Context: an optimization exercise on an open-source flow, tuned for small area and a short achievable clock period. The choices shown serve that exercise and are no tape-out recipe.
The RTL was checked by simulation tests, not by an equivalence proof against the original design.
Not every run is shown, and edits may drop behaviour that the tests do not exercise.

**Run 1: metal 3**

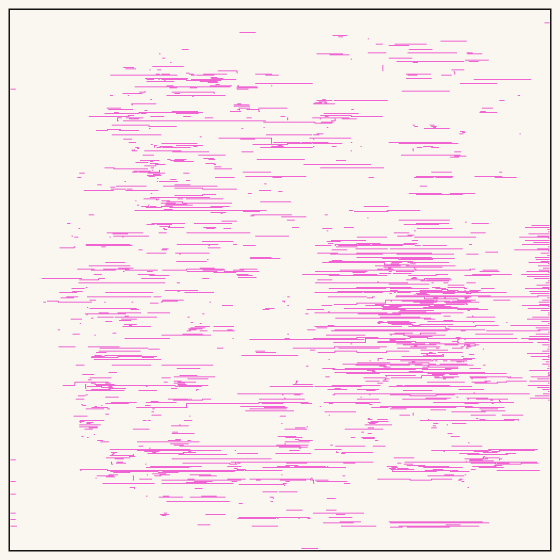
**Run 1: clock tree branches**

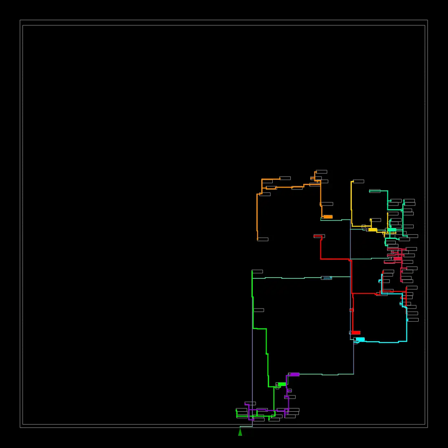
**Run 1: cell density map**

Bar = 100 µm. The die is cut into 34 by 34 equal tiles; dark purple is low, yellow is high, 0 to 100% covered.
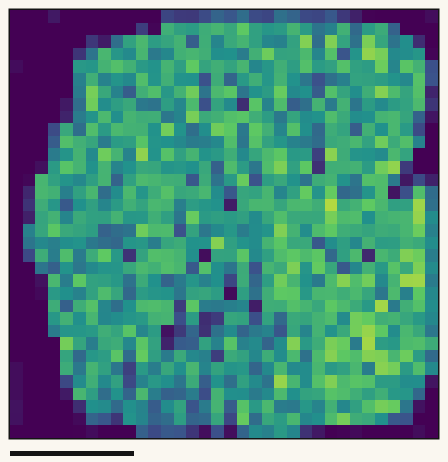
--- config.mk ---
export PLATFORM = sky130hd
export DESIGN_NAME = ALU_Top
export DESIGN_NICKNAME = ALU_Top
export VERILOG_FILES = /design/flow/design.v
export SDC_FILE = /design/flow/constraint.sdc
export NUM_CORES = 4
export LEC_CHECK = 0
export CAP_MARGIN = 20
export CORE_MARGIN = 2
export CORE_UTILIZATION = 40
export SLEW_MARGIN = 20
--- design.v ---
module DECODER(
input  wire [3:2] ALU_FUN,
output reg Arith_Enable,
output reg Logic_Enable,
output reg CMP_Enable, 
output reg Shift_Enable
);
always @(*)
   begin
     Arith_Enable   = 1'b0;
	 Logic_Enable = 1'b0;
	 CMP_Enable   = 1'b0;
	 Shift_Enable = 1'b0;
     case(ALU_FUN)
	     2'b00 : Arith_Enable = 1'b1;
	     2'b01 : Logic_Enable = 1'b1;
	     2'b10 : CMP_Enable   = 1'b1;
	     2'b11 : Shift_Enable = 1'b1;
	  endcase
   end 
 endmodule
module ARITHMETIC_UNIT #(parameter width = 16 , Arith_width = width + width )(
input wire signed [width-1:0] A,
input wire signed [width-1:0] B, 
input wire [1:0] ALU_FUN,
input wire Arith_Enable,
input wire CLK,
input wire RST,
output reg signed [Arith_width-1:0] Arith_OUT,
output reg        Carry_OUT,
output reg        Arith_Flag
);
reg [Arith_width-1:0] Arith_OUT0;
reg                   Carry_OUT0;
reg                   Arith_Flag0;
always @(posedge CLK, negedge RST)
  begin 
    if(!RST)
	 begin
	    Arith_OUT <= 'b0;
		Carry_OUT <= 16'b0;
		Arith_Flag<= 1'b0;
	 end
	else
	 begin
	    Arith_OUT <= Arith_OUT0;
		if(Arith_Enable)
		  Carry_OUT <= Carry_OUT0;
		Arith_Flag<= Arith_Flag0;
	 end
  end
always @(*)
  begin
     if(Arith_Enable)
	 begin
	     Arith_Flag0 = 1'b1;
	     case(ALU_FUN)
		     2'b00 : {Carry_OUT0,Arith_OUT0} = A+B;
			 2'b01 : {Carry_OUT0,Arith_OUT0} = A-B;
			 2'b10 : {Carry_OUT0,Arith_OUT0} = A*B;
			 2'b11 : {Carry_OUT0,Arith_OUT0} = (B == 0) ? 1'sb0 : A/B;
		  endcase
	 end
	 else
	   begin
	     Arith_OUT0  = 'b0;
		 Carry_OUT0  = 1'b0;
		 Arith_Flag0 = 1'b0;
	   end
  end
endmodule
module LOGIC_UNIT #(parameter width = 16 , Logic_width = width)(
input wire  [width-1:0] A,
input wire  [width-1:0] B, 
input wire [1:0] ALU_FUN,
input wire Logic_Enable,
input wire CLK,
input wire RST,
output reg [Logic_width-1:0] Logic_OUT,
output reg         Logic_Flag
);
reg [Logic_width-1:0] Logic_OUT0; 
reg                   Logic_Flag0 ;
always @(posedge CLK, negedge RST)
  begin
    if(!RST)
	 begin
	    Logic_OUT <= 'b0;
		Logic_Flag<= 1'b0;
	 end
	else
	 begin
	  Logic_OUT <= Logic_OUT0;
		Logic_Flag<= Logic_Flag0;
	 end
  end
always @(*)
  begin
     if(Logic_Enable)
	 begin
	     Logic_Flag0 = 1'b1;
	     case(ALU_FUN)
		   2'b00 : Logic_OUT0 = A&B;
			 2'b01 : Logic_OUT0 = A|B;
			 2'b10 : Logic_OUT0 = ~(A&B);
			 2'b11 : Logic_OUT0 = ~(A|B);
		  endcase
	 end
	 else
	   begin
	     Logic_OUT0  = 'b0;
		 Logic_Flag0 = 1'b0;
	   end
  end
endmodule
module CMP_UNIT #(parameter width = 16 , CMP_width   = width )(
input wire  [width-1:0] A,
input wire  [width-1:0] B, 
input wire [1:0] ALU_FUN,
input wire CMP_Enable,
input wire CLK,
input wire RST,
output reg [CMP_width-1:0] CMP_OUT,
output reg         CMP_Flag
);
reg [CMP_width-1:0] CMP_OUT0;
reg                 CMP_Flag0 ;
reg [CMP_width-1:0] EQ ;
reg [CMP_width-1:0] GR ; 
reg [CMP_width-1:0] LW;
always @(posedge CLK , negedge RST)
  begin
    if(!RST)
	 begin
	    CMP_OUT <= 'b0;
		CMP_Flag<= 1'b0;
	 end
	else
	 begin
	    CMP_OUT <= CMP_OUT0;
		CMP_Flag<= CMP_Flag0;
	 end
  end
always @(*)
  begin
     if(A==B)
       EQ ='b1;
     else 
       EQ ='b0;
     if(A>B)
       GR ='b10;
     else 
       GR ='b0;
     if(A<B)
       LW ='b11;
     else 
       LW ='b0;
     if(CMP_Enable)
	   begin
	     CMP_Flag0 = 1'b1;
	     case(ALU_FUN)
		     2'b00 : CMP_OUT0 = 'b0;
			 2'b01 : CMP_OUT0 = EQ;
			 2'b10 : CMP_OUT0 = GR;
			 2'b11 : CMP_OUT0 = LW;
		  endcase
	   end
	 else
	   begin
	     CMP_OUT0  = 'b0;
		 CMP_Flag0 = 1'b0;
	   end
  end
endmodule
module SHIFT_UNIT #(parameter width = 16 , Shift_width = width)(
input wire  [width-1:0] A,
input wire  [width-1:0] B, 
input wire [1:0] ALU_FUN,
input wire Shift_Enable,
input wire CLK,
input wire RST,
output reg [Shift_width-1:0] Shift_OUT,
output reg         Shift_Flag
);
reg [Shift_width-1:0] Shift_OUT0;
reg                   Shift_Flag0 ;
always @(posedge CLK, negedge RST)
  begin
    if(!RST)
	 begin
	    Shift_OUT <= 'b0;
		Shift_Flag<= 1'b0;
	 end
	else
	 begin
	    Shift_OUT <= Shift_OUT0;
		Shift_Flag<= Shift_Flag0;
	 end
  end
always @(*)
  begin
     if(Shift_Enable)
	 begin
	     Shift_Flag0 = 1'b1;
	     case(ALU_FUN)
		     2'b00 : Shift_OUT0 = A>>1'b1;
			 2'b01 : Shift_OUT0 = A<<1'b1;
			 2'b10 : Shift_OUT0 = B>>1'b1;
			 2'b11 : Shift_OUT0 = B<<1'b1;
		  endcase
	 end
	 else
	   begin
	     Shift_OUT0  = 'b0;
		 Shift_Flag0 = 1'b0;
	   end
  end
endmodule
module ALU_Top #(parameter width = 16 ,
                   Arith_width = width + width ,
                   Logic_width = width,	
                   CMP_width   = width,
                   Shift_width = width)(
input wire [width-1:0] A,
input wire [width-1:0] B,
input wire CLK,
input wire RST,
input wire [3:0] ALU_FUN,
output wire [Arith_width-1:0]  Arith_OUT,
output wire                    Carry_OUT,
output wire                    Arith_Flag,
output wire [Logic_width-1:0]  Logic_OUT,  
output wire                    Logic_Flag,
output wire [CMP_width-1:0]    CMP_OUT,    
output wire                    CMP_Flag,
output wire [Shift_width-1:0]  Shift_OUT,
output wire                    Shift_Flag
);
wire Arith_Enable ,Logic_Enable , CMP_Enable , Shift_Enable;
DECODER u_decoder(
.ALU_FUN(ALU_FUN[3:2]),
.Arith_Enable(Arith_Enable),
.Logic_Enable(Logic_Enable),
.CMP_Enable(CMP_Enable),
.Shift_Enable(Shift_Enable)
);
ARITHMETIC_UNIT #(.width(width),.Arith_width(Arith_width)) u_arithmatic(
.A(A),
.B(B),
.ALU_FUN(ALU_FUN[1:0]),
.CLK(CLK),
.RST(RST),
.Arith_Enable(Arith_Enable),
.Arith_OUT(Arith_OUT),
.Carry_OUT(Carry_OUT),
.Arith_Flag(Arith_Flag)
);
LOGIC_UNIT #(.width(width),.Logic_width(Logic_width)) u_logic(
.A(A),
.B(B),
.ALU_FUN(ALU_FUN[1:0]),
.CLK(CLK),
.RST(RST),
.Logic_Enable(Logic_Enable),
.Logic_OUT(Logic_OUT),
.Logic_Flag(Logic_Flag)
);
CMP_UNIT #(.width(width),.CMP_width(CMP_width)) u_cmp(
.A(A),
.B(B),
.ALU_FUN(ALU_FUN[1:0]),
.CLK(CLK),
.RST(RST),
.CMP_Enable(CMP_Enable),
.CMP_OUT(CMP_OUT),
.CMP_Flag(CMP_Flag)
);
SHIFT_UNIT #(.width(width),.Shift_width(Shift_width)) u_shift(
.A(A),
.B(B),
.ALU_FUN(ALU_FUN[1:0]),
.CLK(CLK),
.RST(RST),
.Shift_Enable(Shift_Enable),
.Shift_OUT(Shift_OUT),
.Shift_Flag(Shift_Flag)
);
endmodule
--- constraint.sdc ---
create_clock -name core_clock -period 95.0 [get_ports {CLK}]
set_input_delay 19.0000 -clock core_clock [delete_from_list [all_inputs] [get_ports {CLK}]]
set_output_delay 19.0000 -clock core_clock [all_outputs]
set_load 0.01 [all_outputs]
--- run.sh ---
#!/bin/bash
# synth_recipe.tcl (not shown) runs the flow's synth.tcl, then flattens the netlist and writes it again
# the make line also repeats each setting of config.mk as NAME=value (left out here)
make -C /OpenROAD-flow-scripts/flow DESIGN_CONFIG=/design/flow/config.mk WORK_HOME=/design/flow/orfs CLKGATE_MAP_FILE= SYNTH_SCRIPT=/design/flow/synth_recipe.tcl finish
==> results.sh, run 1 <==
export IMPL_arrival_ns=91.25
export IMPL_outcome="finished clean"
export IMPL_grt_pass1_wl_um=289900
export IMPL_overflow=0
export IMPL_maxSlewHeadroom=0.2026
export IMPL_r2r_start="u_arithmatic.Carry_OUT"
export IMPL_synth_top_area_share=0.1875
export IMPL_ys_warn_count=5
export IMPL_hold_end="u_arithmatic.Carry_OUT"
export IMPL_yosys_top_cells_count="695 x ha_1, 629 x nand2_1, 591 x nor2_1"
export IMPL_busiest_layer="met2"
export IMPL_worst_pin_slew_ns=1.196
export IMPL_drc=0
export IMPL_grt_max_degree=62
export IMPL_cpMaxStageDelayCell="or4_1"
export IMPL_critPathCaptureType="register"
export IMPL_synthFlopType="dfrtp_1"
export IMPL_rrSetupSlack_ns=94.20
export IMPL_hold_viol=0
export IMPL_fin_crit_sh=0.9582
export IMPL_fillers=11607
export IMPL_crit_path_frequent_cell="ha_1"
export IMPL_synthTopCellsByArea="ha_1 19%, fa_1 11%, xnor2_1 5.8%"
export IMPL_drive_gt1_frac=0.1533
export IMPL_placed_cells=8558
export IMPL_synth_fa_ha_area_frac=0.3015
export IMPL_synth_xor_area_frac=0.08819
export IMPL_clock_latency_ns=0.38
export IMPL_hold_depth=2
export IMPL_fin_nets=8063
export IMPL_fin_crit_ns=91.03
export IMPL_area_growth_pct=20.00
export IMPL_cap_violations=0
export IMPL_crit_buf_inv=42
export IMPL_whs_ns=0.7010
## Picture notes: 'metal 3'
nets with wire on the layer	775
longest straight run	124 µm
wire length on this layer	16,200 µm
main direction	horizontal
DRT Wirelength: 190,700 µm
met3 usage: 0.04326
Vias: 50,914

## Picture notes: 'clock tree branches'
CTS Buf Count: 9
H-tree level count: 3
CTS Sinks: 71

## Picture notes: 'cell density map'
tiles over 75% full	5.9%
emptiest ninth of the die	upper left
mean over tiles	45%
nearly empty tiles	13%
fullest tile	88%
initial core utilization: 0.4045
core footprint: 114,700 µm²
Final Util: 0.4854

-- run 1: worst max path at each step --
stage	end	slack, ns	cells past startpoint
after CTS	u_arithmatic.Arith_OUT[26]	0.07	320
final	u_arithmatic.Arith_OUT[26]	3.97	329
after global placement	u_arithmatic.Arith_OUT[26]	-1.48	321
after detailed placement	u_arithmatic.Arith_OUT[26]	-2.02	318
after floorplan	u_arithmatic.Arith_OUT[22]	3.24	336
after global routing	u_arithmatic.Arith_OUT[26]	-0.22	330
-- run 1: sequential cells by signal (all words and copies together) (netlist names) --
name / count
u_arithmatic.Arith_Flag: 1
u_arithmatic.Arith_OUT: 32
u_arithmatic.Carry_OUT: 1
u_cmp.CMP_Flag: 1
u_cmp.CMP_OUT: 2
u_logic.Logic_Flag: 1
u_logic.Logic_OUT: 16
u_shift.Shift_Flag: 1
u_shift.Shift_OUT: 16
-- run 1: metal layers --
| layer | wire length, µm | part of all wire |
|---|---|---|
| met1 | 85530 | 0.45 |
| met3 | 16170 | 0.085 |
| met4 | 6381 | 0.033 |
| met2 | 82620 | 0.43 |
| met5 | 25 | 0.00013 |
-- run 1: logic make-up after synthesis --
group / after synthesis
AND/OR/NAND/NOR: 2063
AO/OA/AOI/OAI: 1880
adder cells (fa/ha/maj): 959
buffers and inverters: 726
XOR/XNOR: 467
multiplexers: 113
flip-flops: 71
other: 2
-- run 1: tightest hold or removal path, stage by stage, from the launching register on --
cell	delay, ns
dfrtp_1	0.48
nand2_1	0.10
o211ai_1	0.08
-- run 1: cell usage in the layout (no fill, tap or decap), types with 134 or more instances in the layout --
| cell | n |
|---|---|
| nor2_1 | 578 |
| a21o_1 | 214 |
| o21a_1 | 134 |
| ha_1 | 695 |
| conb_1 | 184 |
| xor2_1 | 158 |
| xnor2_1 | 301 |
| nor3_1 | 170 |
| a21oi_1 | 455 |
| inv_1 | 484 |
| buf_4 | 704 |
| o21ai_0 | 301 |
| fa_1 | 264 |
| nand2_1 | 622 |
-- run 1: through the flow --
stage,TNS [ns],worst slack [ns]
2_1_floorplan,0,3.236
3_3_place_gp,-27.81,-1.481
3_5_place_dp,-46.53,-2.020
4_1_cts,0,0.06902
5_1_grt,-0.8233,-0.2183
6_report,0,3.971
-- run 1: layout make-up --
cell class | count | area (µm²) | share of cell area
clock buffer | 9 | 225.2 | 0.004047
clock inverter | 7 | 77.57 | 0.001394
inverter | 497 | 1866 | 0.03352
multi-input combinational | 5666 | 43270 | 0.7776
sequential | 71 | 1777 | 0.03193
tap | 1512 | 1892 | 0.03399
timing repair buffer | 821 | 6543 | 0.1176
-- run 1: timing repair --
action | 4_1_cts | 5_1_grt
pin swaps | 0 | 12
setup endpoints to repair | 33 | 33
setup buffers | 0 | 9
resized for setup | 12 | 147
**Run 1: gate families picked out**

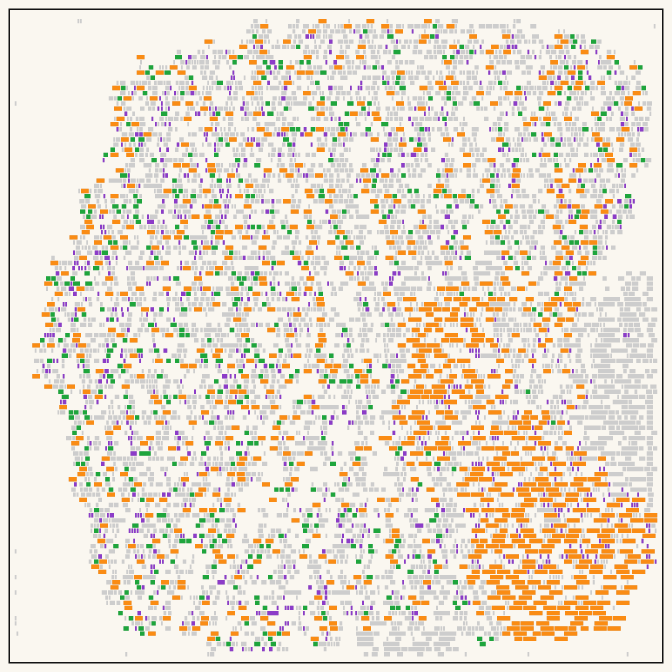

--- run 2 (changed files replaced; the others as in run 1) ---
==> design.v <==
module DECODER(
input  wire [3:2] ALU_FUN,
output wire Arith_Enable,
output wire Logic_Enable,
output wire CMP_Enable,
output wire Shift_Enable
);
assign Arith_Enable = ~ALU_FUN[3] & ~ALU_FUN[2];
assign Logic_Enable = ~ALU_FUN[3] &  ALU_FUN[2];
assign CMP_Enable   =  ALU_FUN[3] & ~ALU_FUN[2];
assign Shift_Enable =  ALU_FUN[3] &  ALU_FUN[2];
endmodule
module MUL_UNIT(
input  wire [15:0] A,
input  wire [15:0] B,
output wire [31:0] P
);
wire [17:0] bb = {B[15], B, 1'b0};
wire [16:0] ax = {A[15], A};
wire [17:0] ay = {A[15], A, 1'b0};
wire neg0 = bb[2];
wire one0 = bb[1] ^ bb[0];
wire two0 = (bb[2] & ~bb[1] & ~bb[0]) | (~bb[2] & bb[1] & bb[0]);
wire [16:0] x0 = A ^ {16{neg0}};
wire [16:0] pp0;
assign pp0[0] = (one0 & x0[0]) | (two0 & neg0);
assign pp0[15:1] = ({15{one0}} & x0[15:1]) | ({15{two0}} & x0[14:0]);
assign pp0[16] = (one0 | two0) & x0[15];
wire neg1 = bb[4];
wire one1 = bb[3] ^ bb[2];
wire two1 = (bb[4] & ~bb[3] & ~bb[2]) | (~bb[4] & bb[3] & bb[2]);
wire [16:0] x1 = A ^ {16{neg1}};
wire [16:0] pp1;
assign pp1[0] = (one1 & x1[0]) | (two1 & neg1);
assign pp1[15:1] = ({15{one1}} & x1[15:1]) | ({15{two1}} & x1[14:0]);
assign pp1[16] = (one1 | two1) & x1[15];
wire neg2 = bb[6];
wire one2 = bb[5] ^ bb[4];
wire two2 = (bb[6] & ~bb[5] & ~bb[4]) | (~bb[6] & bb[5] & bb[4]);
wire [16:0] x2 = A ^ {16{neg2}};
wire [16:0] pp2;
assign pp2[0] = (one2 & x2[0]) | (two2 & neg2);
assign pp2[15:1] = ({15{one2}} & x2[15:1]) | ({15{two2}} & x2[14:0]);
assign pp2[16] = (one2 | two2) & x2[15];
wire neg3 = bb[8];
wire one3 = bb[7] ^ bb[6];
wire two3 = (bb[8] & ~bb[7] & ~bb[6]) | (~bb[8] & bb[7] & bb[6]);
wire [16:0] x3 = A ^ {16{neg3}};
wire [16:0] pp3;
assign pp3[0] = (one3 & x3[0]) | (two3 & neg3);
assign pp3[15:1] = ({15{one3}} & x3[15:1]) | ({15{two3}} & x3[14:0]);
assign pp3[16] = (one3 | two3) & x3[15];
wire neg4 = bb[10];
wire one4 = bb[9] ^ bb[8];
wire two4 = (bb[10] & ~bb[9] & ~bb[8]) | (~bb[10] & bb[9] & bb[8]);
wire [16:0] x4 = A ^ {16{neg4}};
wire [16:0] pp4;
assign pp4[0] = (one4 & x4[0]) | (two4 & neg4);
assign pp4[15:1] = ({15{one4}} & x4[15:1]) | ({15{two4}} & x4[14:0]);
assign pp4[16] = (one4 | two4) & x4[15];
wire neg5 = bb[12];
wire one5 = bb[11] ^ bb[10];
wire two5 = (bb[12] & ~bb[11] & ~bb[10]) | (~bb[12] & bb[11] & bb[10]);
wire [16:0] x5 = A ^ {16{neg5}};
wire [16:0] pp5;
assign pp5[0] = (one5 & x5[0]) | (two5 & neg5);
assign pp5[15:1] = ({15{one5}} & x5[15:1]) | ({15{two5}} & x5[14:0]);
assign pp5[16] = (one5 | two5) & x5[15];
wire neg6 = bb[14];
wire one6 = bb[13] ^ bb[12];
wire two6 = (bb[14] & ~bb[13] & ~bb[12]) | (~bb[14] & bb[13] & bb[12]);
wire [16:0] x6 = A ^ {16{neg6}};
wire [16:0] pp6;
assign pp6[0] = (one6 & x6[0]) | (two6 & neg6);
assign pp6[15:1] = ({15{one6}} & x6[15:1]) | ({15{two6}} & x6[14:0]);
assign pp6[16] = (one6 | two6) & x6[15];
wire neg7 = bb[16];
wire one7 = bb[15] ^ bb[14];
wire two7 = (bb[16] & ~bb[15] & ~bb[14]) | (~bb[16] & bb[15] & bb[14]);
wire [16:0] x7 = A ^ {16{neg7}};
wire [16:0] pp7;
assign pp7[0] = (one7 & x7[0]) | (two7 & neg7);
assign pp7[15:1] = ({15{one7}} & x7[15:1]) | ({15{two7}} & x7[14:0]);
assign pp7[16] = (one7 | two7) & x7[15];
wire fs0 = (neg1 & (one1 | two1)) ^ pp0[2] ^ pp1[0];
wire fc0 = ((neg1 & (one1 | two1)) & pp0[2]) | (((neg1 & (one1 | two1)) ^ pp0[2]) & pp1[0]);
wire fs1 = pp0[3] ^ pp1[1] ^ fc0;
wire fc1 = (pp0[3] & pp1[1]) | ((pp0[3] ^ pp1[1]) & fc0);
wire fs2 = (neg2 & (one2 | two2)) ^ pp0[4] ^ pp1[2];
wire fc2 = ((neg2 & (one2 | two2)) & pp0[4]) | (((neg2 & (one2 | two2)) ^ pp0[4]) & pp1[2]);
wire fs3 = pp2[0] ^ fs2 ^ fc1;
wire fc3 = (pp2[0] & fs2) | ((pp2[0] ^ fs2) & fc1);
wire fs4 = pp0[5] ^ pp1[3] ^ pp2[1];
wire fc4 = (pp0[5] & pp1[3]) | ((pp0[5] ^ pp1[3]) & pp2[1]);
wire fs5 = fc2 ^ fs4 ^ fc3;
wire fc5 = (fc2 & fs4) | ((fc2 ^ fs4) & fc3);
wire fs6 = (neg3 & (one3 | two3)) ^ pp0[6] ^ pp1[4];
wire fc6 = ((neg3 & (one3 | two3)) & pp0[6]) | (((neg3 & (one3 | two3)) ^ pp0[6]) & pp1[4]);
wire fs7 = pp2[2] ^ pp3[0] ^ fc4;
wire fc7 = (pp2[2] & pp3[0]) | ((pp2[2] ^ pp3[0]) & fc4);
wire fs8 = fs6 ^ fs7 ^ fc5;
wire fc8 = (fs6 & fs7) | ((fs6 ^ fs7) & fc5);
wire fs9 = pp0[7] ^ pp1[5] ^ pp2[3];
wire fc9 = (pp0[7] & pp1[5]) | ((pp0[7] ^ pp1[5]) & pp2[3]);
wire fs10 = pp3[1] ^ fc6 ^ fs9;
wire fc10 = (pp3[1] & fc6) | ((pp3[1] ^ fc6) & fs9);
wire fs11 = fc7 ^ fs10 ^ fc8;
wire fc11 = (fc7 & fs10) | ((fc7 ^ fs10) & fc8);
wire fs12 = (neg4 & (one4 | two4)) ^ pp0[8] ^ pp1[6];
wire fc12 = ((neg4 & (one4 | two4)) & pp0[8]) | (((neg4 & (one4 | two4)) ^ pp0[8]) & pp1[6]);
wire fs13 = pp2[4] ^ pp3[2] ^ pp4[0];
wire fc13 = (pp2[4] & pp3[2]) | ((pp2[4] ^ pp3[2]) & pp4[0]);
wire fs14 = fc9 ^ fs12 ^ fs13;
wire fc14 = (fc9 & fs12) | ((fc9 ^ fs12) & fs13);
wire fs15 = fc10 ^ fs14 ^ fc11;
wire fc15 = (fc10 & fs14) | ((fc10 ^ fs14) & fc11);
wire fs16 = pp0[9] ^ pp1[7] ^ pp2[5];
wire fc16 = (pp0[9] & pp1[7]) | ((pp0[9] ^ pp1[7]) & pp2[5]);
wire fs17 = pp3[3] ^ pp4[1] ^ fc12;
wire fc17 = (pp3[3] & pp4[1]) | ((pp3[3] ^ pp4[1]) & fc12);
wire fs18 = fc13 ^ fs16 ^ fs17;
wire fc18 = (fc13 & fs16) | ((fc13 ^ fs16) & fs17);
wire fs19 = fc14 ^ fs18 ^ fc15;
wire fc19 = (fc14 & fs18) | ((fc14 ^ fs18) & fc15);
wire fs20 = (neg5 & (one5 | two5)) ^ pp0[10] ^ pp1[8];
wire fc20 = ((neg5 & (one5 | two5)) & pp0[10]) | (((neg5 & (one5 | two5)) ^ pp0[10]) & pp1[8]);
wire fs21 = pp2[6] ^ pp3[4] ^ pp4[2];
wire fc21 = (pp2[6] & pp3[4]) | ((pp2[6] ^ pp3[4]) & pp4[2]);
wire fs22 = pp5[0] ^ fc16 ^ fs20;
wire fc22 = (pp5[0] & fc16) | ((pp5[0] ^ fc16) & fs20);
wire fs23 = fs21 ^ fc17 ^ fs22;
wire fc23 = (fs21 & fc17) | ((fs21 ^ fc17) & fs22);
wire fs24 = fc18 ^ fs23 ^ fc19;
wire fc24 = (fc18 & fs23) | ((fc18 ^ fs23) & fc19);
wire fs25 = pp0[11] ^ pp1[9] ^ pp2[7];
wire fc25 = (pp0[11] & pp1[9]) | ((pp0[11] ^ pp1[9]) & pp2[7]);
wire fs26 = pp3[5] ^ pp4[3] ^ pp5[1];
wire fc26 = (pp3[5] & pp4[3]) | ((pp3[5] ^ pp4[3]) & pp5[1]);
wire fs27 = fc20 ^ fc21 ^ fs25;
wire fc27 = (fc20 & fc21) | ((fc20 ^ fc21) & fs25);
wire fs28 = fs26 ^ fc22 ^ fs27;
wire fc28 = (fs26 & fc22) | ((fs26 ^ fc22) & fs27);
wire fs29 = fc23 ^ fs28 ^ fc24;
wire fc29 = (fc23 & fs28) | ((fc23 ^ fs28) & fc24);
wire fs30 = (neg6 & (one6 | two6)) ^ pp0[12] ^ pp1[10];
wire fc30 = ((neg6 & (one6 | two6)) & pp0[12]) | (((neg6 & (one6 | two6)) ^ pp0[12]) & pp1[10]);
wire fs31 = pp2[8] ^ pp3[6] ^ pp4[4];
wire fc31 = (pp2[8] & pp3[6]) | ((pp2[8] ^ pp3[6]) & pp4[4]);
wire fs32 = pp5[2] ^ pp6[0] ^ fc25;
wire fc32 = (pp5[2] & pp6[0]) | ((pp5[2] ^ pp6[0]) & fc25);
wire fs33 = fc26 ^ fs30 ^ fs31;
wire fc33 = (fc26 & fs30) | ((fc26 ^ fs30) & fs31);
wire fs34 = fs32 ^ fc27 ^ fs33;
wire fc34 = (fs32 & fc27) | ((fs32 ^ fc27) & fs33);
wire fs35 = fc28 ^ fs34 ^ fc29;
wire fc35 = (fc28 & fs34) | ((fc28 ^ fs34) & fc29);
wire fs36 = pp0[13] ^ pp1[11] ^ pp2[9];
wire fc36 = (pp0[13] & pp1[11]) | ((pp0[13] ^ pp1[11]) & pp2[9]);
wire fs37 = pp3[7] ^ pp4[5] ^ pp5[3];
wire fc37 = (pp3[7] & pp4[5]) | ((pp3[7] ^ pp4[5]) & pp5[3]);
wire fs38 = pp6[1] ^ fc30 ^ fc31;
wire fc38 = (pp6[1] & fc30) | ((pp6[1] ^ fc30) & fc31);
wire fs39 = fs36 ^ fs37 ^ fc32;
wire fc39 = (fs36 & fs37) | ((fs36 ^ fs37) & fc32);
wire fs40 = fs38 ^ fc33 ^ fs39;
wire fc40 = (fs38 & fc33) | ((fs38 ^ fc33) & fs39);
wire fs41 = fc34 ^ fs40 ^ fc35;
wire fc41 = (fc34 & fs40) | ((fc34 ^ fs40) & fc35);
wire fs42 = (neg7 & (one7 | two7)) ^ pp0[14] ^ pp1[12];
wire fc42 = ((neg7 & (one7 | two7)) & pp0[14]) | (((neg7 & (one7 | two7)) ^ pp0[14]) & pp1[12]);
wire fs43 = pp2[10] ^ pp3[8] ^ pp4[6];
wire fc43 = (pp2[10] & pp3[8]) | ((pp2[10] ^ pp3[8]) & pp4[6]);
wire fs44 = pp5[4] ^ pp6[2] ^ pp7[0];
wire fc44 = (pp5[4] & pp6[2]) | ((pp5[4] ^ pp6[2]) & pp7[0]);
wire fs45 = fc36 ^ fc37 ^ fs42;
wire fc45 = (fc36 & fc37) | ((fc36 ^ fc37) & fs42);
wire fs46 = fs43 ^ fs44 ^ fc38;
wire fc46 = (fs43 & fs44) | ((fs43 ^ fs44) & fc38);
wire fs47 = fs45 ^ fc39 ^ fs46;
wire fc47 = (fs45 & fc39) | ((fs45 ^ fc39) & fs46);
wire fs48 = fc40 ^ fs47 ^ fc41;
wire fc48 = (fc40 & fs47) | ((fc40 ^ fs47) & fc41);
wire fs49 = pp0[15] ^ pp1[13] ^ pp2[11];
wire fc49 = (pp0[15] & pp1[13]) | ((pp0[15] ^ pp1[13]) & pp2[11]);
wire fs50 = pp3[9] ^ pp4[7] ^ pp5[5];
wire fc50 = (pp3[9] & pp4[7]) | ((pp3[9] ^ pp4[7]) & pp5[5]);
wire fs51 = pp6[3] ^ pp7[1] ^ fc42;
wire fc51 = (pp6[3] & pp7[1]) | ((pp6[3] ^ pp7[1]) & fc42);
wire fs52 = fc43 ^ fc44 ^ fs49;
wire fc52 = (fc43 & fc44) | ((fc43 ^ fc44) & fs49);
wire fs53 = fs50 ^ fs51 ^ fc45;
wire fc53 = (fs50 & fs51) | ((fs50 ^ fs51) & fc45);
wire fs54 = fs52 ^ fc46 ^ fs53;
wire fc54 = (fs52 & fc46) | ((fs52 ^ fc46) & fs53);
wire fs55 = fc47 ^ fs54 ^ fc48;
wire fc55 = (fc47 & fs54) | ((fc47 ^ fs54) & fc48);
wire fs56 = 1'b1 ^ pp1[14] ^ pp2[12];
wire fc56 = (1'b1 & pp1[14]) | ((1'b1 ^ pp1[14]) & pp2[12]);
wire fs57 = pp3[10] ^ pp4[8] ^ pp5[6];
wire fc57 = (pp3[10] & pp4[8]) | ((pp3[10] ^ pp4[8]) & pp5[6]);
wire fs58 = pp6[4] ^ pp7[2] ^ ~pp0[16];
wire fc58 = (pp6[4] & pp7[2]) | ((pp6[4] ^ pp7[2]) & ~pp0[16]);
wire fs59 = fc49 ^ fc50 ^ fs56;
wire fc59 = (fc49 & fc50) | ((fc49 ^ fc50) & fs56);
wire fs60 = fs57 ^ fs58 ^ fc51;
wire fc60 = (fs57 & fs58) | ((fs57 ^ fs58) & fc51);
wire fs61 = fc52 ^ fs59 ^ fs60;
wire fc61 = (fc52 & fs59) | ((fc52 ^ fs59) & fs60);
wire fs62 = fc53 ^ fs61 ^ fc54;
wire fc62 = (fc53 & fs61) | ((fc53 ^ fs61) & fc54);
wire fs63 = 1'b1 ^ pp1[15] ^ pp2[13];
wire fc63 = (1'b1 & pp1[15]) | ((1'b1 ^ pp1[15]) & pp2[13]);
wire fs64 = pp3[11] ^ pp4[9] ^ pp5[7];
wire fc64 = (pp3[11] & pp4[9]) | ((pp3[11] ^ pp4[9]) & pp5[7]);
wire fs65 = pp6[5] ^ pp7[3] ^ fc56;
wire fc65 = (pp6[5] & pp7[3]) | ((pp6[5] ^ pp7[3]) & fc56);
wire fs66 = fc57 ^ fc58 ^ fs63;
wire fc66 = (fc57 & fc58) | ((fc57 ^ fc58) & fs63);
wire fs67 = fs64 ^ fs65 ^ fc59;
wire fc67 = (fs64 & fs65) | ((fs64 ^ fs65) & fc59);
wire fs68 = fs66 ^ fc60 ^ fs67;
wire fc68 = (fs66 & fc60) | ((fs66 ^ fc60) & fs67);
wire fs69 = fc61 ^ fs68 ^ fc62;
wire fc69 = (fc61 & fs68) | ((fc61 ^ fs68) & fc62);
wire fs70 = pp2[14] ^ pp3[12] ^ pp4[10];
wire fc70 = (pp2[14] & pp3[12]) | ((pp2[14] ^ pp3[12]) & pp4[10]);
wire fs71 = pp5[8] ^ pp6[6] ^ pp7[4];
wire fc71 = (pp5[8] & pp6[6]) | ((pp5[8] ^ pp6[6]) & pp7[4]);
wire fs72 = ~pp1[16] ^ fc63 ^ fc64;
wire fc72 = (~pp1[16] & fc63) | ((~pp1[16] ^ fc63) & fc64);
wire fs73 = fs70 ^ fs71 ^ fc65;
wire fc73 = (fs70 & fs71) | ((fs70 ^ fs71) & fc65);
wire fs74 = fs72 ^ fc66 ^ fs73;
wire fc74 = (fs72 & fc66) | ((fs72 ^ fc66) & fs73);
wire fs75 = fc67 ^ fs74 ^ fc68;
wire fc75 = (fc67 & fs74) | ((fc67 ^ fs74) & fc68);
wire fs76 = 1'b1 ^ pp2[15] ^ pp3[13];
wire fc76 = (1'b1 & pp2[15]) | ((1'b1 ^ pp2[15]) & pp3[13]);
wire fs77 = pp4[11] ^ pp5[9] ^ pp6[7];
wire fc77 = (pp4[11] & pp5[9]) | ((pp4[11] ^ pp5[9]) & pp6[7]);
wire fs78 = pp7[5] ^ fc70 ^ fc71;
wire fc78 = (pp7[5] & fc70) | ((pp7[5] ^ fc70) & fc71);
wire fs79 = fs76 ^ fs77 ^ fc72;
wire fc79 = (fs76 & fs77) | ((fs76 ^ fs77) & fc72);
wire fs80 = fs78 ^ fc73 ^ fs79;
wire fc80 = (fs78 & fc73) | ((fs78 ^ fc73) & fs79);
wire fs81 = fc74 ^ fs80 ^ fc75;
wire fc81 = (fc74 & fs80) | ((fc74 ^ fs80) & fc75);
wire fs82 = pp3[14] ^ pp4[12] ^ pp5[10];
wire fc82 = (pp3[14] & pp4[12]) | ((pp3[14] ^ pp4[12]) & pp5[10]);
wire fs83 = pp6[8] ^ pp7[6] ^ ~pp2[16];
wire fc83 = (pp6[8] & pp7[6]) | ((pp6[8] ^ pp7[6]) & ~pp2[16]);
wire fs84 = fc76 ^ fc77 ^ fs82;
wire fc84 = (fc76 & fc77) | ((fc76 ^ fc77) & fs82);
wire fs85 = fs83 ^ fc78 ^ fs84;
wire fc85 = (fs83 & fc78) | ((fs83 ^ fc78) & fs84);
wire fs86 = fc79 ^ fs85 ^ fc80;
wire fc86 = (fc79 & fs85) | ((fc79 ^ fs85) & fc80);
wire fs87 = 1'b1 ^ pp3[15] ^ pp4[13];
wire fc87 = (1'b1 & pp3[15]) | ((1'b1 ^ pp3[15]) & pp4[13]);
wire fs88 = pp5[11] ^ pp6[9] ^ pp7[7];
wire fc88 = (pp5[11] & pp6[9]) | ((pp5[11] ^ pp6[9]) & pp7[7]);
wire fs89 = fc82 ^ fc83 ^ fs87;
wire fc89 = (fc82 & fc83) | ((fc82 ^ fc83) & fs87);
wire fs90 = fs88 ^ fc84 ^ fs89;
wire fc90 = (fs88 & fc84) | ((fs88 ^ fc84) & fs89);
wire fs91 = fc85 ^ fs90 ^ fc86;
wire fc91 = (fc85 & fs90) | ((fc85 ^ fs90) & fc86);
wire fs92 = pp4[14] ^ pp5[12] ^ pp6[10];
wire fc92 = (pp4[14] & pp5[12]) | ((pp4[14] ^ pp5[12]) & pp6[10]);
wire fs93 = pp7[8] ^ ~pp3[16] ^ fc87;
wire fc93 = (pp7[8] & ~pp3[16]) | ((pp7[8] ^ ~pp3[16]) & fc87);
wire fs94 = fc88 ^ fs92 ^ fs93;
wire fc94 = (fc88 & fs92) | ((fc88 ^ fs92) & fs93);
wire fs95 = fc89 ^ fc90 ^ fs94;
wire fc95 = (fc89 & fc90) | ((fc89 ^ fc90) & fs94);
wire fs96 = 1'b1 ^ pp4[15] ^ pp5[13];
wire fc96 = (1'b1 & pp4[15]) | ((1'b1 ^ pp4[15]) & pp5[13]);
wire fs97 = pp6[11] ^ pp7[9] ^ fc92;
wire fc97 = (pp6[11] & pp7[9]) | ((pp6[11] ^ pp7[9]) & fc92);
wire fs98 = fs96 ^ fc93 ^ fs97;
wire fc98 = (fs96 & fc93) | ((fs96 ^ fc93) & fs97);
wire fs99 = fc94 ^ fs98 ^ fc95;
wire fc99 = (fc94 & fs98) | ((fc94 ^ fs98) & fc95);
wire fs100 = pp5[14] ^ pp6[12] ^ pp7[10];
wire fc100 = (pp5[14] & pp6[12]) | ((pp5[14] ^ pp6[12]) & pp7[10]);
wire fs101 = ~pp4[16] ^ fc96 ^ fs100;
wire fc101 = (~pp4[16] & fc96) | ((~pp4[16] ^ fc96) & fs100);
wire fs102 = fc97 ^ fs101 ^ fc98;
wire fc102 = (fc97 & fs101) | ((fc97 ^ fs101) & fc98);
wire fs103 = 1'b1 ^ pp5[15] ^ pp6[13];
wire fc103 = (1'b1 & pp5[15]) | ((1'b1 ^ pp5[15]) & pp6[13]);
wire fs104 = pp7[11] ^ fc100 ^ fs103;
wire fc104 = (pp7[11] & fc100) | ((pp7[11] ^ fc100) & fs103);
wire fs105 = fc101 ^ fs104 ^ fc102;
wire fc105 = (fc101 & fs104) | ((fc101 ^ fs104) & fc102);
wire fs106 = pp6[14] ^ pp7[12] ^ ~pp5[16];
wire fc106 = (pp6[14] & pp7[12]) | ((pp6[14] ^ pp7[12]) & ~pp5[16]);
wire fs107 = fc103 ^ fs106 ^ fc104;
wire fc107 = (fc103 & fs106) | ((fc103 ^ fs106) & fc104);
wire fs108 = 1'b1 ^ pp6[15] ^ pp7[13];
wire fc108 = (1'b1 & pp6[15]) | ((1'b1 ^ pp6[15]) & pp7[13]);
wire fs109 = fc106 ^ fs108 ^ fc107;
wire fc109 = (fc106 & fs108) | ((fc106 ^ fs108) & fc107);
wire fs110 = pp7[14] ^ ~pp6[16] ^ fc108;
wire fc110 = (pp7[14] & ~pp6[16]) | ((pp7[14] ^ ~pp6[16]) & fc108);
wire fs111 = 1'b1 ^ pp7[15] ^ fc110;
wire fc111 = (1'b1 & pp7[15]) | ((1'b1 ^ pp7[15]) & fc110);
wire [31:0] ra = {1'b1, ~pp7[16], fs111, fs110, fs109, fs107, fs105, fs102, fs99, fs95, fs91, fs86, fs81, fs75, fs69, fs62, fs55, fs48, fs41, fs35, fs29, fs24, fs19, fs15, fs11, fs8, fs5, fs3, fs1, fs0, pp0[1], (neg0 & (one0 | two0))};
wire [31:0] rb = {1'b0, fc111, 1'b0, fc109, 1'b0, fc105, 1'b0, fc99, 1'b0, fc91, 1'b0, fc81, 1'b0, fc69, 1'b0, fc55, 1'b0, 1'b0, 1'b0, 1'b0, 1'b0, 1'b0, 1'b0, 1'b0, 1'b0, 1'b0, 1'b0, 1'b0, 1'b0, 1'b0, 1'b0, pp0[0]};
wire [32:0] cc;
assign cc[0] = 1'b0;
genvar gi;
generate for (gi = 0; gi < 32; gi = gi + 1) begin : fin
  assign P[gi] = ra[gi] ^ rb[gi] ^ cc[gi];
  assign cc[gi+1] = (ra[gi] & rb[gi]) | ((ra[gi] ^ rb[gi]) & cc[gi]);
end endgenerate
endmodule
module DIV_UNIT(
input  wire [15:0] A,
input  wire [15:0] B,
output wire [16:0] Q
);
wire [15:0] a = A[15] ? (~A + 16'd1) : A;
wire [15:0] b = B[15] ? (~B + 16'd1) : B;
wire [15:0] nb = ~b;
wire [15:0] q;
wire [0:0] r0, g0_0, t0_0, x0;
assign r0 = a[15];
assign g0_0 = r0 & nb[0:0];
assign t0_0 = r0 | nb[0:0];
assign q[15] = ~|b[15:1] & t0_0[0];
wire [0:0] c0 = {1'b1};
wire [0:0] m0 = r0 ^ ({1{q[15]}} & (b[0:0] ~^ c0));
wire [1:0] r1, g1_0, t1_0, x1;
assign r1 = {m0, a[14]};
assign g1_0 = r1 & nb[1:0];
assign t1_0 = r1 | nb[1:0];
wire G1_0 = g1_0[1] | (t1_0[1] & t1_0[0]);
assign q[14] = ~|b[15:2] & G1_0;
wire [1:0] c1 = {t1_0[0], 1'b1};
wire [1:0] m1 = r1 ^ ({2{q[14]}} & (b[1:0] ~^ c1));
wire [2:0] r2, g2_0, t2_0, x2;
assign r2 = {m1, a[13]};
assign g2_0 = r2 & nb[2:0];
assign t2_0 = r2 | nb[2:0];
wire G2_0 = g2_0[1] | (t2_0[1] & t2_0[0]);
wire G2_1 = g2_0[2] | (t2_0[2] & G2_0);
assign q[13] = ~|b[15:3] & G2_1;
wire [2:0] c2 = {G2_0, t2_0[0], 1'b1};
wire [2:0] m2 = r2 ^ ({3{q[13]}} & (b[2:0] ~^ c2));
wire [3:0] r3, g3_0, t3_0, x3;
assign r3 = {m2, a[12]};
assign g3_0 = r3 & nb[3:0];
assign t3_0 = r3 | nb[3:0];
wire G3_0 = g3_0[1] | (t3_0[1] & t3_0[0]);
wire G3_1 = g3_0[3] | (t3_0[3] & g3_0[2]);
wire T3_1 = t3_0[3] & t3_0[2];
wire G3_2 = g3_0[2] | (t3_0[2] & G3_0);
wire G3_3 = G3_1 | (T3_1 & G3_0);
assign q[12] = ~|b[15:4] & G3_3;
wire [3:0] c3 = {G3_2, G3_0, t3_0[0], 1'b1};
wire [3:0] m3 = r3 ^ ({4{q[12]}} & (b[3:0] ~^ c3));
wire [4:0] r4, g4_0, t4_0, x4;
assign r4 = {m3, a[11]};
assign g4_0 = r4 & nb[4:0];
assign t4_0 = r4 | nb[4:0];
wire G4_0 = g4_0[1] | (t4_0[1] & t4_0[0]);
wire G4_1 = g4_0[3] | (t4_0[3] & g4_0[2]);
wire T4_1 = t4_0[3] & t4_0[2];
wire G4_2 = g4_0[2] | (t4_0[2] & G4_0);
wire G4_3 = G4_1 | (T4_1 & G4_0);
wire G4_4 = g4_0[4] | (t4_0[4] & G4_3);
assign q[11] = ~|b[15:5] & G4_4;
wire [4:0] c4 = {G4_3, G4_2, G4_0, t4_0[0], 1'b1};
wire [4:0] m4 = r4 ^ ({5{q[11]}} & (b[4:0] ~^ c4));
wire [5:0] r5, g5_0, t5_0, x5;
assign r5 = {m4, a[10]};
assign g5_0 = r5 & nb[5:0];
assign t5_0 = r5 | nb[5:0];
wire G5_0 = g5_0[1] | (t5_0[1] & t5_0[0]);
wire G5_1 = g5_0[3] | (t5_0[3] & g5_0[2]);
wire T5_1 = t5_0[3] & t5_0[2];
wire G5_2 = g5_0[5] | (t5_0[5] & g5_0[4]);
wire T5_2 = t5_0[5] & t5_0[4];
wire G5_3 = g5_0[2] | (t5_0[2] & G5_0);
wire G5_4 = G5_1 | (T5_1 & G5_0);
wire G5_5 = g5_0[4] | (t5_0[4] & G5_4);
wire G5_6 = G5_2 | (T5_2 & G5_4);
assign q[10] = ~|b[15:6] & G5_6;
wire [5:0] c5 = {G5_5, G5_4, G5_3, G5_0, t5_0[0], 1'b1};
wire [5:0] m5 = r5 ^ ({6{q[10]}} & (b[5:0] ~^ c5));
wire [6:0] r6, g6_0, t6_0, x6;
assign r6 = {m5, a[9]};
assign g6_0 = r6 & nb[6:0];
assign t6_0 = r6 | nb[6:0];
wire G6_0 = g6_0[1] | (t6_0[1] & t6_0[0]);
wire G6_1 = g6_0[3] | (t6_0[3] & g6_0[2]);
wire T6_1 = t6_0[3] & t6_0[2];
wire G6_2 = g6_0[5] | (t6_0[5] & g6_0[4]);
wire T6_2 = t6_0[5] & t6_0[4];
wire G6_3 = g6_0[2] | (t6_0[2] & G6_0);
wire G6_4 = G6_1 | (T6_1 & G6_0);
wire G6_5 = g6_0[6] | (t6_0[6] & G6_2);
wire T6_5 = t6_0[6] & T6_2;
wire G6_6 = g6_0[4] | (t6_0[4] & G6_4);
wire G6_7 = G6_2 | (T6_2 & G6_4);
wire G6_8 = G6_5 | (T6_5 & G6_4);
assign q[9] = ~|b[15:7] & G6_8;
wire [6:0] c6 = {G6_7, G6_6, G6_4, G6_3, G6_0, t6_0[0], 1'b1};
wire [6:0] m6 = r6 ^ ({7{q[9]}} & (b[6:0] ~^ c6));
wire [7:0] r7, g7_0, t7_0, x7;
assign r7 = {m6, a[8]};
assign g7_0 = r7 & nb[7:0];
assign t7_0 = r7 | nb[7:0];
wire G7_0 = g7_0[1] | (t7_0[1] & t7_0[0]);
wire G7_1 = g7_0[3] | (t7_0[3] & g7_0[2]);
wire T7_1 = t7_0[3] & t7_0[2];
wire G7_2 = g7_0[5] | (t7_0[5] & g7_0[4]);
wire T7_2 = t7_0[5] & t7_0[4];
wire G7_3 = g7_0[7] | (t7_0[7] & g7_0[6]);
wire T7_3 = t7_0[7] & t7_0[6];
wire G7_4 = g7_0[2] | (t7_0[2] & G7_0);
wire G7_5 = G7_1 | (T7_1 & G7_0);
wire G7_6 = g7_0[6] | (t7_0[6] & G7_2);
wire T7_6 = t7_0[6] & T7_2;
wire G7_7 = G7_3 | (T7_3 & G7_2);
wire T7_7 = T7_3 & T7_2;
wire G7_8 = g7_0[4] | (t7_0[4] & G7_5);
wire G7_9 = G7_2 | (T7_2 & G7_5);
wire G7_10 = G7_6 | (T7_6 & G7_5);
wire G7_11 = G7_7 | (T7_7 & G7_5);
assign q[8] = ~|b[15:8] & G7_11;
wire [7:0] c7 = {G7_10, G7_9, G7_8, G7_5, G7_4, G7_0, t7_0[0], 1'b1};
wire [7:0] m7 = r7 ^ ({8{q[8]}} & (b[7:0] ~^ c7));
wire [8:0] r8, g8_0, t8_0, x8;
assign r8 = {m7, a[7]};
assign g8_0 = r8 & nb[8:0];
assign t8_0 = r8 | nb[8:0];
wire G8_0 = g8_0[1] | (t8_0[1] & t8_0[0]);
wire G8_1 = g8_0[3] | (t8_0[3] & g8_0[2]);
wire T8_1 = t8_0[3] & t8_0[2];
wire G8_2 = g8_0[5] | (t8_0[5] & g8_0[4]);
wire T8_2 = t8_0[5] & t8_0[4];
wire G8_3 = g8_0[7] | (t8_0[7] & g8_0[6]);
wire T8_3 = t8_0[7] & t8_0[6];
wire G8_4 = g8_0[2] | (t8_0[2] & G8_0);
wire G8_5 = G8_1 | (T8_1 & G8_0);
wire G8_6 = g8_0[6] | (t8_0[6] & G8_2);
wire T8_6 = t8_0[6] & T8_2;
wire G8_7 = G8_3 | (T8_3 & G8_2);
wire T8_7 = T8_3 & T8_2;
wire G8_8 = g8_0[4] | (t8_0[4] & G8_5);
wire G8_9 = G8_2 | (T8_2 & G8_5);
wire G8_10 = G8_6 | (T8_6 & G8_5);
wire G8_11 = G8_7 | (T8_7 & G8_5);
wire G8_12 = g8_0[8] | (t8_0[8] & G8_11);
assign q[7] = ~|b[15:9] & G8_12;
wire [8:0] c8 = {G8_11, G8_10, G8_9, G8_8, G8_5, G8_4, G8_0, t8_0[0], 1'b1};
wire [8:0] m8 = r8 ^ ({9{q[7]}} & (b[8:0] ~^ c8));
wire [9:0] r9, g9_0, t9_0, x9;
assign r9 = {m8, a[6]};
assign g9_0 = r9 & nb[9:0];
assign t9_0 = r9 | nb[9:0];
wire G9_0 = g9_0[1] | (t9_0[1] & t9_0[0]);
wire G9_1 = g9_0[3] | (t9_0[3] & g9_0[2]);
wire T9_1 = t9_0[3] & t9_0[2];
wire G9_2 = g9_0[5] | (t9_0[5] & g9_0[4]);
wire T9_2 = t9_0[5] & t9_0[4];
wire G9_3 = g9_0[7] | (t9_0[7] & g9_0[6]);
wire T9_3 = t9_0[7] & t9_0[6];
wire G9_4 = g9_0[9] | (t9_0[9] & g9_0[8]);
wire T9_4 = t9_0[9] & t9_0[8];
wire G9_5 = g9_0[2] | (t9_0[2] & G9_0);
wire G9_6 = G9_1 | (T9_1 & G9_0);
wire G9_7 = g9_0[6] | (t9_0[6] & G9_2);
wire T9_7 = t9_0[6] & T9_2;
wire G9_8 = G9_3 | (T9_3 & G9_2);
wire T9_8 = T9_3 & T9_2;
wire G9_9 = g9_0[4] | (t9_0[4] & G9_6);
wire G9_10 = G9_2 | (T9_2 & G9_6);
wire G9_11 = G9_7 | (T9_7 & G9_6);
wire G9_12 = G9_8 | (T9_8 & G9_6);
wire G9_13 = g9_0[8] | (t9_0[8] & G9_12);
wire G9_14 = G9_4 | (T9_4 & G9_12);
assign q[6] = ~|b[15:10] & G9_14;
wire [9:0] c9 = {G9_13, G9_12, G9_11, G9_10, G9_9, G9_6, G9_5, G9_0, t9_0[0], 1'b1};
wire [9:0] m9 = r9 ^ ({10{q[6]}} & (b[9:0] ~^ c9));
wire [10:0] r10, g10_0, t10_0, x10;
assign r10 = {m9, a[5]};
assign g10_0 = r10 & nb[10:0];
assign t10_0 = r10 | nb[10:0];
wire G10_0 = g10_0[1] | (t10_0[1] & t10_0[0]);
wire G10_1 = g10_0[3] | (t10_0[3] & g10_0[2]);
wire T10_1 = t10_0[3] & t10_0[2];
wire G10_2 = g10_0[5] | (t10_0[5] & g10_0[4]);
wire T10_2 = t10_0[5] & t10_0[4];
wire G10_3 = g10_0[7] | (t10_0[7] & g10_0[6]);
wire T10_3 = t10_0[7] & t10_0[6];
wire G10_4 = g10_0[9] | (t10_0[9] & g10_0[8]);
wire T10_4 = t10_0[9] & t10_0[8];
wire G10_5 = g10_0[2] | (t10_0[2] & G10_0);
wire G10_6 = G10_1 | (T10_1 & G10_0);
wire G10_7 = g10_0[6] | (t10_0[6] & G10_2);
wire T10_7 = t10_0[6] & T10_2;
wire G10_8 = G10_3 | (T10_3 & G10_2);
wire T10_8 = T10_3 & T10_2;
wire G10_9 = g10_0[10] | (t10_0[10] & G10_4);
wire T10_9 = t10_0[10] & T10_4;
wire G10_10 = g10_0[4] | (t10_0[4] & G10_6);
wire G10_11 = G10_2 | (T10_2 & G10_6);
wire G10_12 = G10_7 | (T10_7 & G10_6);
wire G10_13 = G10_8 | (T10_8 & G10_6);
wire G10_14 = g10_0[8] | (t10_0[8] & G10_13);
wire G10_15 = G10_4 | (T10_4 & G10_13);
wire G10_16 = G10_9 | (T10_9 & G10_13);
assign q[5] = ~|b[15:11] & G10_16;
wire [10:0] c10 = {G10_15, G10_14, G10_13, G10_12, G10_11, G10_10, G10_6, G10_5, G10_0, t10_0[0], 1'b1};
wire [10:0] m10 = r10 ^ ({11{q[5]}} & (b[10:0] ~^ c10));
wire [11:0] r11, g11_0, t11_0, x11;
assign r11 = {m10, a[4]};
assign g11_0 = r11 & nb[11:0];
assign t11_0 = r11 | nb[11:0];
wire G11_0 = g11_0[1] | (t11_0[1] & t11_0[0]);
wire G11_1 = g11_0[3] | (t11_0[3] & g11_0[2]);
wire T11_1 = t11_0[3] & t11_0[2];
wire G11_2 = g11_0[5] | (t11_0[5] & g11_0[4]);
wire T11_2 = t11_0[5] & t11_0[4];
wire G11_3 = g11_0[7] | (t11_0[7] & g11_0[6]);
wire T11_3 = t11_0[7] & t11_0[6];
wire G11_4 = g11_0[9] | (t11_0[9] & g11_0[8]);
wire T11_4 = t11_0[9] & t11_0[8];
wire G11_5 = g11_0[11] | (t11_0[11] & g11_0[10]);
wire T11_5 = t11_0[11] & t11_0[10];
wire G11_6 = g11_0[2] | (t11_0[2] & G11_0);
wire G11_7 = G11_1 | (T11_1 & G11_0);
wire G11_8 = g11_0[6] | (t11_0[6] & G11_2);
wire T11_8 = t11_0[6] & T11_2;
wire G11_9 = G11_3 | (T11_3 & G11_2);
wire T11_9 = T11_3 & T11_2;
wire G11_10 = g11_0[10] | (t11_0[10] & G11_4);
wire T11_10 = t11_0[10] & T11_4;
wire G11_11 = G11_5 | (T11_5 & G11_4);
wire T11_11 = T11_5 & T11_4;
wire G11_12 = g11_0[4] | (t11_0[4] & G11_7);
wire G11_13 = G11_2 | (T11_2 & G11_7);
wire G11_14 = G11_8 | (T11_8 & G11_7);
wire G11_15 = G11_9 | (T11_9 & G11_7);
wire G11_16 = g11_0[8] | (t11_0[8] & G11_15);
wire G11_17 = G11_4 | (T11_4 & G11_15);
wire G11_18 = G11_10 | (T11_10 & G11_15);
wire G11_19 = G11_11 | (T11_11 & G11_15);
assign q[4] = ~|b[15:12] & G11_19;
wire [11:0] c11 = {G11_18, G11_17, G11_16, G11_15, G11_14, G11_13, G11_12, G11_7, G11_6, G11_0, t11_0[0], 1'b1};
wire [11:0] m11 = r11 ^ ({12{q[4]}} & (b[11:0] ~^ c11));
wire [12:0] r12, g12_0, t12_0, x12;
assign r12 = {m11, a[3]};
assign g12_0 = r12 & nb[12:0];
assign t12_0 = r12 | nb[12:0];
wire G12_0 = g12_0[1] | (t12_0[1] & t12_0[0]);
wire G12_1 = g12_0[3] | (t12_0[3] & g12_0[2]);
wire T12_1 = t12_0[3] & t12_0[2];
wire G12_2 = g12_0[5] | (t12_0[5] & g12_0[4]);
wire T12_2 = t12_0[5] & t12_0[4];
wire G12_3 = g12_0[7] | (t12_0[7] & g12_0[6]);
wire T12_3 = t12_0[7] & t12_0[6];
wire G12_4 = g12_0[9] | (t12_0[9] & g12_0[8]);
wire T12_4 = t12_0[9] & t12_0[8];
wire G12_5 = g12_0[11] | (t12_0[11] & g12_0[10]);
wire T12_5 = t12_0[11] & t12_0[10];
wire G12_6 = g12_0[2] | (t12_0[2] & G12_0);
wire G12_7 = G12_1 | (T12_1 & G12_0);
wire G12_8 = g12_0[6] | (t12_0[6] & G12_2);
wire T12_8 = t12_0[6] & T12_2;
wire G12_9 = G12_3 | (T12_3 & G12_2);
wire T12_9 = T12_3 & T12_2;
wire G12_10 = g12_0[10] | (t12_0[10] & G12_4);
wire T12_10 = t12_0[10] & T12_4;
wire G12_11 = G12_5 | (T12_5 & G12_4);
wire T12_11 = T12_5 & T12_4;
wire G12_12 = g12_0[4] | (t12_0[4] & G12_7);
wire G12_13 = G12_2 | (T12_2 & G12_7);
wire G12_14 = G12_8 | (T12_8 & G12_7);
wire G12_15 = G12_9 | (T12_9 & G12_7);
wire G12_16 = g12_0[12] | (t12_0[12] & G12_11);
wire T12_16 = t12_0[12] & T12_11;
wire G12_17 = g12_0[8] | (t12_0[8] & G12_15);
wire G12_18 = G12_4 | (T12_4 & G12_15);
wire G12_19 = G12_10 | (T12_10 & G12_15);
wire G12_20 = G12_11 | (T12_11 & G12_15);
wire G12_21 = G12_16 | (T12_16 & G12_15);
assign q[3] = ~|b[15:13] & G12_21;
wire [12:0] c12 = {G12_20, G12_19, G12_18, G12_17, G12_15, G12_14, G12_13, G12_12, G12_7, G12_6, G12_0, t12_0[0], 1'b1};
wire [12:0] m12 = r12 ^ ({13{q[3]}} & (b[12:0] ~^ c12));
wire [13:0] r13, g13_0, t13_0, x13;
assign r13 = {m12, a[2]};
assign g13_0 = r13 & nb[13:0];
assign t13_0 = r13 | nb[13:0];
wire G13_0 = g13_0[1] | (t13_0[1] & t13_0[0]);
wire G13_1 = g13_0[3] | (t13_0[3] & g13_0[2]);
wire T13_1 = t13_0[3] & t13_0[2];
wire G13_2 = g13_0[5] | (t13_0[5] & g13_0[4]);
wire T13_2 = t13_0[5] & t13_0[4];
wire G13_3 = g13_0[7] | (t13_0[7] & g13_0[6]);
wire T13_3 = t13_0[7] & t13_0[6];
wire G13_4 = g13_0[9] | (t13_0[9] & g13_0[8]);
wire T13_4 = t13_0[9] & t13_0[8];
wire G13_5 = g13_0[11] | (t13_0[11] & g13_0[10]);
wire T13_5 = t13_0[11] & t13_0[10];
wire G13_6 = g13_0[13] | (t13_0[13] & g13_0[12]);
wire T13_6 = t13_0[13] & t13_0[12];
wire G13_7 = g13_0[2] | (t13_0[2] & G13_0);
wire G13_8 = G13_1 | (T13_1 & G13_0);
wire G13_9 = g13_0[6] | (t13_0[6] & G13_2);
wire T13_9 = t13_0[6] & T13_2;
wire G13_10 = G13_3 | (T13_3 & G13_2);
wire T13_10 = T13_3 & T13_2;
wire G13_11 = g13_0[10] | (t13_0[10] & G13_4);
wire T13_11 = t13_0[10] & T13_4;
wire G13_12 = G13_5 | (T13_5 & G13_4);
wire T13_12 = T13_5 & T13_4;
wire G13_13 = g13_0[4] | (t13_0[4] & G13_8);
wire G13_14 = G13_2 | (T13_2 & G13_8);
wire G13_15 = G13_9 | (T13_9 & G13_8);
wire G13_16 = G13_10 | (T13_10 & G13_8);
wire G13_17 = g13_0[12] | (t13_0[12] & G13_12);
wire T13_17 = t13_0[12] & T13_12;
wire G13_18 = G13_6 | (T13_6 & G13_12);
wire T13_18 = T13_6 & T13_12;
wire G13_19 = g13_0[8] | (t13_0[8] & G13_16);
wire G13_20 = G13_4 | (T13_4 & G13_16);
wire G13_21 = G13_11 | (T13_11 & G13_16);
wire G13_22 = G13_12 | (T13_12 & G13_16);
wire G13_23 = G13_17 | (T13_17 & G13_16);
wire G13_24 = G13_18 | (T13_18 & G13_16);
assign q[2] = ~|b[15:14] & G13_24;
wire [13:0] c13 = {G13_23, G13_22, G13_21, G13_20, G13_19, G13_16, G13_15, G13_14, G13_13, G13_8, G13_7, G13_0, t13_0[0], 1'b1};
wire [13:0] m13 = r13 ^ ({14{q[2]}} & (b[13:0] ~^ c13));
wire [14:0] r14, g14_0, t14_0, x14;
assign r14 = {m13, a[1]};
assign g14_0 = r14 & nb[14:0];
assign t14_0 = r14 | nb[14:0];
wire G14_0 = g14_0[1] | (t14_0[1] & t14_0[0]);
wire G14_1 = g14_0[3] | (t14_0[3] & g14_0[2]);
wire T14_1 = t14_0[3] & t14_0[2];
wire G14_2 = g14_0[5] | (t14_0[5] & g14_0[4]);
wire T14_2 = t14_0[5] & t14_0[4];
wire G14_3 = g14_0[7] | (t14_0[7] & g14_0[6]);
wire T14_3 = t14_0[7] & t14_0[6];
wire G14_4 = g14_0[9] | (t14_0[9] & g14_0[8]);
wire T14_4 = t14_0[9] & t14_0[8];
wire G14_5 = g14_0[11] | (t14_0[11] & g14_0[10]);
wire T14_5 = t14_0[11] & t14_0[10];
wire G14_6 = g14_0[13] | (t14_0[13] & g14_0[12]);
wire T14_6 = t14_0[13] & t14_0[12];
wire G14_7 = g14_0[2] | (t14_0[2] & G14_0);
wire G14_8 = G14_1 | (T14_1 & G14_0);
wire G14_9 = g14_0[6] | (t14_0[6] & G14_2);
wire T14_9 = t14_0[6] & T14_2;
wire G14_10 = G14_3 | (T14_3 & G14_2);
wire T14_10 = T14_3 & T14_2;
wire G14_11 = g14_0[10] | (t14_0[10] & G14_4);
wire T14_11 = t14_0[10] & T14_4;
wire G14_12 = G14_5 | (T14_5 & G14_4);
wire T14_12 = T14_5 & T14_4;
wire G14_13 = g14_0[14] | (t14_0[14] & G14_6);
wire T14_13 = t14_0[14] & T14_6;
wire G14_14 = g14_0[4] | (t14_0[4] & G14_8);
wire G14_15 = G14_2 | (T14_2 & G14_8);
wire G14_16 = G14_9 | (T14_9 & G14_8);
wire G14_17 = G14_10 | (T14_10 & G14_8);
wire G14_18 = g14_0[12] | (t14_0[12] & G14_12);
wire T14_18 = t14_0[12] & T14_12;
wire G14_19 = G14_6 | (T14_6 & G14_12);
wire T14_19 = T14_6 & T14_12;
wire G14_20 = G14_13 | (T14_13 & G14_12);
wire T14_20 = T14_13 & T14_12;
wire G14_21 = g14_0[8] | (t14_0[8] & G14_17);
wire G14_22 = G14_4 | (T14_4 & G14_17);
wire G14_23 = G14_11 | (T14_11 & G14_17);
wire G14_24 = G14_12 | (T14_12 & G14_17);
wire G14_25 = G14_18 | (T14_18 & G14_17);
wire G14_26 = G14_19 | (T14_19 & G14_17);
wire G14_27 = G14_20 | (T14_20 & G14_17);
assign q[1] = ~|b[15:15] & G14_27;
wire [14:0] c14 = {G14_26, G14_25, G14_24, G14_23, G14_22, G14_21, G14_17, G14_16, G14_15, G14_14, G14_8, G14_7, G14_0, t14_0[0], 1'b1};
wire [14:0] m14 = r14 ^ ({15{q[1]}} & (b[14:0] ~^ c14));
wire [15:0] r15, g15_0, t15_0, x15;
assign r15 = {m14, a[0]};
assign g15_0 = r15 & nb[15:0];
assign t15_0 = r15 | nb[15:0];
wire G15_0 = g15_0[1] | (t15_0[1] & t15_0[0]);
wire G15_1 = g15_0[3] | (t15_0[3] & g15_0[2]);
wire T15_1 = t15_0[3] & t15_0[2];
wire G15_2 = g15_0[5] | (t15_0[5] & g15_0[4]);
wire T15_2 = t15_0[5] & t15_0[4];
wire G15_3 = g15_0[7] | (t15_0[7] & g15_0[6]);
wire T15_3 = t15_0[7] & t15_0[6];
wire G15_4 = g15_0[9] | (t15_0[9] & g15_0[8]);
wire T15_4 = t15_0[9] & t15_0[8];
wire G15_5 = g15_0[11] | (t15_0[11] & g15_0[10]);
wire T15_5 = t15_0[11] & t15_0[10];
wire G15_6 = g15_0[13] | (t15_0[13] & g15_0[12]);
wire T15_6 = t15_0[13] & t15_0[12];
wire G15_7 = g15_0[15] | (t15_0[15] & g15_0[14]);
wire T15_7 = t15_0[15] & t15_0[14];
wire G15_8 = g15_0[2] | (t15_0[2] & G15_0);
wire G15_9 = G15_1 | (T15_1 & G15_0);
wire G15_10 = g15_0[6] | (t15_0[6] & G15_2);
wire T15_10 = t15_0[6] & T15_2;
wire G15_11 = G15_3 | (T15_3 & G15_2);
wire T15_11 = T15_3 & T15_2;
wire G15_12 = g15_0[10] | (t15_0[10] & G15_4);
wire T15_12 = t15_0[10] & T15_4;
wire G15_13 = G15_5 | (T15_5 & G15_4);
wire T15_13 = T15_5 & T15_4;
wire G15_14 = g15_0[14] | (t15_0[14] & G15_6);
wire T15_14 = t15_0[14] & T15_6;
wire G15_15 = G15_7 | (T15_7 & G15_6);
wire T15_15 = T15_7 & T15_6;
wire G15_16 = g15_0[4] | (t15_0[4] & G15_9);
wire G15_17 = G15_2 | (T15_2 & G15_9);
wire G15_18 = G15_10 | (T15_10 & G15_9);
wire G15_19 = G15_11 | (T15_11 & G15_9);
wire G15_20 = g15_0[12] | (t15_0[12] & G15_13);
wire T15_20 = t15_0[12] & T15_13;
wire G15_21 = G15_6 | (T15_6 & G15_13);
wire T15_21 = T15_6 & T15_13;
wire G15_22 = G15_14 | (T15_14 & G15_13);
wire T15_22 = T15_14 & T15_13;
wire G15_23 = G15_15 | (T15_15 & G15_13);
wire T15_23 = T15_15 & T15_13;
wire G15_24 = g15_0[8] | (t15_0[8] & G15_19);
wire G15_25 = G15_4 | (T15_4 & G15_19);
wire G15_26 = G15_12 | (T15_12 & G15_19);
wire G15_27 = G15_13 | (T15_13 & G15_19);
wire G15_28 = G15_20 | (T15_20 & G15_19);
wire G15_29 = G15_21 | (T15_21 & G15_19);
wire G15_30 = G15_22 | (T15_22 & G15_19);
wire G15_31 = G15_23 | (T15_23 & G15_19);
assign q[0] = 1'b1 & G15_31;
wire        bz  = ~|B;
wire        neg = A[15] ^ B[15];
wire [16:0] qq  = {1'b0, q & {16{~bz}}};
assign Q = neg ? (~qq + 17'd1) : qq;
endmodule
module LOGIC_UNIT(
input  wire [15:0] A,
input  wire [15:0] B,
input  wire [1:0]  ALU_FUN,
input  wire        En,
output wire [15:0] Y
);
wire v0 = En &  ALU_FUN[1];                 
wire v1 = En & (ALU_FUN[0] ^ ALU_FUN[1]);   
wire v2 = En & ~ALU_FUN[1];                 
assign Y = (A & B & {16{v2}}) | (~A & ~B & {16{v0}}) | ((A ^ B) & {16{v1}});
endmodule
module CMP_UNIT(
input  wire [1:0] ALU_FUN,
input  wire       eq,    
input  wire       ge,    
output wire [1:0] Y
);
wire hit = (ALU_FUN == 2'b01) ? eq :
           (ALU_FUN == 2'b10) ? (ge & ~eq) :
           (ALU_FUN == 2'b11) ? ~ge : 1'b0;
assign Y = ALU_FUN & {2{hit}};
endmodule
module SHIFT_UNIT(
input  wire [15:0] A,
input  wire [15:0] B,
input  wire [1:0]  ALU_FUN,
input  wire        En,
output wire [15:0] Y
);
wire sar = En & ~ALU_FUN[1] & ~ALU_FUN[0];
wire sal = En & ~ALU_FUN[1] &  ALU_FUN[0];
wire sbr = En &  ALU_FUN[1] & ~ALU_FUN[0];
wire sbl = En &  ALU_FUN[1] &  ALU_FUN[0];
assign Y = ({1'b0, A[15:1]} & {16{sar}}) | ({A[14:0], 1'b0} & {16{sal}}) |
           ({1'b0, B[15:1]} & {16{sbr}}) | ({B[14:0], 1'b0} & {16{sbl}});
endmodule
module ALU_Top #(parameter width = 16 ,
                   Arith_width = width + width ,
                   Logic_width = width,
                   CMP_width   = width,
                   Shift_width = width)(
input wire [width-1:0] A,
input wire [width-1:0] B,
input wire CLK,
input wire RST,
input wire [3:0] ALU_FUN,
output reg  [Arith_width-1:0]  Arith_OUT,
output reg                     Carry_OUT,
output reg                     Arith_Flag,
output reg  [Logic_width-1:0]  Logic_OUT,
output reg                     Logic_Flag,
output reg  [CMP_width-1:0]    CMP_OUT,
output reg                     CMP_Flag,
output reg  [Shift_width-1:0]  Shift_OUT,
output reg                     Shift_Flag
);
wire Arith_Enable, Logic_Enable, CMP_Enable, Shift_Enable;
DECODER u_decoder(
.ALU_FUN(ALU_FUN[3:2]),
.Arith_Enable(Arith_Enable),
.Logic_Enable(Logic_Enable),
.CMP_Enable(CMP_Enable),
.Shift_Enable(Shift_Enable)
);
wire        sub = ALU_FUN[0] | ALU_FUN[3];
wire [15:0] bx  = B ^ {16{sub}};
wire [16:0] s16 = {1'b0, A} + {1'b0, bx} + {16'b0, sub};
wire        c16 = s16[16];                   
wire        sgn = A[15] ^ bx[15] ^ c16;      
wire        eq  = &(A ~^ B);
wire [31:0] prod;
wire [16:0] quot;
MUL_UNIT u_mul(.A(A), .B(B), .P(prod));
DIV_UNIT u_div(.A(A), .B(B), .Q(quot));
reg [32:0] arith;
always @(*) begin
  case (ALU_FUN[1:0])
    2'b00, 2'b01: arith = {{16{sgn}}, sgn, s16[15:0]};
    2'b10:        arith = {prod[31], prod};
    default:      arith = {{16{quot[16]}}, quot};
  endcase
end
wire [15:0] logic_res;
LOGIC_UNIT u_logic(.A(A), .B(B), .ALU_FUN(ALU_FUN[1:0]), .En(Logic_Enable), .Y(logic_res));
wire [1:0] cmp_res;
CMP_UNIT u_cmp(.ALU_FUN(ALU_FUN[1:0]), .eq(eq), .ge(c16), .Y(cmp_res));
wire [15:0] shift_res;
SHIFT_UNIT u_shift(.A(A), .B(B), .ALU_FUN(ALU_FUN[1:0]), .En(Shift_Enable), .Y(shift_res));
always @(posedge CLK, negedge RST) begin
  if (!RST) begin
    Arith_OUT  <= 32'b0;
    Carry_OUT  <= 1'b0;
    Arith_Flag <= 1'b0;
    Logic_OUT  <= 16'b0;
    Logic_Flag <= 1'b0;
    CMP_OUT    <= 16'b0;
    CMP_Flag   <= 1'b0;
    Shift_OUT  <= 16'b0;
    Shift_Flag <= 1'b0;
  end else begin
    Arith_OUT  <= arith[31:0] & {32{Arith_Enable}};
    if (Arith_Enable)
      Carry_OUT <= arith[32];
    Arith_Flag <= Arith_Enable;
    Logic_OUT  <= logic_res;
    Logic_Flag <= Logic_Enable;
    CMP_OUT    <= {14'b0, cmp_res & {2{CMP_Enable}}};
    CMP_Flag   <= CMP_Enable;
    Shift_OUT  <= shift_res;
    Shift_Flag <= Shift_Enable;
  end
end
endmodule
==> config.mk <==
export PLATFORM = sky130hd
export DESIGN_NAME = ALU_Top
export DESIGN_NICKNAME = ALU_Top
export VERILOG_FILES = /design/flow/design.v
export SDC_FILE = /design/flow/constraint.sdc
export NUM_CORES = 4
export LEC_CHECK = 0
export ABC_AREA = 1
export CAP_MARGIN = 20
export CORE_MARGIN = 2
export CORE_UTILIZATION = 40
export SLEW_MARGIN = 20
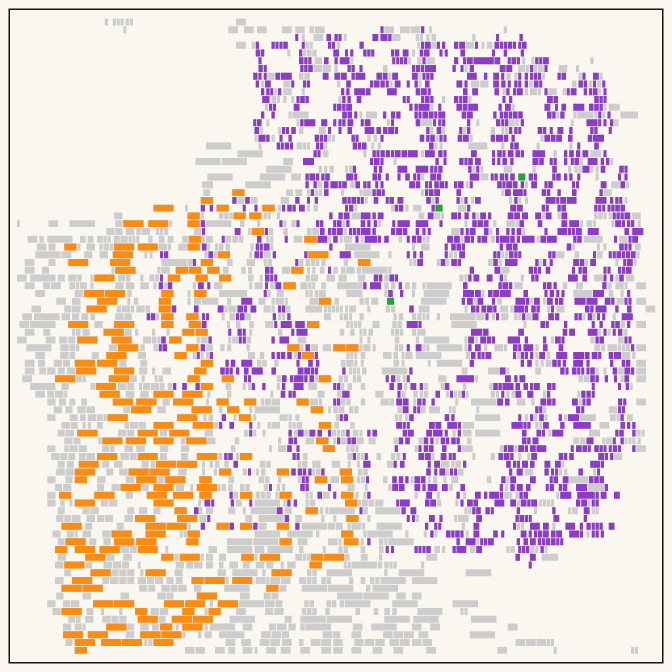
**Above:** run 2 (gate families picked out).
color	family	cells	most used
orange	adder and majority cells	208	fa_1
purple	NAND gates	1,382	nand2_1
green	AND-OR and OR-AND gates	3	o21a_1
fraction of area in multi-input gates: 0.7249
post-route insts no fill: 3,741

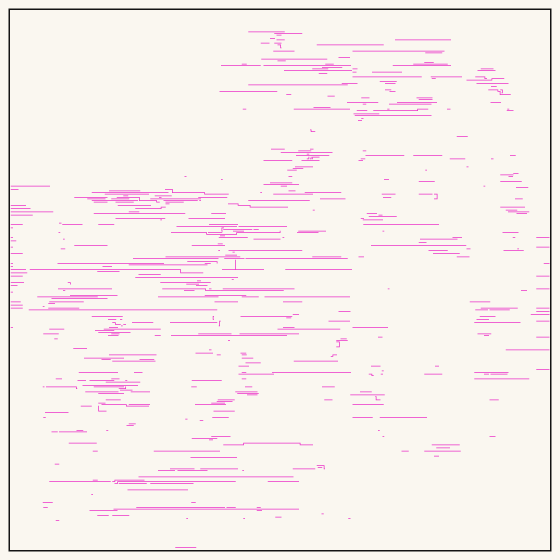
**Above:** run 2 (metal 3).
longest straight run	79.6 µm
main direction	horizontal
nets with wire on the layer	294
wire length on this layer	4,490 µm
DRT Wirelength: 69,170 µm
met3 usage: 0.02233
Vias: 20,744

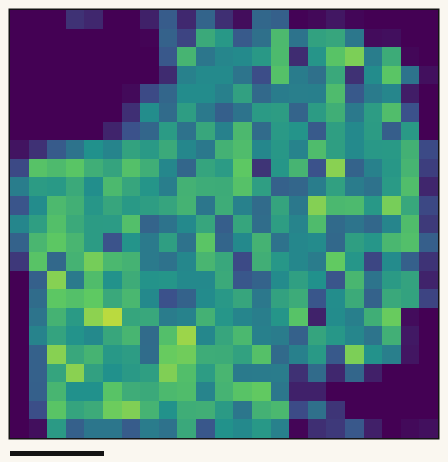
**Above:** run 2 (cell density map).
Bar = 50 µm. The die is cut into 23 by 23 equal tiles; dark purple is low, yellow is high, 0 to 100% covered.
fullest tile	90%
nearly empty tiles	16%
mean over tiles	40%
emptiest ninth of the die	upper left
tiles over 75% full	3.8%
core footprint: 49,970 µm²
Final Util: 0.4301
initial core utilization: 0.4038

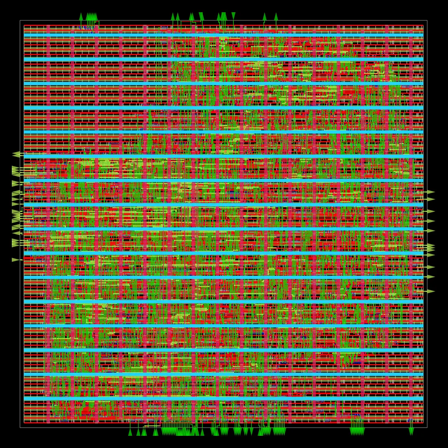
**Above:** run 2 (the whole layout, all layers).
cell row count: 82
Die W: 228.6 µm
Die Footprint: 52,250 µm²
Die Y: 228.6 µm

==> run 2 against run 1 <==
Effect of this change:
- still clean on timing, DRC and antenna
- final area fell by 61%
- routed wire length shrank 64%
- die area down 56%
- clock skew unchanged
- first-iteration DRC count is 63% lower
- flip-flop and latch count did not move
- hold slack worse by 0.14 ns
- non-clock buffer count fell by 677
- setup slack better by 53 ns
- area after synthesis shrank 56%
- register-to-register slack gained 0.09 ns
- critical path type unchanged
==> results.sh, run 2 <==
export IMPL_fin_crit_ns=38.09
export IMPL_hold_viol=0
export IMPL_reg_largest_list="Arith_OUT: 32 flops, Logic_OUT: 16 flops, Shift_OUT: 16 flops"
export IMPL_hold_end="Carry_OUT"
export IMPL_synthTopCellsByArea="nand2_1 13%, fa_1 11%, dfrtp_1 8.8%"
export IMPL_area_growth_pct=6.512
export IMPL_cap_violations=0
export IMPL_path_depth=142
export IMPL_arrival_ns=38.31
export IMPL_ys_warn_count=1
export IMPL_crit_buf_inv=14
export IMPL_grt_pass1_wl_um=108900
export IMPL_clock_latency_ns=0.36
export IMPL_max_flop_register="Arith_OUT"
export IMPL_critPathCaptureType="register"
export IMPL_maxSlewHeadroom=0.2563
export IMPL_cts_buffers=9
export IMPL_largest_reg_flops=32
export IMPL_outcome="finished clean"
export IMPL_overflow=0
export IMPL_synth_top_area_share=0.1343
export IMPL_cpMaxStageDelayCell="nor2_4"
export IMPL_hold_depth=2
export IMPL_worst_pin_slew_ns=1.111
export IMPL_htreeDepth=3
export IMPL_setup_tns_ns=0
-- run 2: worst max-delay path by stage --
stage | to | slack (ns)
after floorplan | Arith_OUT[22] | 61.02
after global placement | Arith_OUT[16] | 57.27
after detailed placement | Carry_OUT | 56.77
after CTS | Carry_OUT | 57.13
after global routing | Carry_OUT | 54.81
final | Carry_OUT | 56.91
-- run 2: kinds of logic after synthesis --
group / Yosys count
other: 1
buffers and inverters: 583
and+or+nand+nor: 1606
AOI/OAI and AO/OA: 409
adders and majority gates: 208
DFF: 71
xor gates and xnor gates: 172
-- run 2: layout make-up --
class | count | area [µm²] | area share
Sequential cell | 71 | 1777 | 0.08268
Timing Repair Buffer | 144 | 1339 | 0.06230
Inverter | 428 | 1657 | 0.07709
Clock buffer | 9 | 225.2 | 0.01048
Tap cell | 672 | 840.8 | 0.03913
Antenna cell | 1 | 2.502 | 0.0001165
Multi-Input combinational cell | 2409 | 15580 | 0.7249
Clock inverter | 7 | 71.32 | 0.003319
-- run 2: routing by layer --
layer | global-route usage | share of wire | vias up
li1 | - | - | 9936
met1 | 0.3527 | 0.45 | 9832
met2 | 0.4314 | 0.46 | 846
met3 | 0.02233 | 0.065 | 130
met4 | 0.07864 | 0.028 | 0
met5 | 0 | 0 | -
-- run 2: metrics by stage --
step / cells / utilization / setup WS, ns / instance area, µm²
CTS: 3740 / 0.4299 / 57.13 / 21480
global placement: 3724 / 0.4240 / 57.27 / 21180
floorplan: 3063 / - / 61.02 / 20220
global route: 3740 / 0.4300 / 54.81 / 21490
detailed placement: 3724 / 0.4240 / 56.77 / 21180
finish: 3741 / 0.4301 / 56.91 / 21490
-- run 2: worst register-to-register path: stages (launching register included) --
cell and delay [ns]:
dfrtp_1 0.41, nand2_1 0.08, o21ai_0 0.09
**Run 2: signal wires by layer**

Two of the layers only.
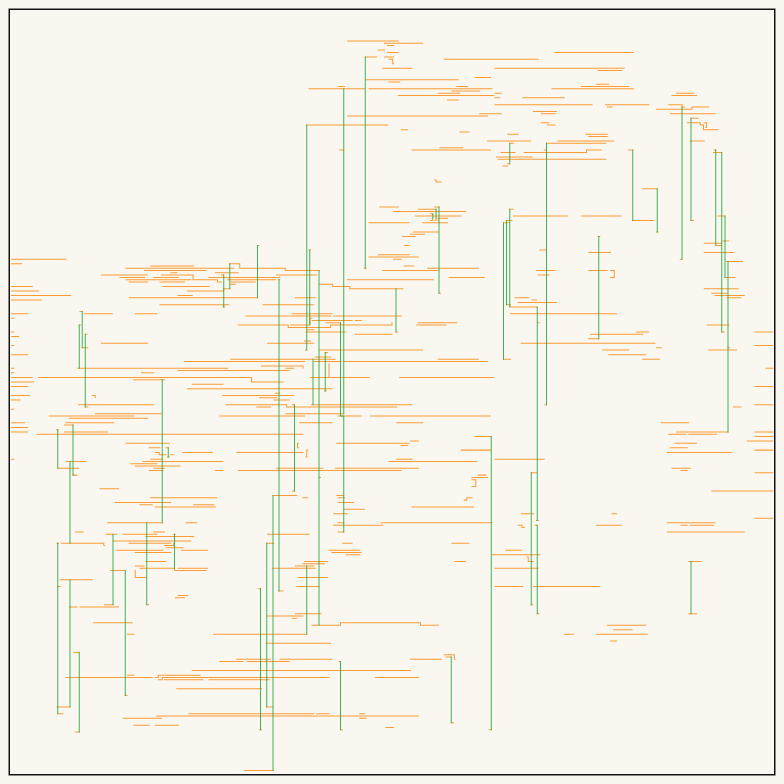

==> run 2 -> run 3 <==
--- a/config.mk
+++ b/config.mk
@@ -8,5 +8,6 @@
 export ABC_AREA = 1
 export CAP_MARGIN = 20
 export CORE_MARGIN = 2
-export CORE_UTILIZATION = 40
+export CORE_UTILIZATION = 70
+export PLACE_DENSITY = 0.8
 export SLEW_MARGIN = 20
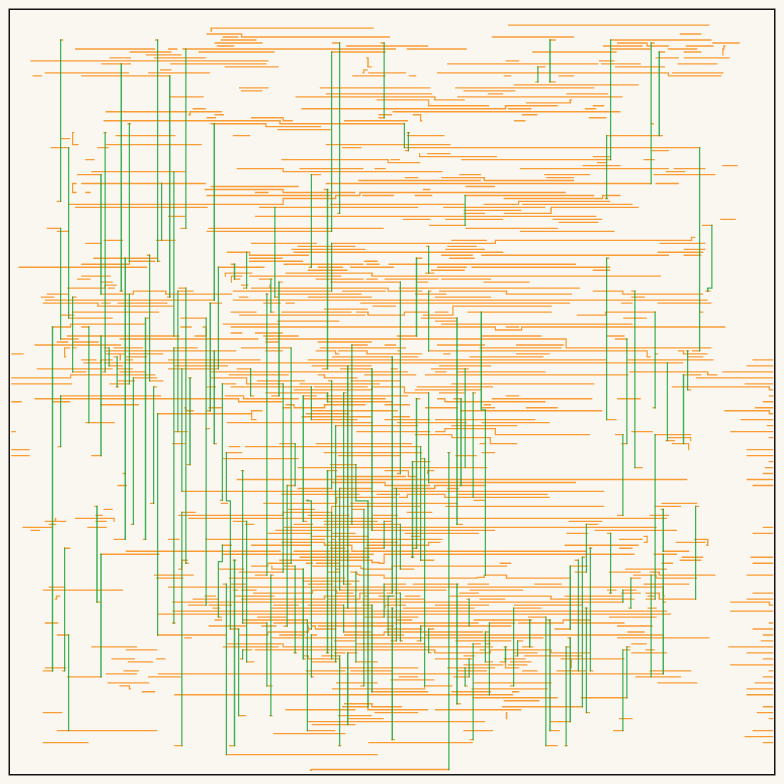
**Above:** run 3 (signal wires by layer).
Two of the layers only.
color	layer	wire length
orange	met3	11,000 µm
green	met4	4,380 µm
drt wl/cell: 20.41 µm
DRT Wirelength: 70,470 µm

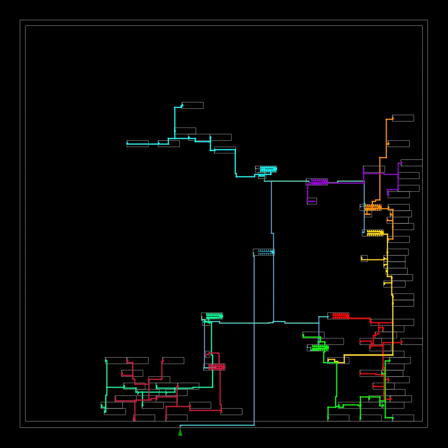
**Above:** run 3 (clock tree branches).
Root Buffer: clkbuf_16
FF+latch count: 71

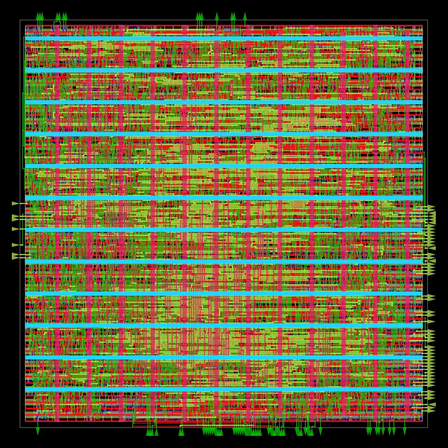
**Above:** run 3 (the whole layout, all layers).
Final Util: 0.7407
cell row count: 62
Die Y: 173.8 µm

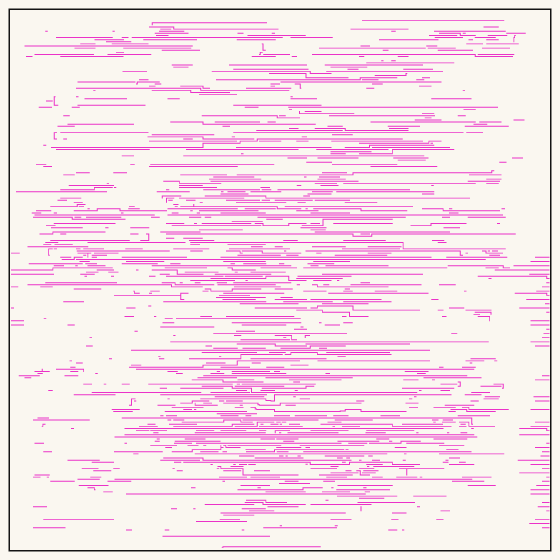
**Above:** run 3 (metal 3).
wire length on this layer	11,000 µm
share of all routed wire	16%
nets with wire on the layer	461
longest straight run	132 µm
main direction	horizontal
met3 usage: 0.1660
Vias: 22,013

==> run 3 against run 2 <==
Effect of this change:
- first-iteration DRC count up 60%
- global-route usage up 20 points
- register-to-register slack better by 0.05 ns
- synthesized cell count unchanged
- critical endpoint is now Arith_OUT[20]
- die area down 42%
- clock skew unchanged
- still clean on timing, DRC and antenna
==> results.sh, run 3 <==
export IMPL_area_growth_pct=4.813
export IMPL_hold_depth=2
export IMPL_finalNonFillerCells=3453
export IMPL_fin_crit_ns=38.67
export IMPL_die_w_um=173.8
export IMPL_crit_buf_inv=15
export IMPL_cts_resized=0
export IMPL_worst_pin_slew_ns=1.143
export IMPL_start_util=0.7067
export IMPL_hold_end="Carry_OUT"
export IMPL_largest_reg_flops=32
export IMPL_cap_violations=0
export IMPL_clock_latency_ns=0.35
export IMPL_arrival_ns=38.88
export IMPL_layout_commonest_cell="nand2_1"
export IMPL_r2r_start="Carry_OUT"
export IMPL_most_common_layout_cells="722 x nand2_1, 380 x inv_1, 346 x nand3_1, 150 x nor2_1, 146 x xor2_1"
export IMPL_hold_viol=0
export IMPL_ys_warn_count=1
export IMPL_synth_top_area_share=0.1343
export IMPL_core_region_area_um2=28550
export IMPL_drc=0
export IMPL_rrSetupSlack_ns=94.34
export IMPL_yosys_top_cells_count="722 x nand2_1, 380 x inv_1, 346 x nand3_1"
export IMPL_outcome="finished clean"
export IMPL_htreeDepth=3
export IMPL_die_area_um2=30190
export IMPL_fin_crit_sh=0.4071
export IMPL_fin_nets=3310
==> run 3: cell count changes in the layout (fill, tap and decap cells not counted), sizes merged <==
| cell | before | now |
|---|---|---|
| clkinvlp | 0 | 1 |
| buf | 39 | 40 |
| inv | 419 | 417 |
| diode | 1 | 0 |
| bufinv | 1 | 2 |
==> run 3: through the flow <==
stage	hold slack, ns	setup slack, ns
after floorplan	0.5161	61.02
after global placement	0.4841	57.48
after detailed placement	0.4984	56.60
after CTS	0.5143	56.92
after global routing	0.5488	54.61
final	0.5075	56.33
==> run 3: worst max path at each step <==
stage | depth (start not counted) | slack, ns | start | end
4_1_cts | 143 | 56.92 | B[1] | Carry_OUT
2_1_floorplan | 152 | 61.02 | B[0] | Arith_OUT[22]
5_1_grt | 138 | 54.61 | B[1] | Carry_OUT
6_report | 144 | 56.33 | B[1] | Arith_OUT[20]
3_5_place_dp | 143 | 56.60 | B[1] | Carry_OUT
3_3_place_gp | 141 | 57.48 | B[1] | Carry_OUT
==> run 3: cell type report <==
type	instances	area share
clock buffers	9	0.01065
clock inverters	7	0.003787
inverters	428	0.07834
multi-input cells	2409	0.7368
flip-flops and latches	71	0.08402
well taps	384	0.02272
repair buffers	145	0.06367
==> run 3: routing by layer <==
metal / vias up / part of all wire / global-route usage
li1: 9946 / - / -
met1: 10070 / 0.37 / 0.5706
met2: 1614 / 0.41 / 0.6892
met3: 383 / 0.16 / 0.1660
met4: 0 / 0.062 / 0.2430
met5: - / 0 / 0
==> run 3: cells by family after synthesis <==
family / count (synthesis) / share of synthesized area
simple gates: 1606 / 0.3929
buf+inv: 583 / 0.1431
compound gates: 409 / 0.1291
fa+ha+maj: 208 / 0.1710
xor+xnor: 172 / 0.07560
flops: 71 / 0.08807
other cells: 1 / 0.0001859
==> run 3: tightest hold or removal path: cells and delay by family (launching register included) <==
family	cells	cell delay (ns)
DFF	1	0.36
AOI/OAI and AO/OA	1	0.06
and+or+nand+nor	1	0.06
**Run 3: cell density map**

Bar = 50 µm. The die is cut into 17 by 17 equal tiles; dark purple is low, yellow is high, 0 to 100% covered.
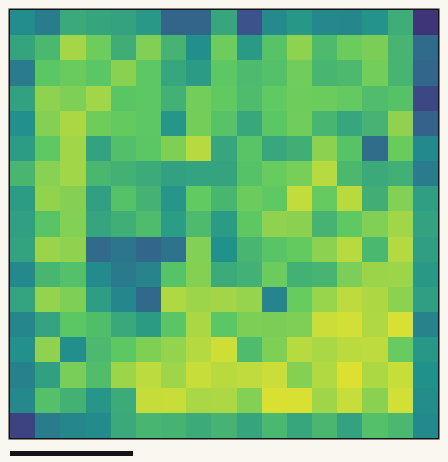

==> run 3 -> run 4 <==
==> flow/run.sh (new file) <==
#!/bin/bash
set -euo pipefail
W=$(pwd)
ABC_SCRIPT="$W/flow/abc_map.script"
{
  head -n 1 synth_recipe.tcl
  cat <<EOT
proc abc {args} {
  set i [lsearch -exact \$args -script]
  if {\$i >= 0} { lset args [expr {\$i + 1}] {$ABC_SCRIPT} }
  puts "own flow: abc \$args"
  yosys abc {*}\$args
}
EOT
  tail -n +2 synth_recipe.tcl
} > own_synth.tcl
grep -q '^SYNTH_SCRIPT=\|SYNTH_SCRIPT=' standard.sh
sed "s#SYNTH_SCRIPT=[^ ']*#SYNTH_SCRIPT=$W/own_synth.tcl#" standard.sh > own_standard.sh
grep -q "SYNTH_SCRIPT=$W/own_synth.tcl" own_standard.sh
bash own_standard.sh > own_flow_make.log 2>&1
test -f out/final.def
==> flow/abc_map.script (new file) <==
strash
dch
map -D 18000
topo
stime -c
buffer -c
upsize -c
dnsize -c
==> standard.sh (new file) <==
#!/bin/bash
# synth_recipe.tcl (not shown) runs the flow's synth.tcl, then flattens the netlist and writes it again
# the make line also repeats each setting of config.mk as NAME=value (left out here)
make -C /OpenROAD-flow-scripts/flow DESIGN_CONFIG=/design/flow/config.mk WORK_HOME=/design/flow/orfs CLKGATE_MAP_FILE= SYNTH_SCRIPT=/design/flow/synth_recipe.tcl "${@:-finish}"
--- a/config.mk
+++ b/config.mk
@@ -8,6 +8,5 @@
 export ABC_AREA = 1
 export CAP_MARGIN = 20
 export CORE_MARGIN = 2
-export CORE_UTILIZATION = 70
-export PLACE_DENSITY = 0.8
+export CORE_UTILIZATION = 40
 export SLEW_MARGIN = 20
removed: run.sh
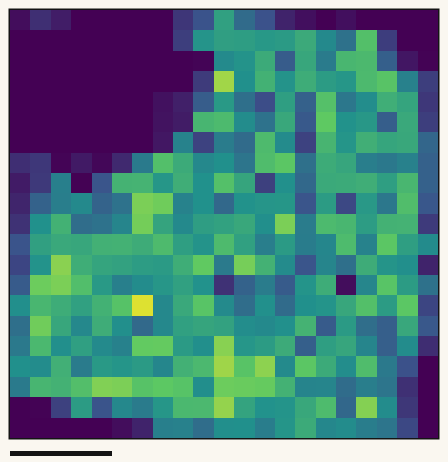
**Above:** run 4 (cell density map).
Bar = 50 µm. The die is cut into 21 by 21 equal tiles; dark purple is low, yellow is high, 0 to 100% covered.
nearly empty tiles	17%
emptiest ninth of the die	upper left
tiles over 75% full	5.7%
core footprint: 41,670 µm²
Final Util: 0.4394
initial core utilization: 0.4028

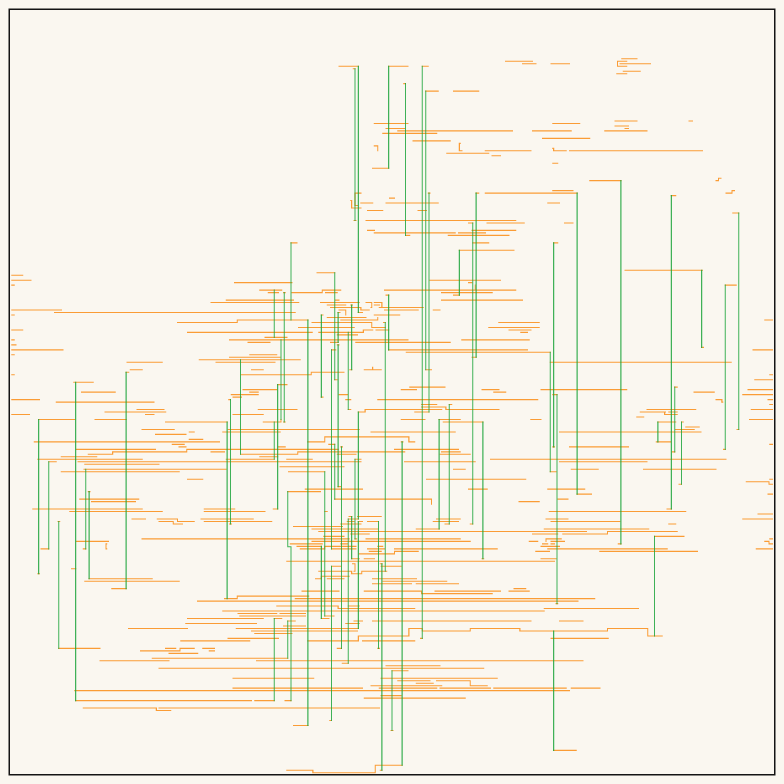
**Above:** run 4 (signal wires by layer).
Two of the layers only.
color	layer	wire length
orange	met3	5,510 µm
green	met4	2,860 µm
Vias: 16,344
drt wl/cell: 21.15 µm

==> run 4 against run 3 <==
Effect of this change:
- critical path depth is 11 higher
- clock skew stayed put
- register-to-register slack better by 0.02 ns
- global-route usage is 18 points lower
- via count is 26% lower
- core utilization is 30 points lower
- final area is 13% lower
- highest routed layer unchanged
==> results.sh, run 4 <==
export IMPL_outcome="finished clean"
export IMPL_synth_compound_area_share=0.1987
export IMPL_grt_pass1_wl_um=92490
export IMPL_max_flop_register="Arith_OUT"
export IMPL_clock_sinks=71
export IMPL_fillers=4298
export IMPL_synth_top_family_by_area="simple AND/OR/NAND/NOR gates"
export IMPL_drive_gt1_frac=0.1030
export IMPL_ctsRootBufferMaster="clkbuf_16"
export IMPL_synth_xor_area_frac=0.1606
export IMPL_fin_crit_ns=44.25
export IMPL_post_cts_buffers=0
export IMPL_rows=75
export IMPL_avgSynthCellArea_um2=7.316
export IMPL_max_freq_mhz=22.60
export IMPL_crit_path_frequent_cell="nand2_1"
export IMPL_synthMuxAreaShare=0
export IMPL_synth_top_area_share=0.1348
export IMPL_worst_pin_slew_ns=1.067
export IMPL_die_w_um=208.8
export IMPL_synth_simple_area_share=0.2105
export IMPL_yosys_top_cells_count="279 x nor2_1, 266 x nand2_1, 231 x xor2_1"
export IMPL_largest_reg_flops=32
export IMPL_rrSetupSlack_ns=94.36
export IMPL_hold_viol=0
export IMPL_whs_ns=0.4836
export IMPL_layout_commonest_cell="nor2_1"
export IMPL_synthTopCellsByArea="fa_1 13%, xor2_1 12%, dfrtp_1 11%"
export IMPL_critPathTopFamily="simple AND/OR/NAND/NOR gates"
export IMPL_most_common_layout_cells="273 x nor2_1, 266 x nand2_1, 228 x xor2_1, 224 x inv_1, 169 x a21oi_1"
export IMPL_crit_buf_inv=19
export IMPL_clock_latency_ns=0.37
export IMPL_arrival_ns=44.51
export IMPL_cts_buffers=9
export IMPL_synthFlopType="dfrtp_1"
export IMPL_cts_resized=0
export IMPL_setup_tns_ns=0
export IMPL_cpMaxStageDelayCell="a21boi_2"
export IMPL_area_growth_pct=9.088
export IMPL_fin_nets=2571
export IMPL_htreeDepth=3
export IMPL_ys_warn_count=1
export IMPL_grt_max_degree=72
export IMPL_overflow=0
export IMPL_fin_crit_sh=0.4658
export IMPL_maxSlewHeadroom=0.2858
export IMPL_synth_fa_ha_area_frac=0.2070
export IMPL_ys_seq_area_frac=0.1059
export IMPL_critPathCaptureType="register"
export IMPL_drc=0
export IMPL_cap_violations=0
export IMPL_reg_largest_list="Arith_OUT: 32 flops, Logic_OUT: 16 flops, Shift_OUT: 16 flops"
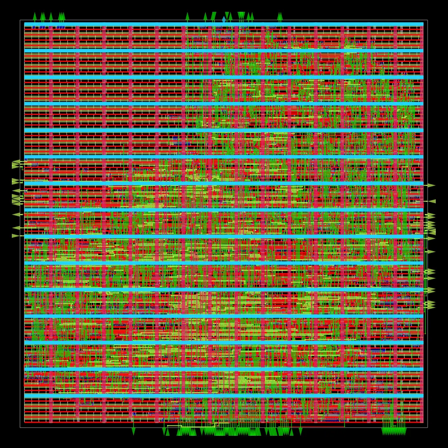
**Above:** run 4 (the whole layout, all layers).
Final Cell Area: 18,310 µm²
IO Pins: 123
post-route insts no fill: 2,871
DRT Wirelength: 60,720 µm
Die Y: 208.8 µm

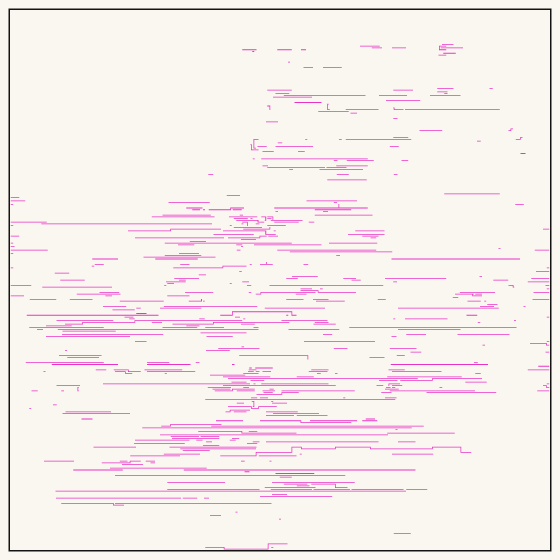
**Above:** run 4 (metal 3).
main direction	horizontal
longest straight run	135 µm
nets with wire on the layer	277
met3 usage: 0.05681

## run 4: layout make-up
type,instances,area [µm²],share of cell area
diodes,2,5.005,0.0002734
clock buffers,13,280.3,0.01531
clock inverters,3,47.55,0.002597
inverters,268,1020,0.05570
multi-input cells,1828,13140,0.7176
flip-flops and latches,71,1777,0.09705
well taps,539,674.4,0.03684
repair buffers,147,1366,0.07463
## run 4: worst paths after layout
path / startpoint / end / depth (start not counted)
setup / recovery: B[1] / Carry_OUT / 155
hold / removal: Carry_OUT / Carry_OUT / 1
setup reg to reg: Carry_OUT / Carry_OUT / 1
hold reg to reg: Carry_OUT / Carry_OUT / 1
max in group asynchronous: RST / Arith_OUT[5] / 1
min in group asynchronous: RST / Arith_OUT[25] / 1
## run 4: per-stage QoR
stage	area, µm²	instances	setup slack, ns
final	18310	2871	50.75
after global routing	18310	2870	48.07
after CTS	18290	2869	50.79
after detailed placement	17970	2853	50.47
after global placement	17970	2853	51.23
after floorplan	16830	2307	55.62
## run 4: logic make-up after synthesis
family,count (synthesis)
AOI/OAI and AO/OA,531
DFF,71
buffers and inverters,408
other,1
and+or+nand+nor,776
adders and majority gates,210
xor gates and xnor gates,297
## run 4: per-layer routing
| metal | wire length [µm] | GRT usage | vias up |
|---|---|---|---|
| li1 | - | - | 7597 |
| met1 | 25050 | 0.3606 | 7778 |
| met4 | 2858 | 0.1254 | 0 |
| met3 | 5509 | 0.05681 | 152 |
| met5 | 0 | 0 | - |
| met2 | 27300 | 0.4385 | 817 |
**Run 4: clock tree branches**

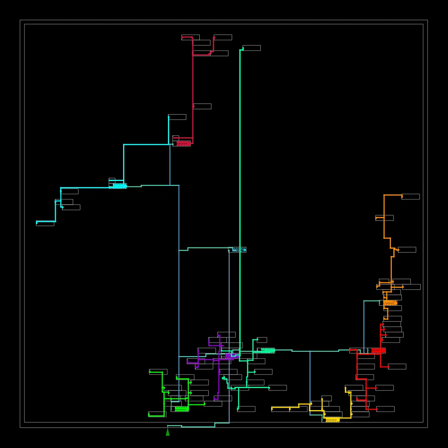

==> run 4 -> run 5 <==
--- a/design.v
+++ b/design.v
@@ -754,7 +754,9 @@
 wire v0 = En &  ALU_FUN[1];                 
 wire v1 = En & (ALU_FUN[0] ^ ALU_FUN[1]);   
 wire v2 = En & ~ALU_FUN[1];                 
-assign Y = (A & B & {16{v2}}) | (~A & ~B & {16{v0}}) | ((A ^ B) & {16{v1}});
+wire [15:0] both = A & B;
+wire [15:0] any  = A | B;
+assign Y = (both & {16{v2}}) | (~both & any & {16{v1}}) | (~any & {16{v0}});
 endmodule
 module CMP_UNIT(
 input  wire [1:0] ALU_FUN,
@@ -811,22 +813,27 @@
 );
 wire        sub = ALU_FUN[0] | ALU_FUN[3];
 wire [15:0] bx  = B ^ {16{sub}};
-wire [16:0] s16 = {1'b0, A} + {1'b0, bx} + {16'b0, sub};
-wire        c16 = s16[16];                   
+wire [15:0] s16;
+wire [16:0] cy;
+assign cy[0] = sub;
+genvar gi;
+generate for (gi = 0; gi < 16; gi = gi + 1) begin : add
+  assign s16[gi]  = A[gi] ^ bx[gi] ^ cy[gi];
+  assign cy[gi+1] = (A[gi] & bx[gi]) | ((A[gi] ^ bx[gi]) & cy[gi]);
+end endgenerate
+wire        c16 = cy[16];                    
 wire        sgn = A[15] ^ bx[15] ^ c16;      
-wire        eq  = &(A ~^ B);
+wire        eq  = ~|s16;                     
 wire [31:0] prod;
 wire [16:0] quot;
 MUL_UNIT u_mul(.A(A), .B(B), .P(prod));
 DIV_UNIT u_div(.A(A), .B(B), .Q(quot));
-reg [32:0] arith;
-always @(*) begin
-  case (ALU_FUN[1:0])
-    2'b00, 2'b01: arith = {{16{sgn}}, sgn, s16[15:0]};
-    2'b10:        arith = {prod[31], prod};
-    default:      arith = {{16{quot[16]}}, quot};
-  endcase
-end
+wire sel_s = Arith_Enable & ~ALU_FUN[1];
+wire sel_m = Arith_Enable &  ALU_FUN[1] & ~ALU_FUN[0];
+wire sel_d = Arith_Enable &  ALU_FUN[1] &  ALU_FUN[0];
+wire [32:0] arith = ({33{sel_s}} & {{16{sgn}}, sgn, s16}) |
+                    ({33{sel_m}} & {prod[31], prod}) |
+                    ({33{sel_d}} & {{16{quot[16]}}, quot});
 wire [15:0] logic_res;
 LOGIC_UNIT u_logic(.A(A), .B(B), .ALU_FUN(ALU_FUN[1:0]), .En(Logic_Enable), .Y(logic_res));
 wire [1:0] cmp_res;
@@ -845,7 +852,7 @@
     Shift_OUT  <= 16'b0;
     Shift_Flag <= 1'b0;
   end else begin
-    Arith_OUT  <= arith[31:0] & {32{Arith_Enable}};
+    Arith_OUT  <= arith[31:0];
     if (Arith_Enable)
       Carry_OUT <= arith[32];
     Arith_Flag <= Arith_Enable;
==> flow/abc_map.script (replaced) <==
strash
dch
map -B 0.9
topo
stime -c
buffer -c
dnsize -c
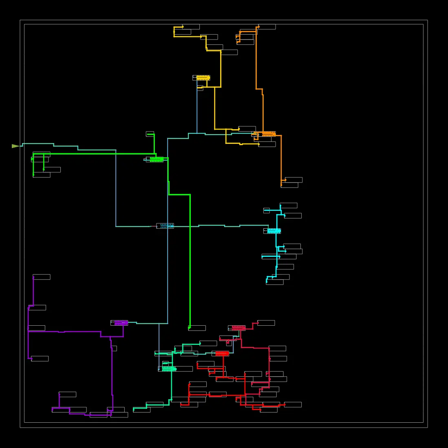
**Above:** run 5 (clock tree branches).

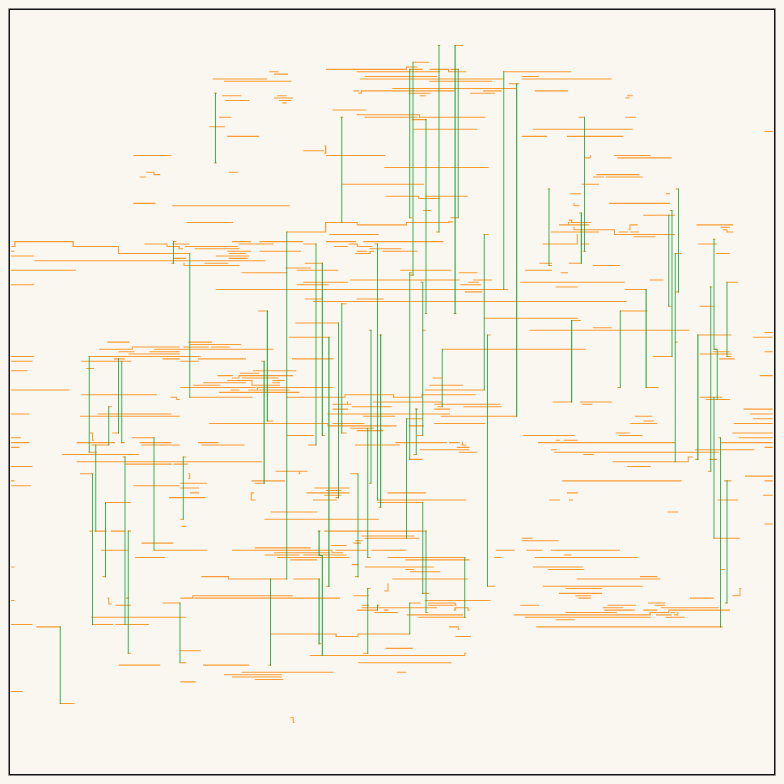
**Above:** run 5 (signal wires by layer).
Two of the layers only.
color	layer	wire length
orange	met3	4,860 µm
green	met4	2,620 µm
GRT Util Overall: 0.2832
DRT Wirelength: 67,910 µm
drt wl/cell: 18.89 µm

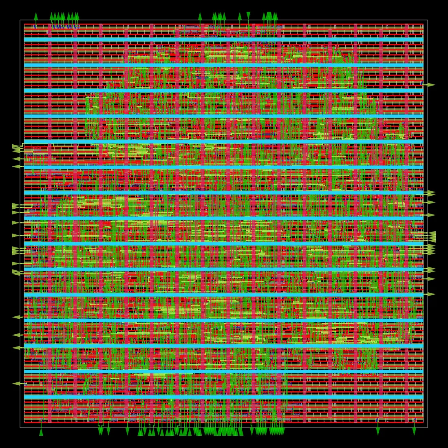
**Above:** run 5 (the whole layout, all layers).
Final Util: 0.4420
cell row count: 78
Die Footprint: 47,150 µm²
post-route insts no fill: 3,596

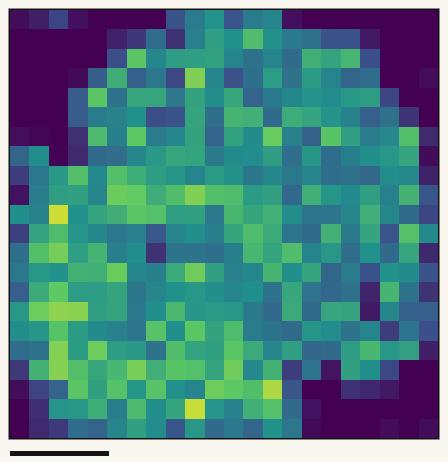
**Above:** run 5 (cell density map).
Bar = 50 µm. The die is cut into 22 by 22 equal tiles; dark purple is low, yellow is high, 0 to 100% covered.
fullest tile	93%
tiles over 75% full	4.3%
nearly empty tiles	13%
core footprint: 45,090 µm²
initial core utilization: 0.4030

==> run 5 against run 4 <==
Effect of this change:
- sequential share of layout area shrank 0.79 points
- global-route usage is 0.74 points higher
- synthesized cell count is 29% higher
- critical path depth fell by 13
- critical path type unchanged
- core utilization grew 0.26 points
- still clean on timing, DRC and antenna
- final area up 8.9%
- routed wire length is 12% higher
- clock-buffer cell count shrank 4
- die area grew 8.1%
==> results.sh, run 5 <==
export IMPL_arrival_ns=41.91
export IMPL_fp_dieH_um=217.1
export IMPL_top_level_ports=123
export IMPL_fin_crit_sh=0.4384
export IMPL_avgSynthCellArea_um2=6.134
export IMPL_min_from="Carry_OUT"
export IMPL_post_cts_buffers=0
export IMPL_r2r_cells=2
export IMPL_layout_commonest_cell="nand2_1"
export IMPL_most_common_layout_cells="910 x nand2_1, 417 x nand3_1, 391 x inv_1, 157 x nor2_1, 149 x xor2_1"
export IMPL_fin_crit_ns=41.65
export IMPL_grt_pass1_wl_um=104200
export IMPL_fillers=4799
export IMPL_clock_sinks=71
export IMPL_crit_path_frequent_cell="nand2_1"
export IMPL_cap_violations=0
export IMPL_max_freq_mhz=24.01
export IMPL_reg_largest_list="Arith_OUT: 32 flops, Logic_OUT: 16 flops, Shift_OUT: 16 flops"
export IMPL_cpMaxStageDelayCell="nor2_1"
export IMPL_synth_top_area_share=0.1880
export IMPL_r2r_end="Carry_OUT"
export IMPL_largest_reg_flops=32
export IMPL_overflow=0
export IMPL_die_w_um=217.1
export IMPL_worst_pin_slew_ns=1.094
export IMPL_yosys_top_cells_count="910 x nand2_1, 417 x nand3_1, 391 x inv_1"
export IMPL_outcome="finished clean"
export IMPL_htreeDepth=3
export IMPL_drc=0
export IMPL_critPathTopFamily="simple AND/OR/NAND/NOR gates"
export IMPL_maxSlewHeadroom=0.2683
export IMPL_fin_nets=3233
export IMPL_hold_viol=0
export IMPL_whs_ns=0.5000
export IMPL_grt_max_degree=64
export IMPL_crit_buf_inv=17
export IMPL_max_flop_register="Arith_OUT"
export IMPL_hold_depth=2
[run 5: cell count changes in the layout (fill, tap and decap cells not counted), sizes merged, moves of 26 or more]
cell	before	now
xor2	238	152
nand2	312	911
nand3	90	417
nor2	299	159
o21ai	131	105
a21oi	178	59
xnor2	59	24
inv	250	395
nand4	4	108
[run 5: worst max-delay path by stage]
stage               endpoint  slack (ns)  depth (start not counted)
6_report       Arith_OUT[30]       53.35                        142
5_1_grt        Arith_OUT[30]       50.57                        140
4_1_cts        Arith_OUT[30]       53.65                        142
3_5_place_dp   Arith_OUT[30]       53.30                        142
3_3_place_gp   Arith_OUT[30]       53.83                        144
2_1_floorplan  Arith_OUT[20]       60.25                        145
[run 5: through the flow]
stage / instance area (µm²) / setup slack [ns]
after floorplan: 18220 / 60.25
after global placement: 19620 / 53.83
after detailed placement: 19620 / 53.30
after CTS: 19910 / 53.65
after global routing: 19930 / 50.57
final: 19930 / 53.35
[run 5: cell families after synthesis]
| kind of cell | Yosys count |
|---|---|
| other | 1 |
| xor gates and xnor gates | 176 |
| DFF | 71 |
| adders and majority gates | 206 |
| buffers and inverters | 554 |
| and+or+nand+nor | 1629 |
| AOI/OAI and AO/OA | 325 |
[run 5: area by class of cell]
class                           instances  area [µm²]  share of cell area
Sequential cell                        71        1777             0.08915
Timing Repair Buffer                  160        1464             0.07345
Inverter                              397        1490             0.07477
Clock inverter                          7       61.31            0.003076
Multi-Input combinational cell       2350       14160              0.7103
Tap cell                              600       750.7             0.03767
Clock buffer                            9       225.2             0.01130
Antenna cell                            2       5.005           0.0002511
[run 5: layer usage]
layer | vias up | wire (µm) | global-route usage
met5 | - | 0 | 0
li1 | 9642 | - | -
met2 | 929 | 31980 | 0.4751
met3 | 157 | 4864 | 0.03466
met4 | 0 | 2617 | 0.1116
met1 | 9452 | 28450 | 0.3705
[run 5: tightest hold or removal path, cell delays in order, from the launching register on]
cell	delay (ns)
dfrtp_1	0.34
nand2_1	0.06
nand3_1	0.07
**Run 5: gate families picked out**

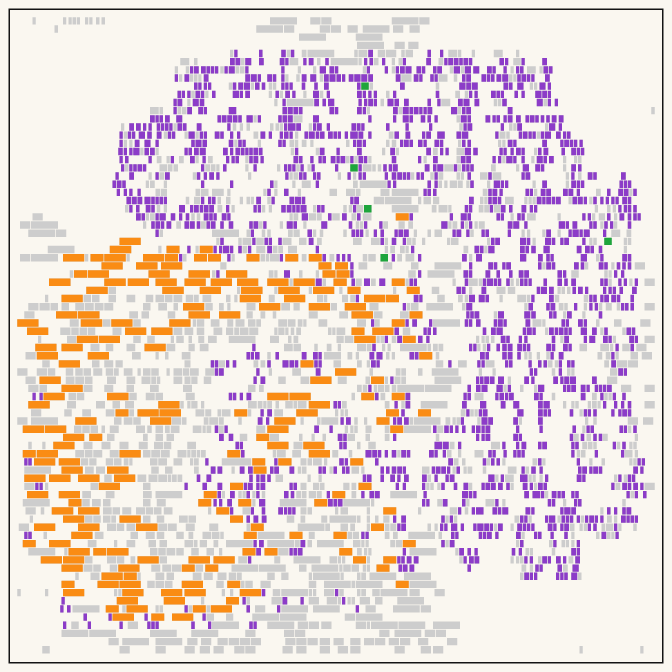

==> run 5 -> run 6 <==
==> run.sh (new file) <==
#!/bin/bash
# synth_recipe.tcl (not shown) runs the flow's synth.tcl, then flattens the netlist and writes it again
# the make line also repeats each setting of config.mk as NAME=value (left out here)
make -C /OpenROAD-flow-scripts/flow DESIGN_CONFIG=/design/flow/config.mk WORK_HOME=/design/flow/orfs CLKGATE_MAP_FILE= SYNTH_SCRIPT=/design/flow/synth_recipe.tcl finish
removed: flow/run.sh
removed: flow/abc_map.script
removed: standard.sh
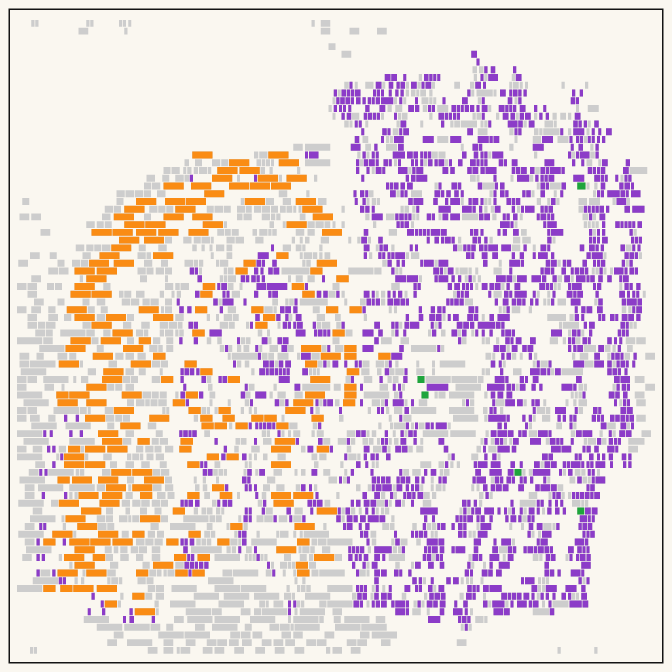
**Above:** run 6 (gate families picked out).
color	family	cells
green	AND-OR and OR-AND gates	5
orange	adder and majority cells	206
purple	NAND gates	1,444
fraction of area in multi-input gates: 0.7272
commonest non-fill, non-tap cell in the layout: nand2_1
post-route insts no fill: 3,656

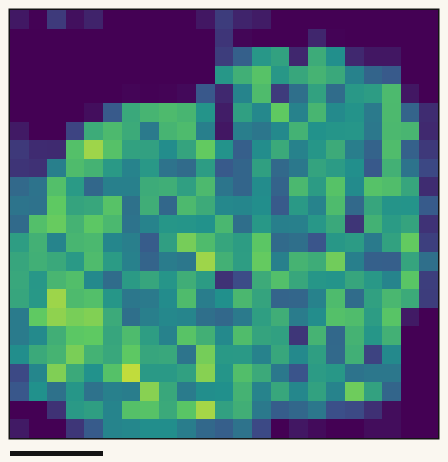
**Above:** run 6 (cell density map).
Bar = 50 µm. The die is cut into 23 by 23 equal tiles; dark purple is low, yellow is high, 0 to 100% covered.
nearly empty tiles	19%
emptiest ninth of the die	upper left
tiles over 75% full	4.2%
mean over tiles	39%
fullest tile	91%
core footprint: 50,070 µm²
Final Util: 0.4292
initial core utilization: 0.4048

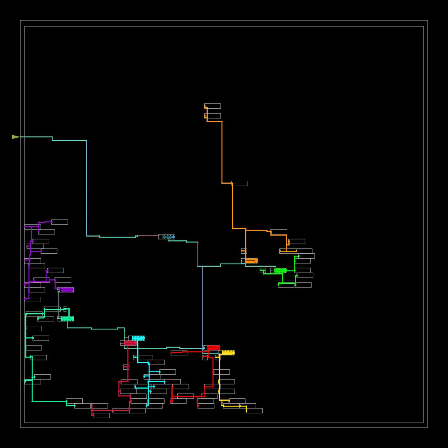
**Above:** run 6 (clock tree branches).

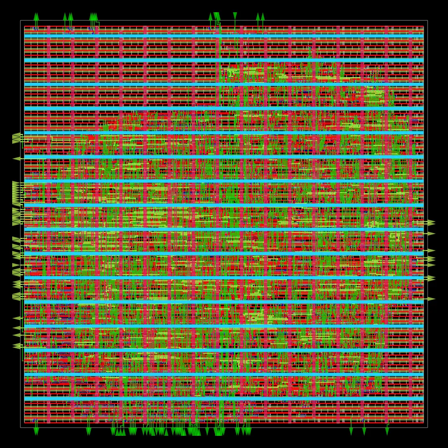
**Above:** run 6 (the whole layout, all layers).
Final Cell Area: 21,490 µm²
Die W: 229.1 µm
DRT Wirelength: 69,010 µm
Die Y: 229.1 µm
cell row count: 82

==> run 6 against run 5 <==
Effect of this change:
- register-to-register slack got worse by 0.02 ns
- synthesized cell count unchanged
- fmax rose by 12%
- final area up 7.8%
- final cell count rose by 1.7%
- hold slack better by 0.0095 ns
- core utilization is 1.3 points lower
- sequential share of layout area shrank 0.65 points
==> results.sh, run 6 <==
export IMPL_routedWlPerCell_um=18.88
export IMPL_most_common_layout_cells="749 x nand2_1, 341 x nand3_1, 338 x inv_1, 148 x xor2_1, 128 x fa_1"
export IMPL_min_from="Carry_OUT"
export IMPL_max_freq_mhz=26.82
export IMPL_setup_tns_ns=0
export IMPL_outcome="finished clean"
export IMPL_clock_sinks=71
export IMPL_htreeDepth=3
export IMPL_reg_largest_list="Arith_OUT: 32 flops, Logic_OUT: 16 flops, Shift_OUT: 16 flops"
export IMPL_ys_warn_count=1
export IMPL_r2r_cells=2
export IMPL_worst_pin_slew_ns=1.148
export IMPL_cts_resized=0
export IMPL_fin_crit_ns=37.29
export IMPL_cpMaxStageDelayCell="clkinv_1"
export IMPL_cts_buffers=9
export IMPL_yosys_top_cells_count="749 x nand2_1, 341 x nand3_1, 338 x inv_1"
export IMPL_die_area_um2=52490
export IMPL_diodes=0
export IMPL_grtUsageTotal=0.2593
export IMPL_top_level_ports=123
export IMPL_hold_depth=2
export IMPL_maxSlewHeadroom=0.2317
export IMPL_post_cts_buffers=0
export IMPL_avgSynthCellArea_um2=6.843
export IMPL_critPathCaptureType="register"
export IMPL_hold_viol=0
export IMPL_fin_ws_ns=57.71
export IMPL_fin_crit_sh=0.3925
export IMPL_ctsRootBufferMaster="clkbuf_16"
export IMPL_rrSetupSlack_ns=94.35
export IMPL_r2r_end="Carry_OUT"
export IMPL_synthFlopType="dfrtp_1"
export IMPL_placed_cells=3640
## run 6: cell types whose count changed in the layout (fill, tap and decap cells not counted), moves of 16 or more
cell / change
nand2_1: -161
nand2_2: +126
nand3_1: -76
nand3_2: +70
inv_1: -53
inv_2: +39
nor2_1: -37
nand2_4: +34
nor2_2: +26
o21ai_0: -23
o21ai_1: +18
nand4_1: -17
nand4_2: +16
## run 6: worst max path at each step
stage,from,to,slack [ns],depth (start not counted)
floorplan,B[0],Arith_OUT[20],61.74,150
CTS,B[1],Carry_OUT,57.89,142
finish,B[1],Carry_OUT,57.71,142
global placement,B[10],Arith_OUT[18],58.28,141
detailed placement,B[1],Carry_OUT,57.57,140
global route,B[1],Carry_OUT,55.77,144
## run 6: final cells by class
cell class | instances | area, µm²
Clock buffer | 9 | 225.2
Clock inverter | 7 | 77.57
Fill cell | 5237 | 28580
Inverter | 397 | 1558
Multi-Input combinational cell | 2350 | 15630
Sequential cell | 71 | 1777
Tap cell | 672 | 840.8
Timing Repair Buffer | 150 | 1384
## run 6: per-layer routing
layer  track usage  up-vias  wire [µm]
met3       0.03523      163       4735
met2        0.4407      884      32540
met5             0        -          0
met4        0.1063        0       2834
met1        0.3306     9669      28900
li1              -     9628          -
## run 6: kinds of logic (layout without fill, tap and decap cells)
family                   after synthesis  in the layout  share of synthesized area
AND/OR/NAND/NOR                     1629           1629                     0.4084
buffers and inverters                554            563                     0.1450
AO/OA/AOI/OAI                        325            325                     0.1059
adder cells (fa/ha/maj)              206            206                     0.1746
XOR/XNOR                             176            176                    0.07828
flip-flops                            71             71                    0.08766
other                                  1             14                  0.0001850
## run 6: per-stage QoR
| stage | util | area (µm²) |
|---|---|---|
| after floorplan | - | 20320 |
| after global placement | 0.4231 | 21180 |
| after detailed placement | 0.4231 | 21180 |
| after CTS | 0.4291 | 21480 |
| after global routing | 0.4292 | 21490 |
| final | 0.4292 | 21490 |
## run 6: critical path, delay by kind of cell
| family | cells | cell delay, ns |
|---|---|---|
| fa+ha+maj | 2 | 0.52 |
| compound gates | 7 | 1.50 |
| simple gates | 120 | 13.71 |
| buf+inv | 13 | 2.67 |

-- port drivers added, routing unchanged --
The flow's constraints put no driver on any port. The routed layouts listed below were extracted and timed again, unchanged, in two steps. Step 1 assumes that a clkbuf_16 drives the clock port and a buf_2 every other input. Step 2 moves the port delays by t, midway between the first and last clock arrival at a register: inputs arrive t later, outputs are due t later. That takes back most of the time a late clock gives input paths. Three values: ideal, step 1, step 2; two values: the first two.
run	t, ns	slack for setup (ns)	worst register clock-pin slew, ns
run 1	0.430	3.971 / 4.005 / 3.575	0.08 / 0.08
run 2	0.395	56.912 / 56.927 / 56.532	0.07 / 0.07
run 3	0.396	56.326 / 56.320 / 55.924	0.07 / 0.07
run 4	0.425	50.749 / 50.768 / 50.343	0.09 / 0.09
run 5	0.420	53.347 / 53.369 / 52.949	0.08 / 0.08
run 6	0.403	57.710 / 57.733 / 57.330	0.07 / 0.07
After both steps every run listed still meets setup and hold. For run 4, which loses most, drivers alone change the setup slack by +0.019 ns; drivers and shift together by -0.406 ns.
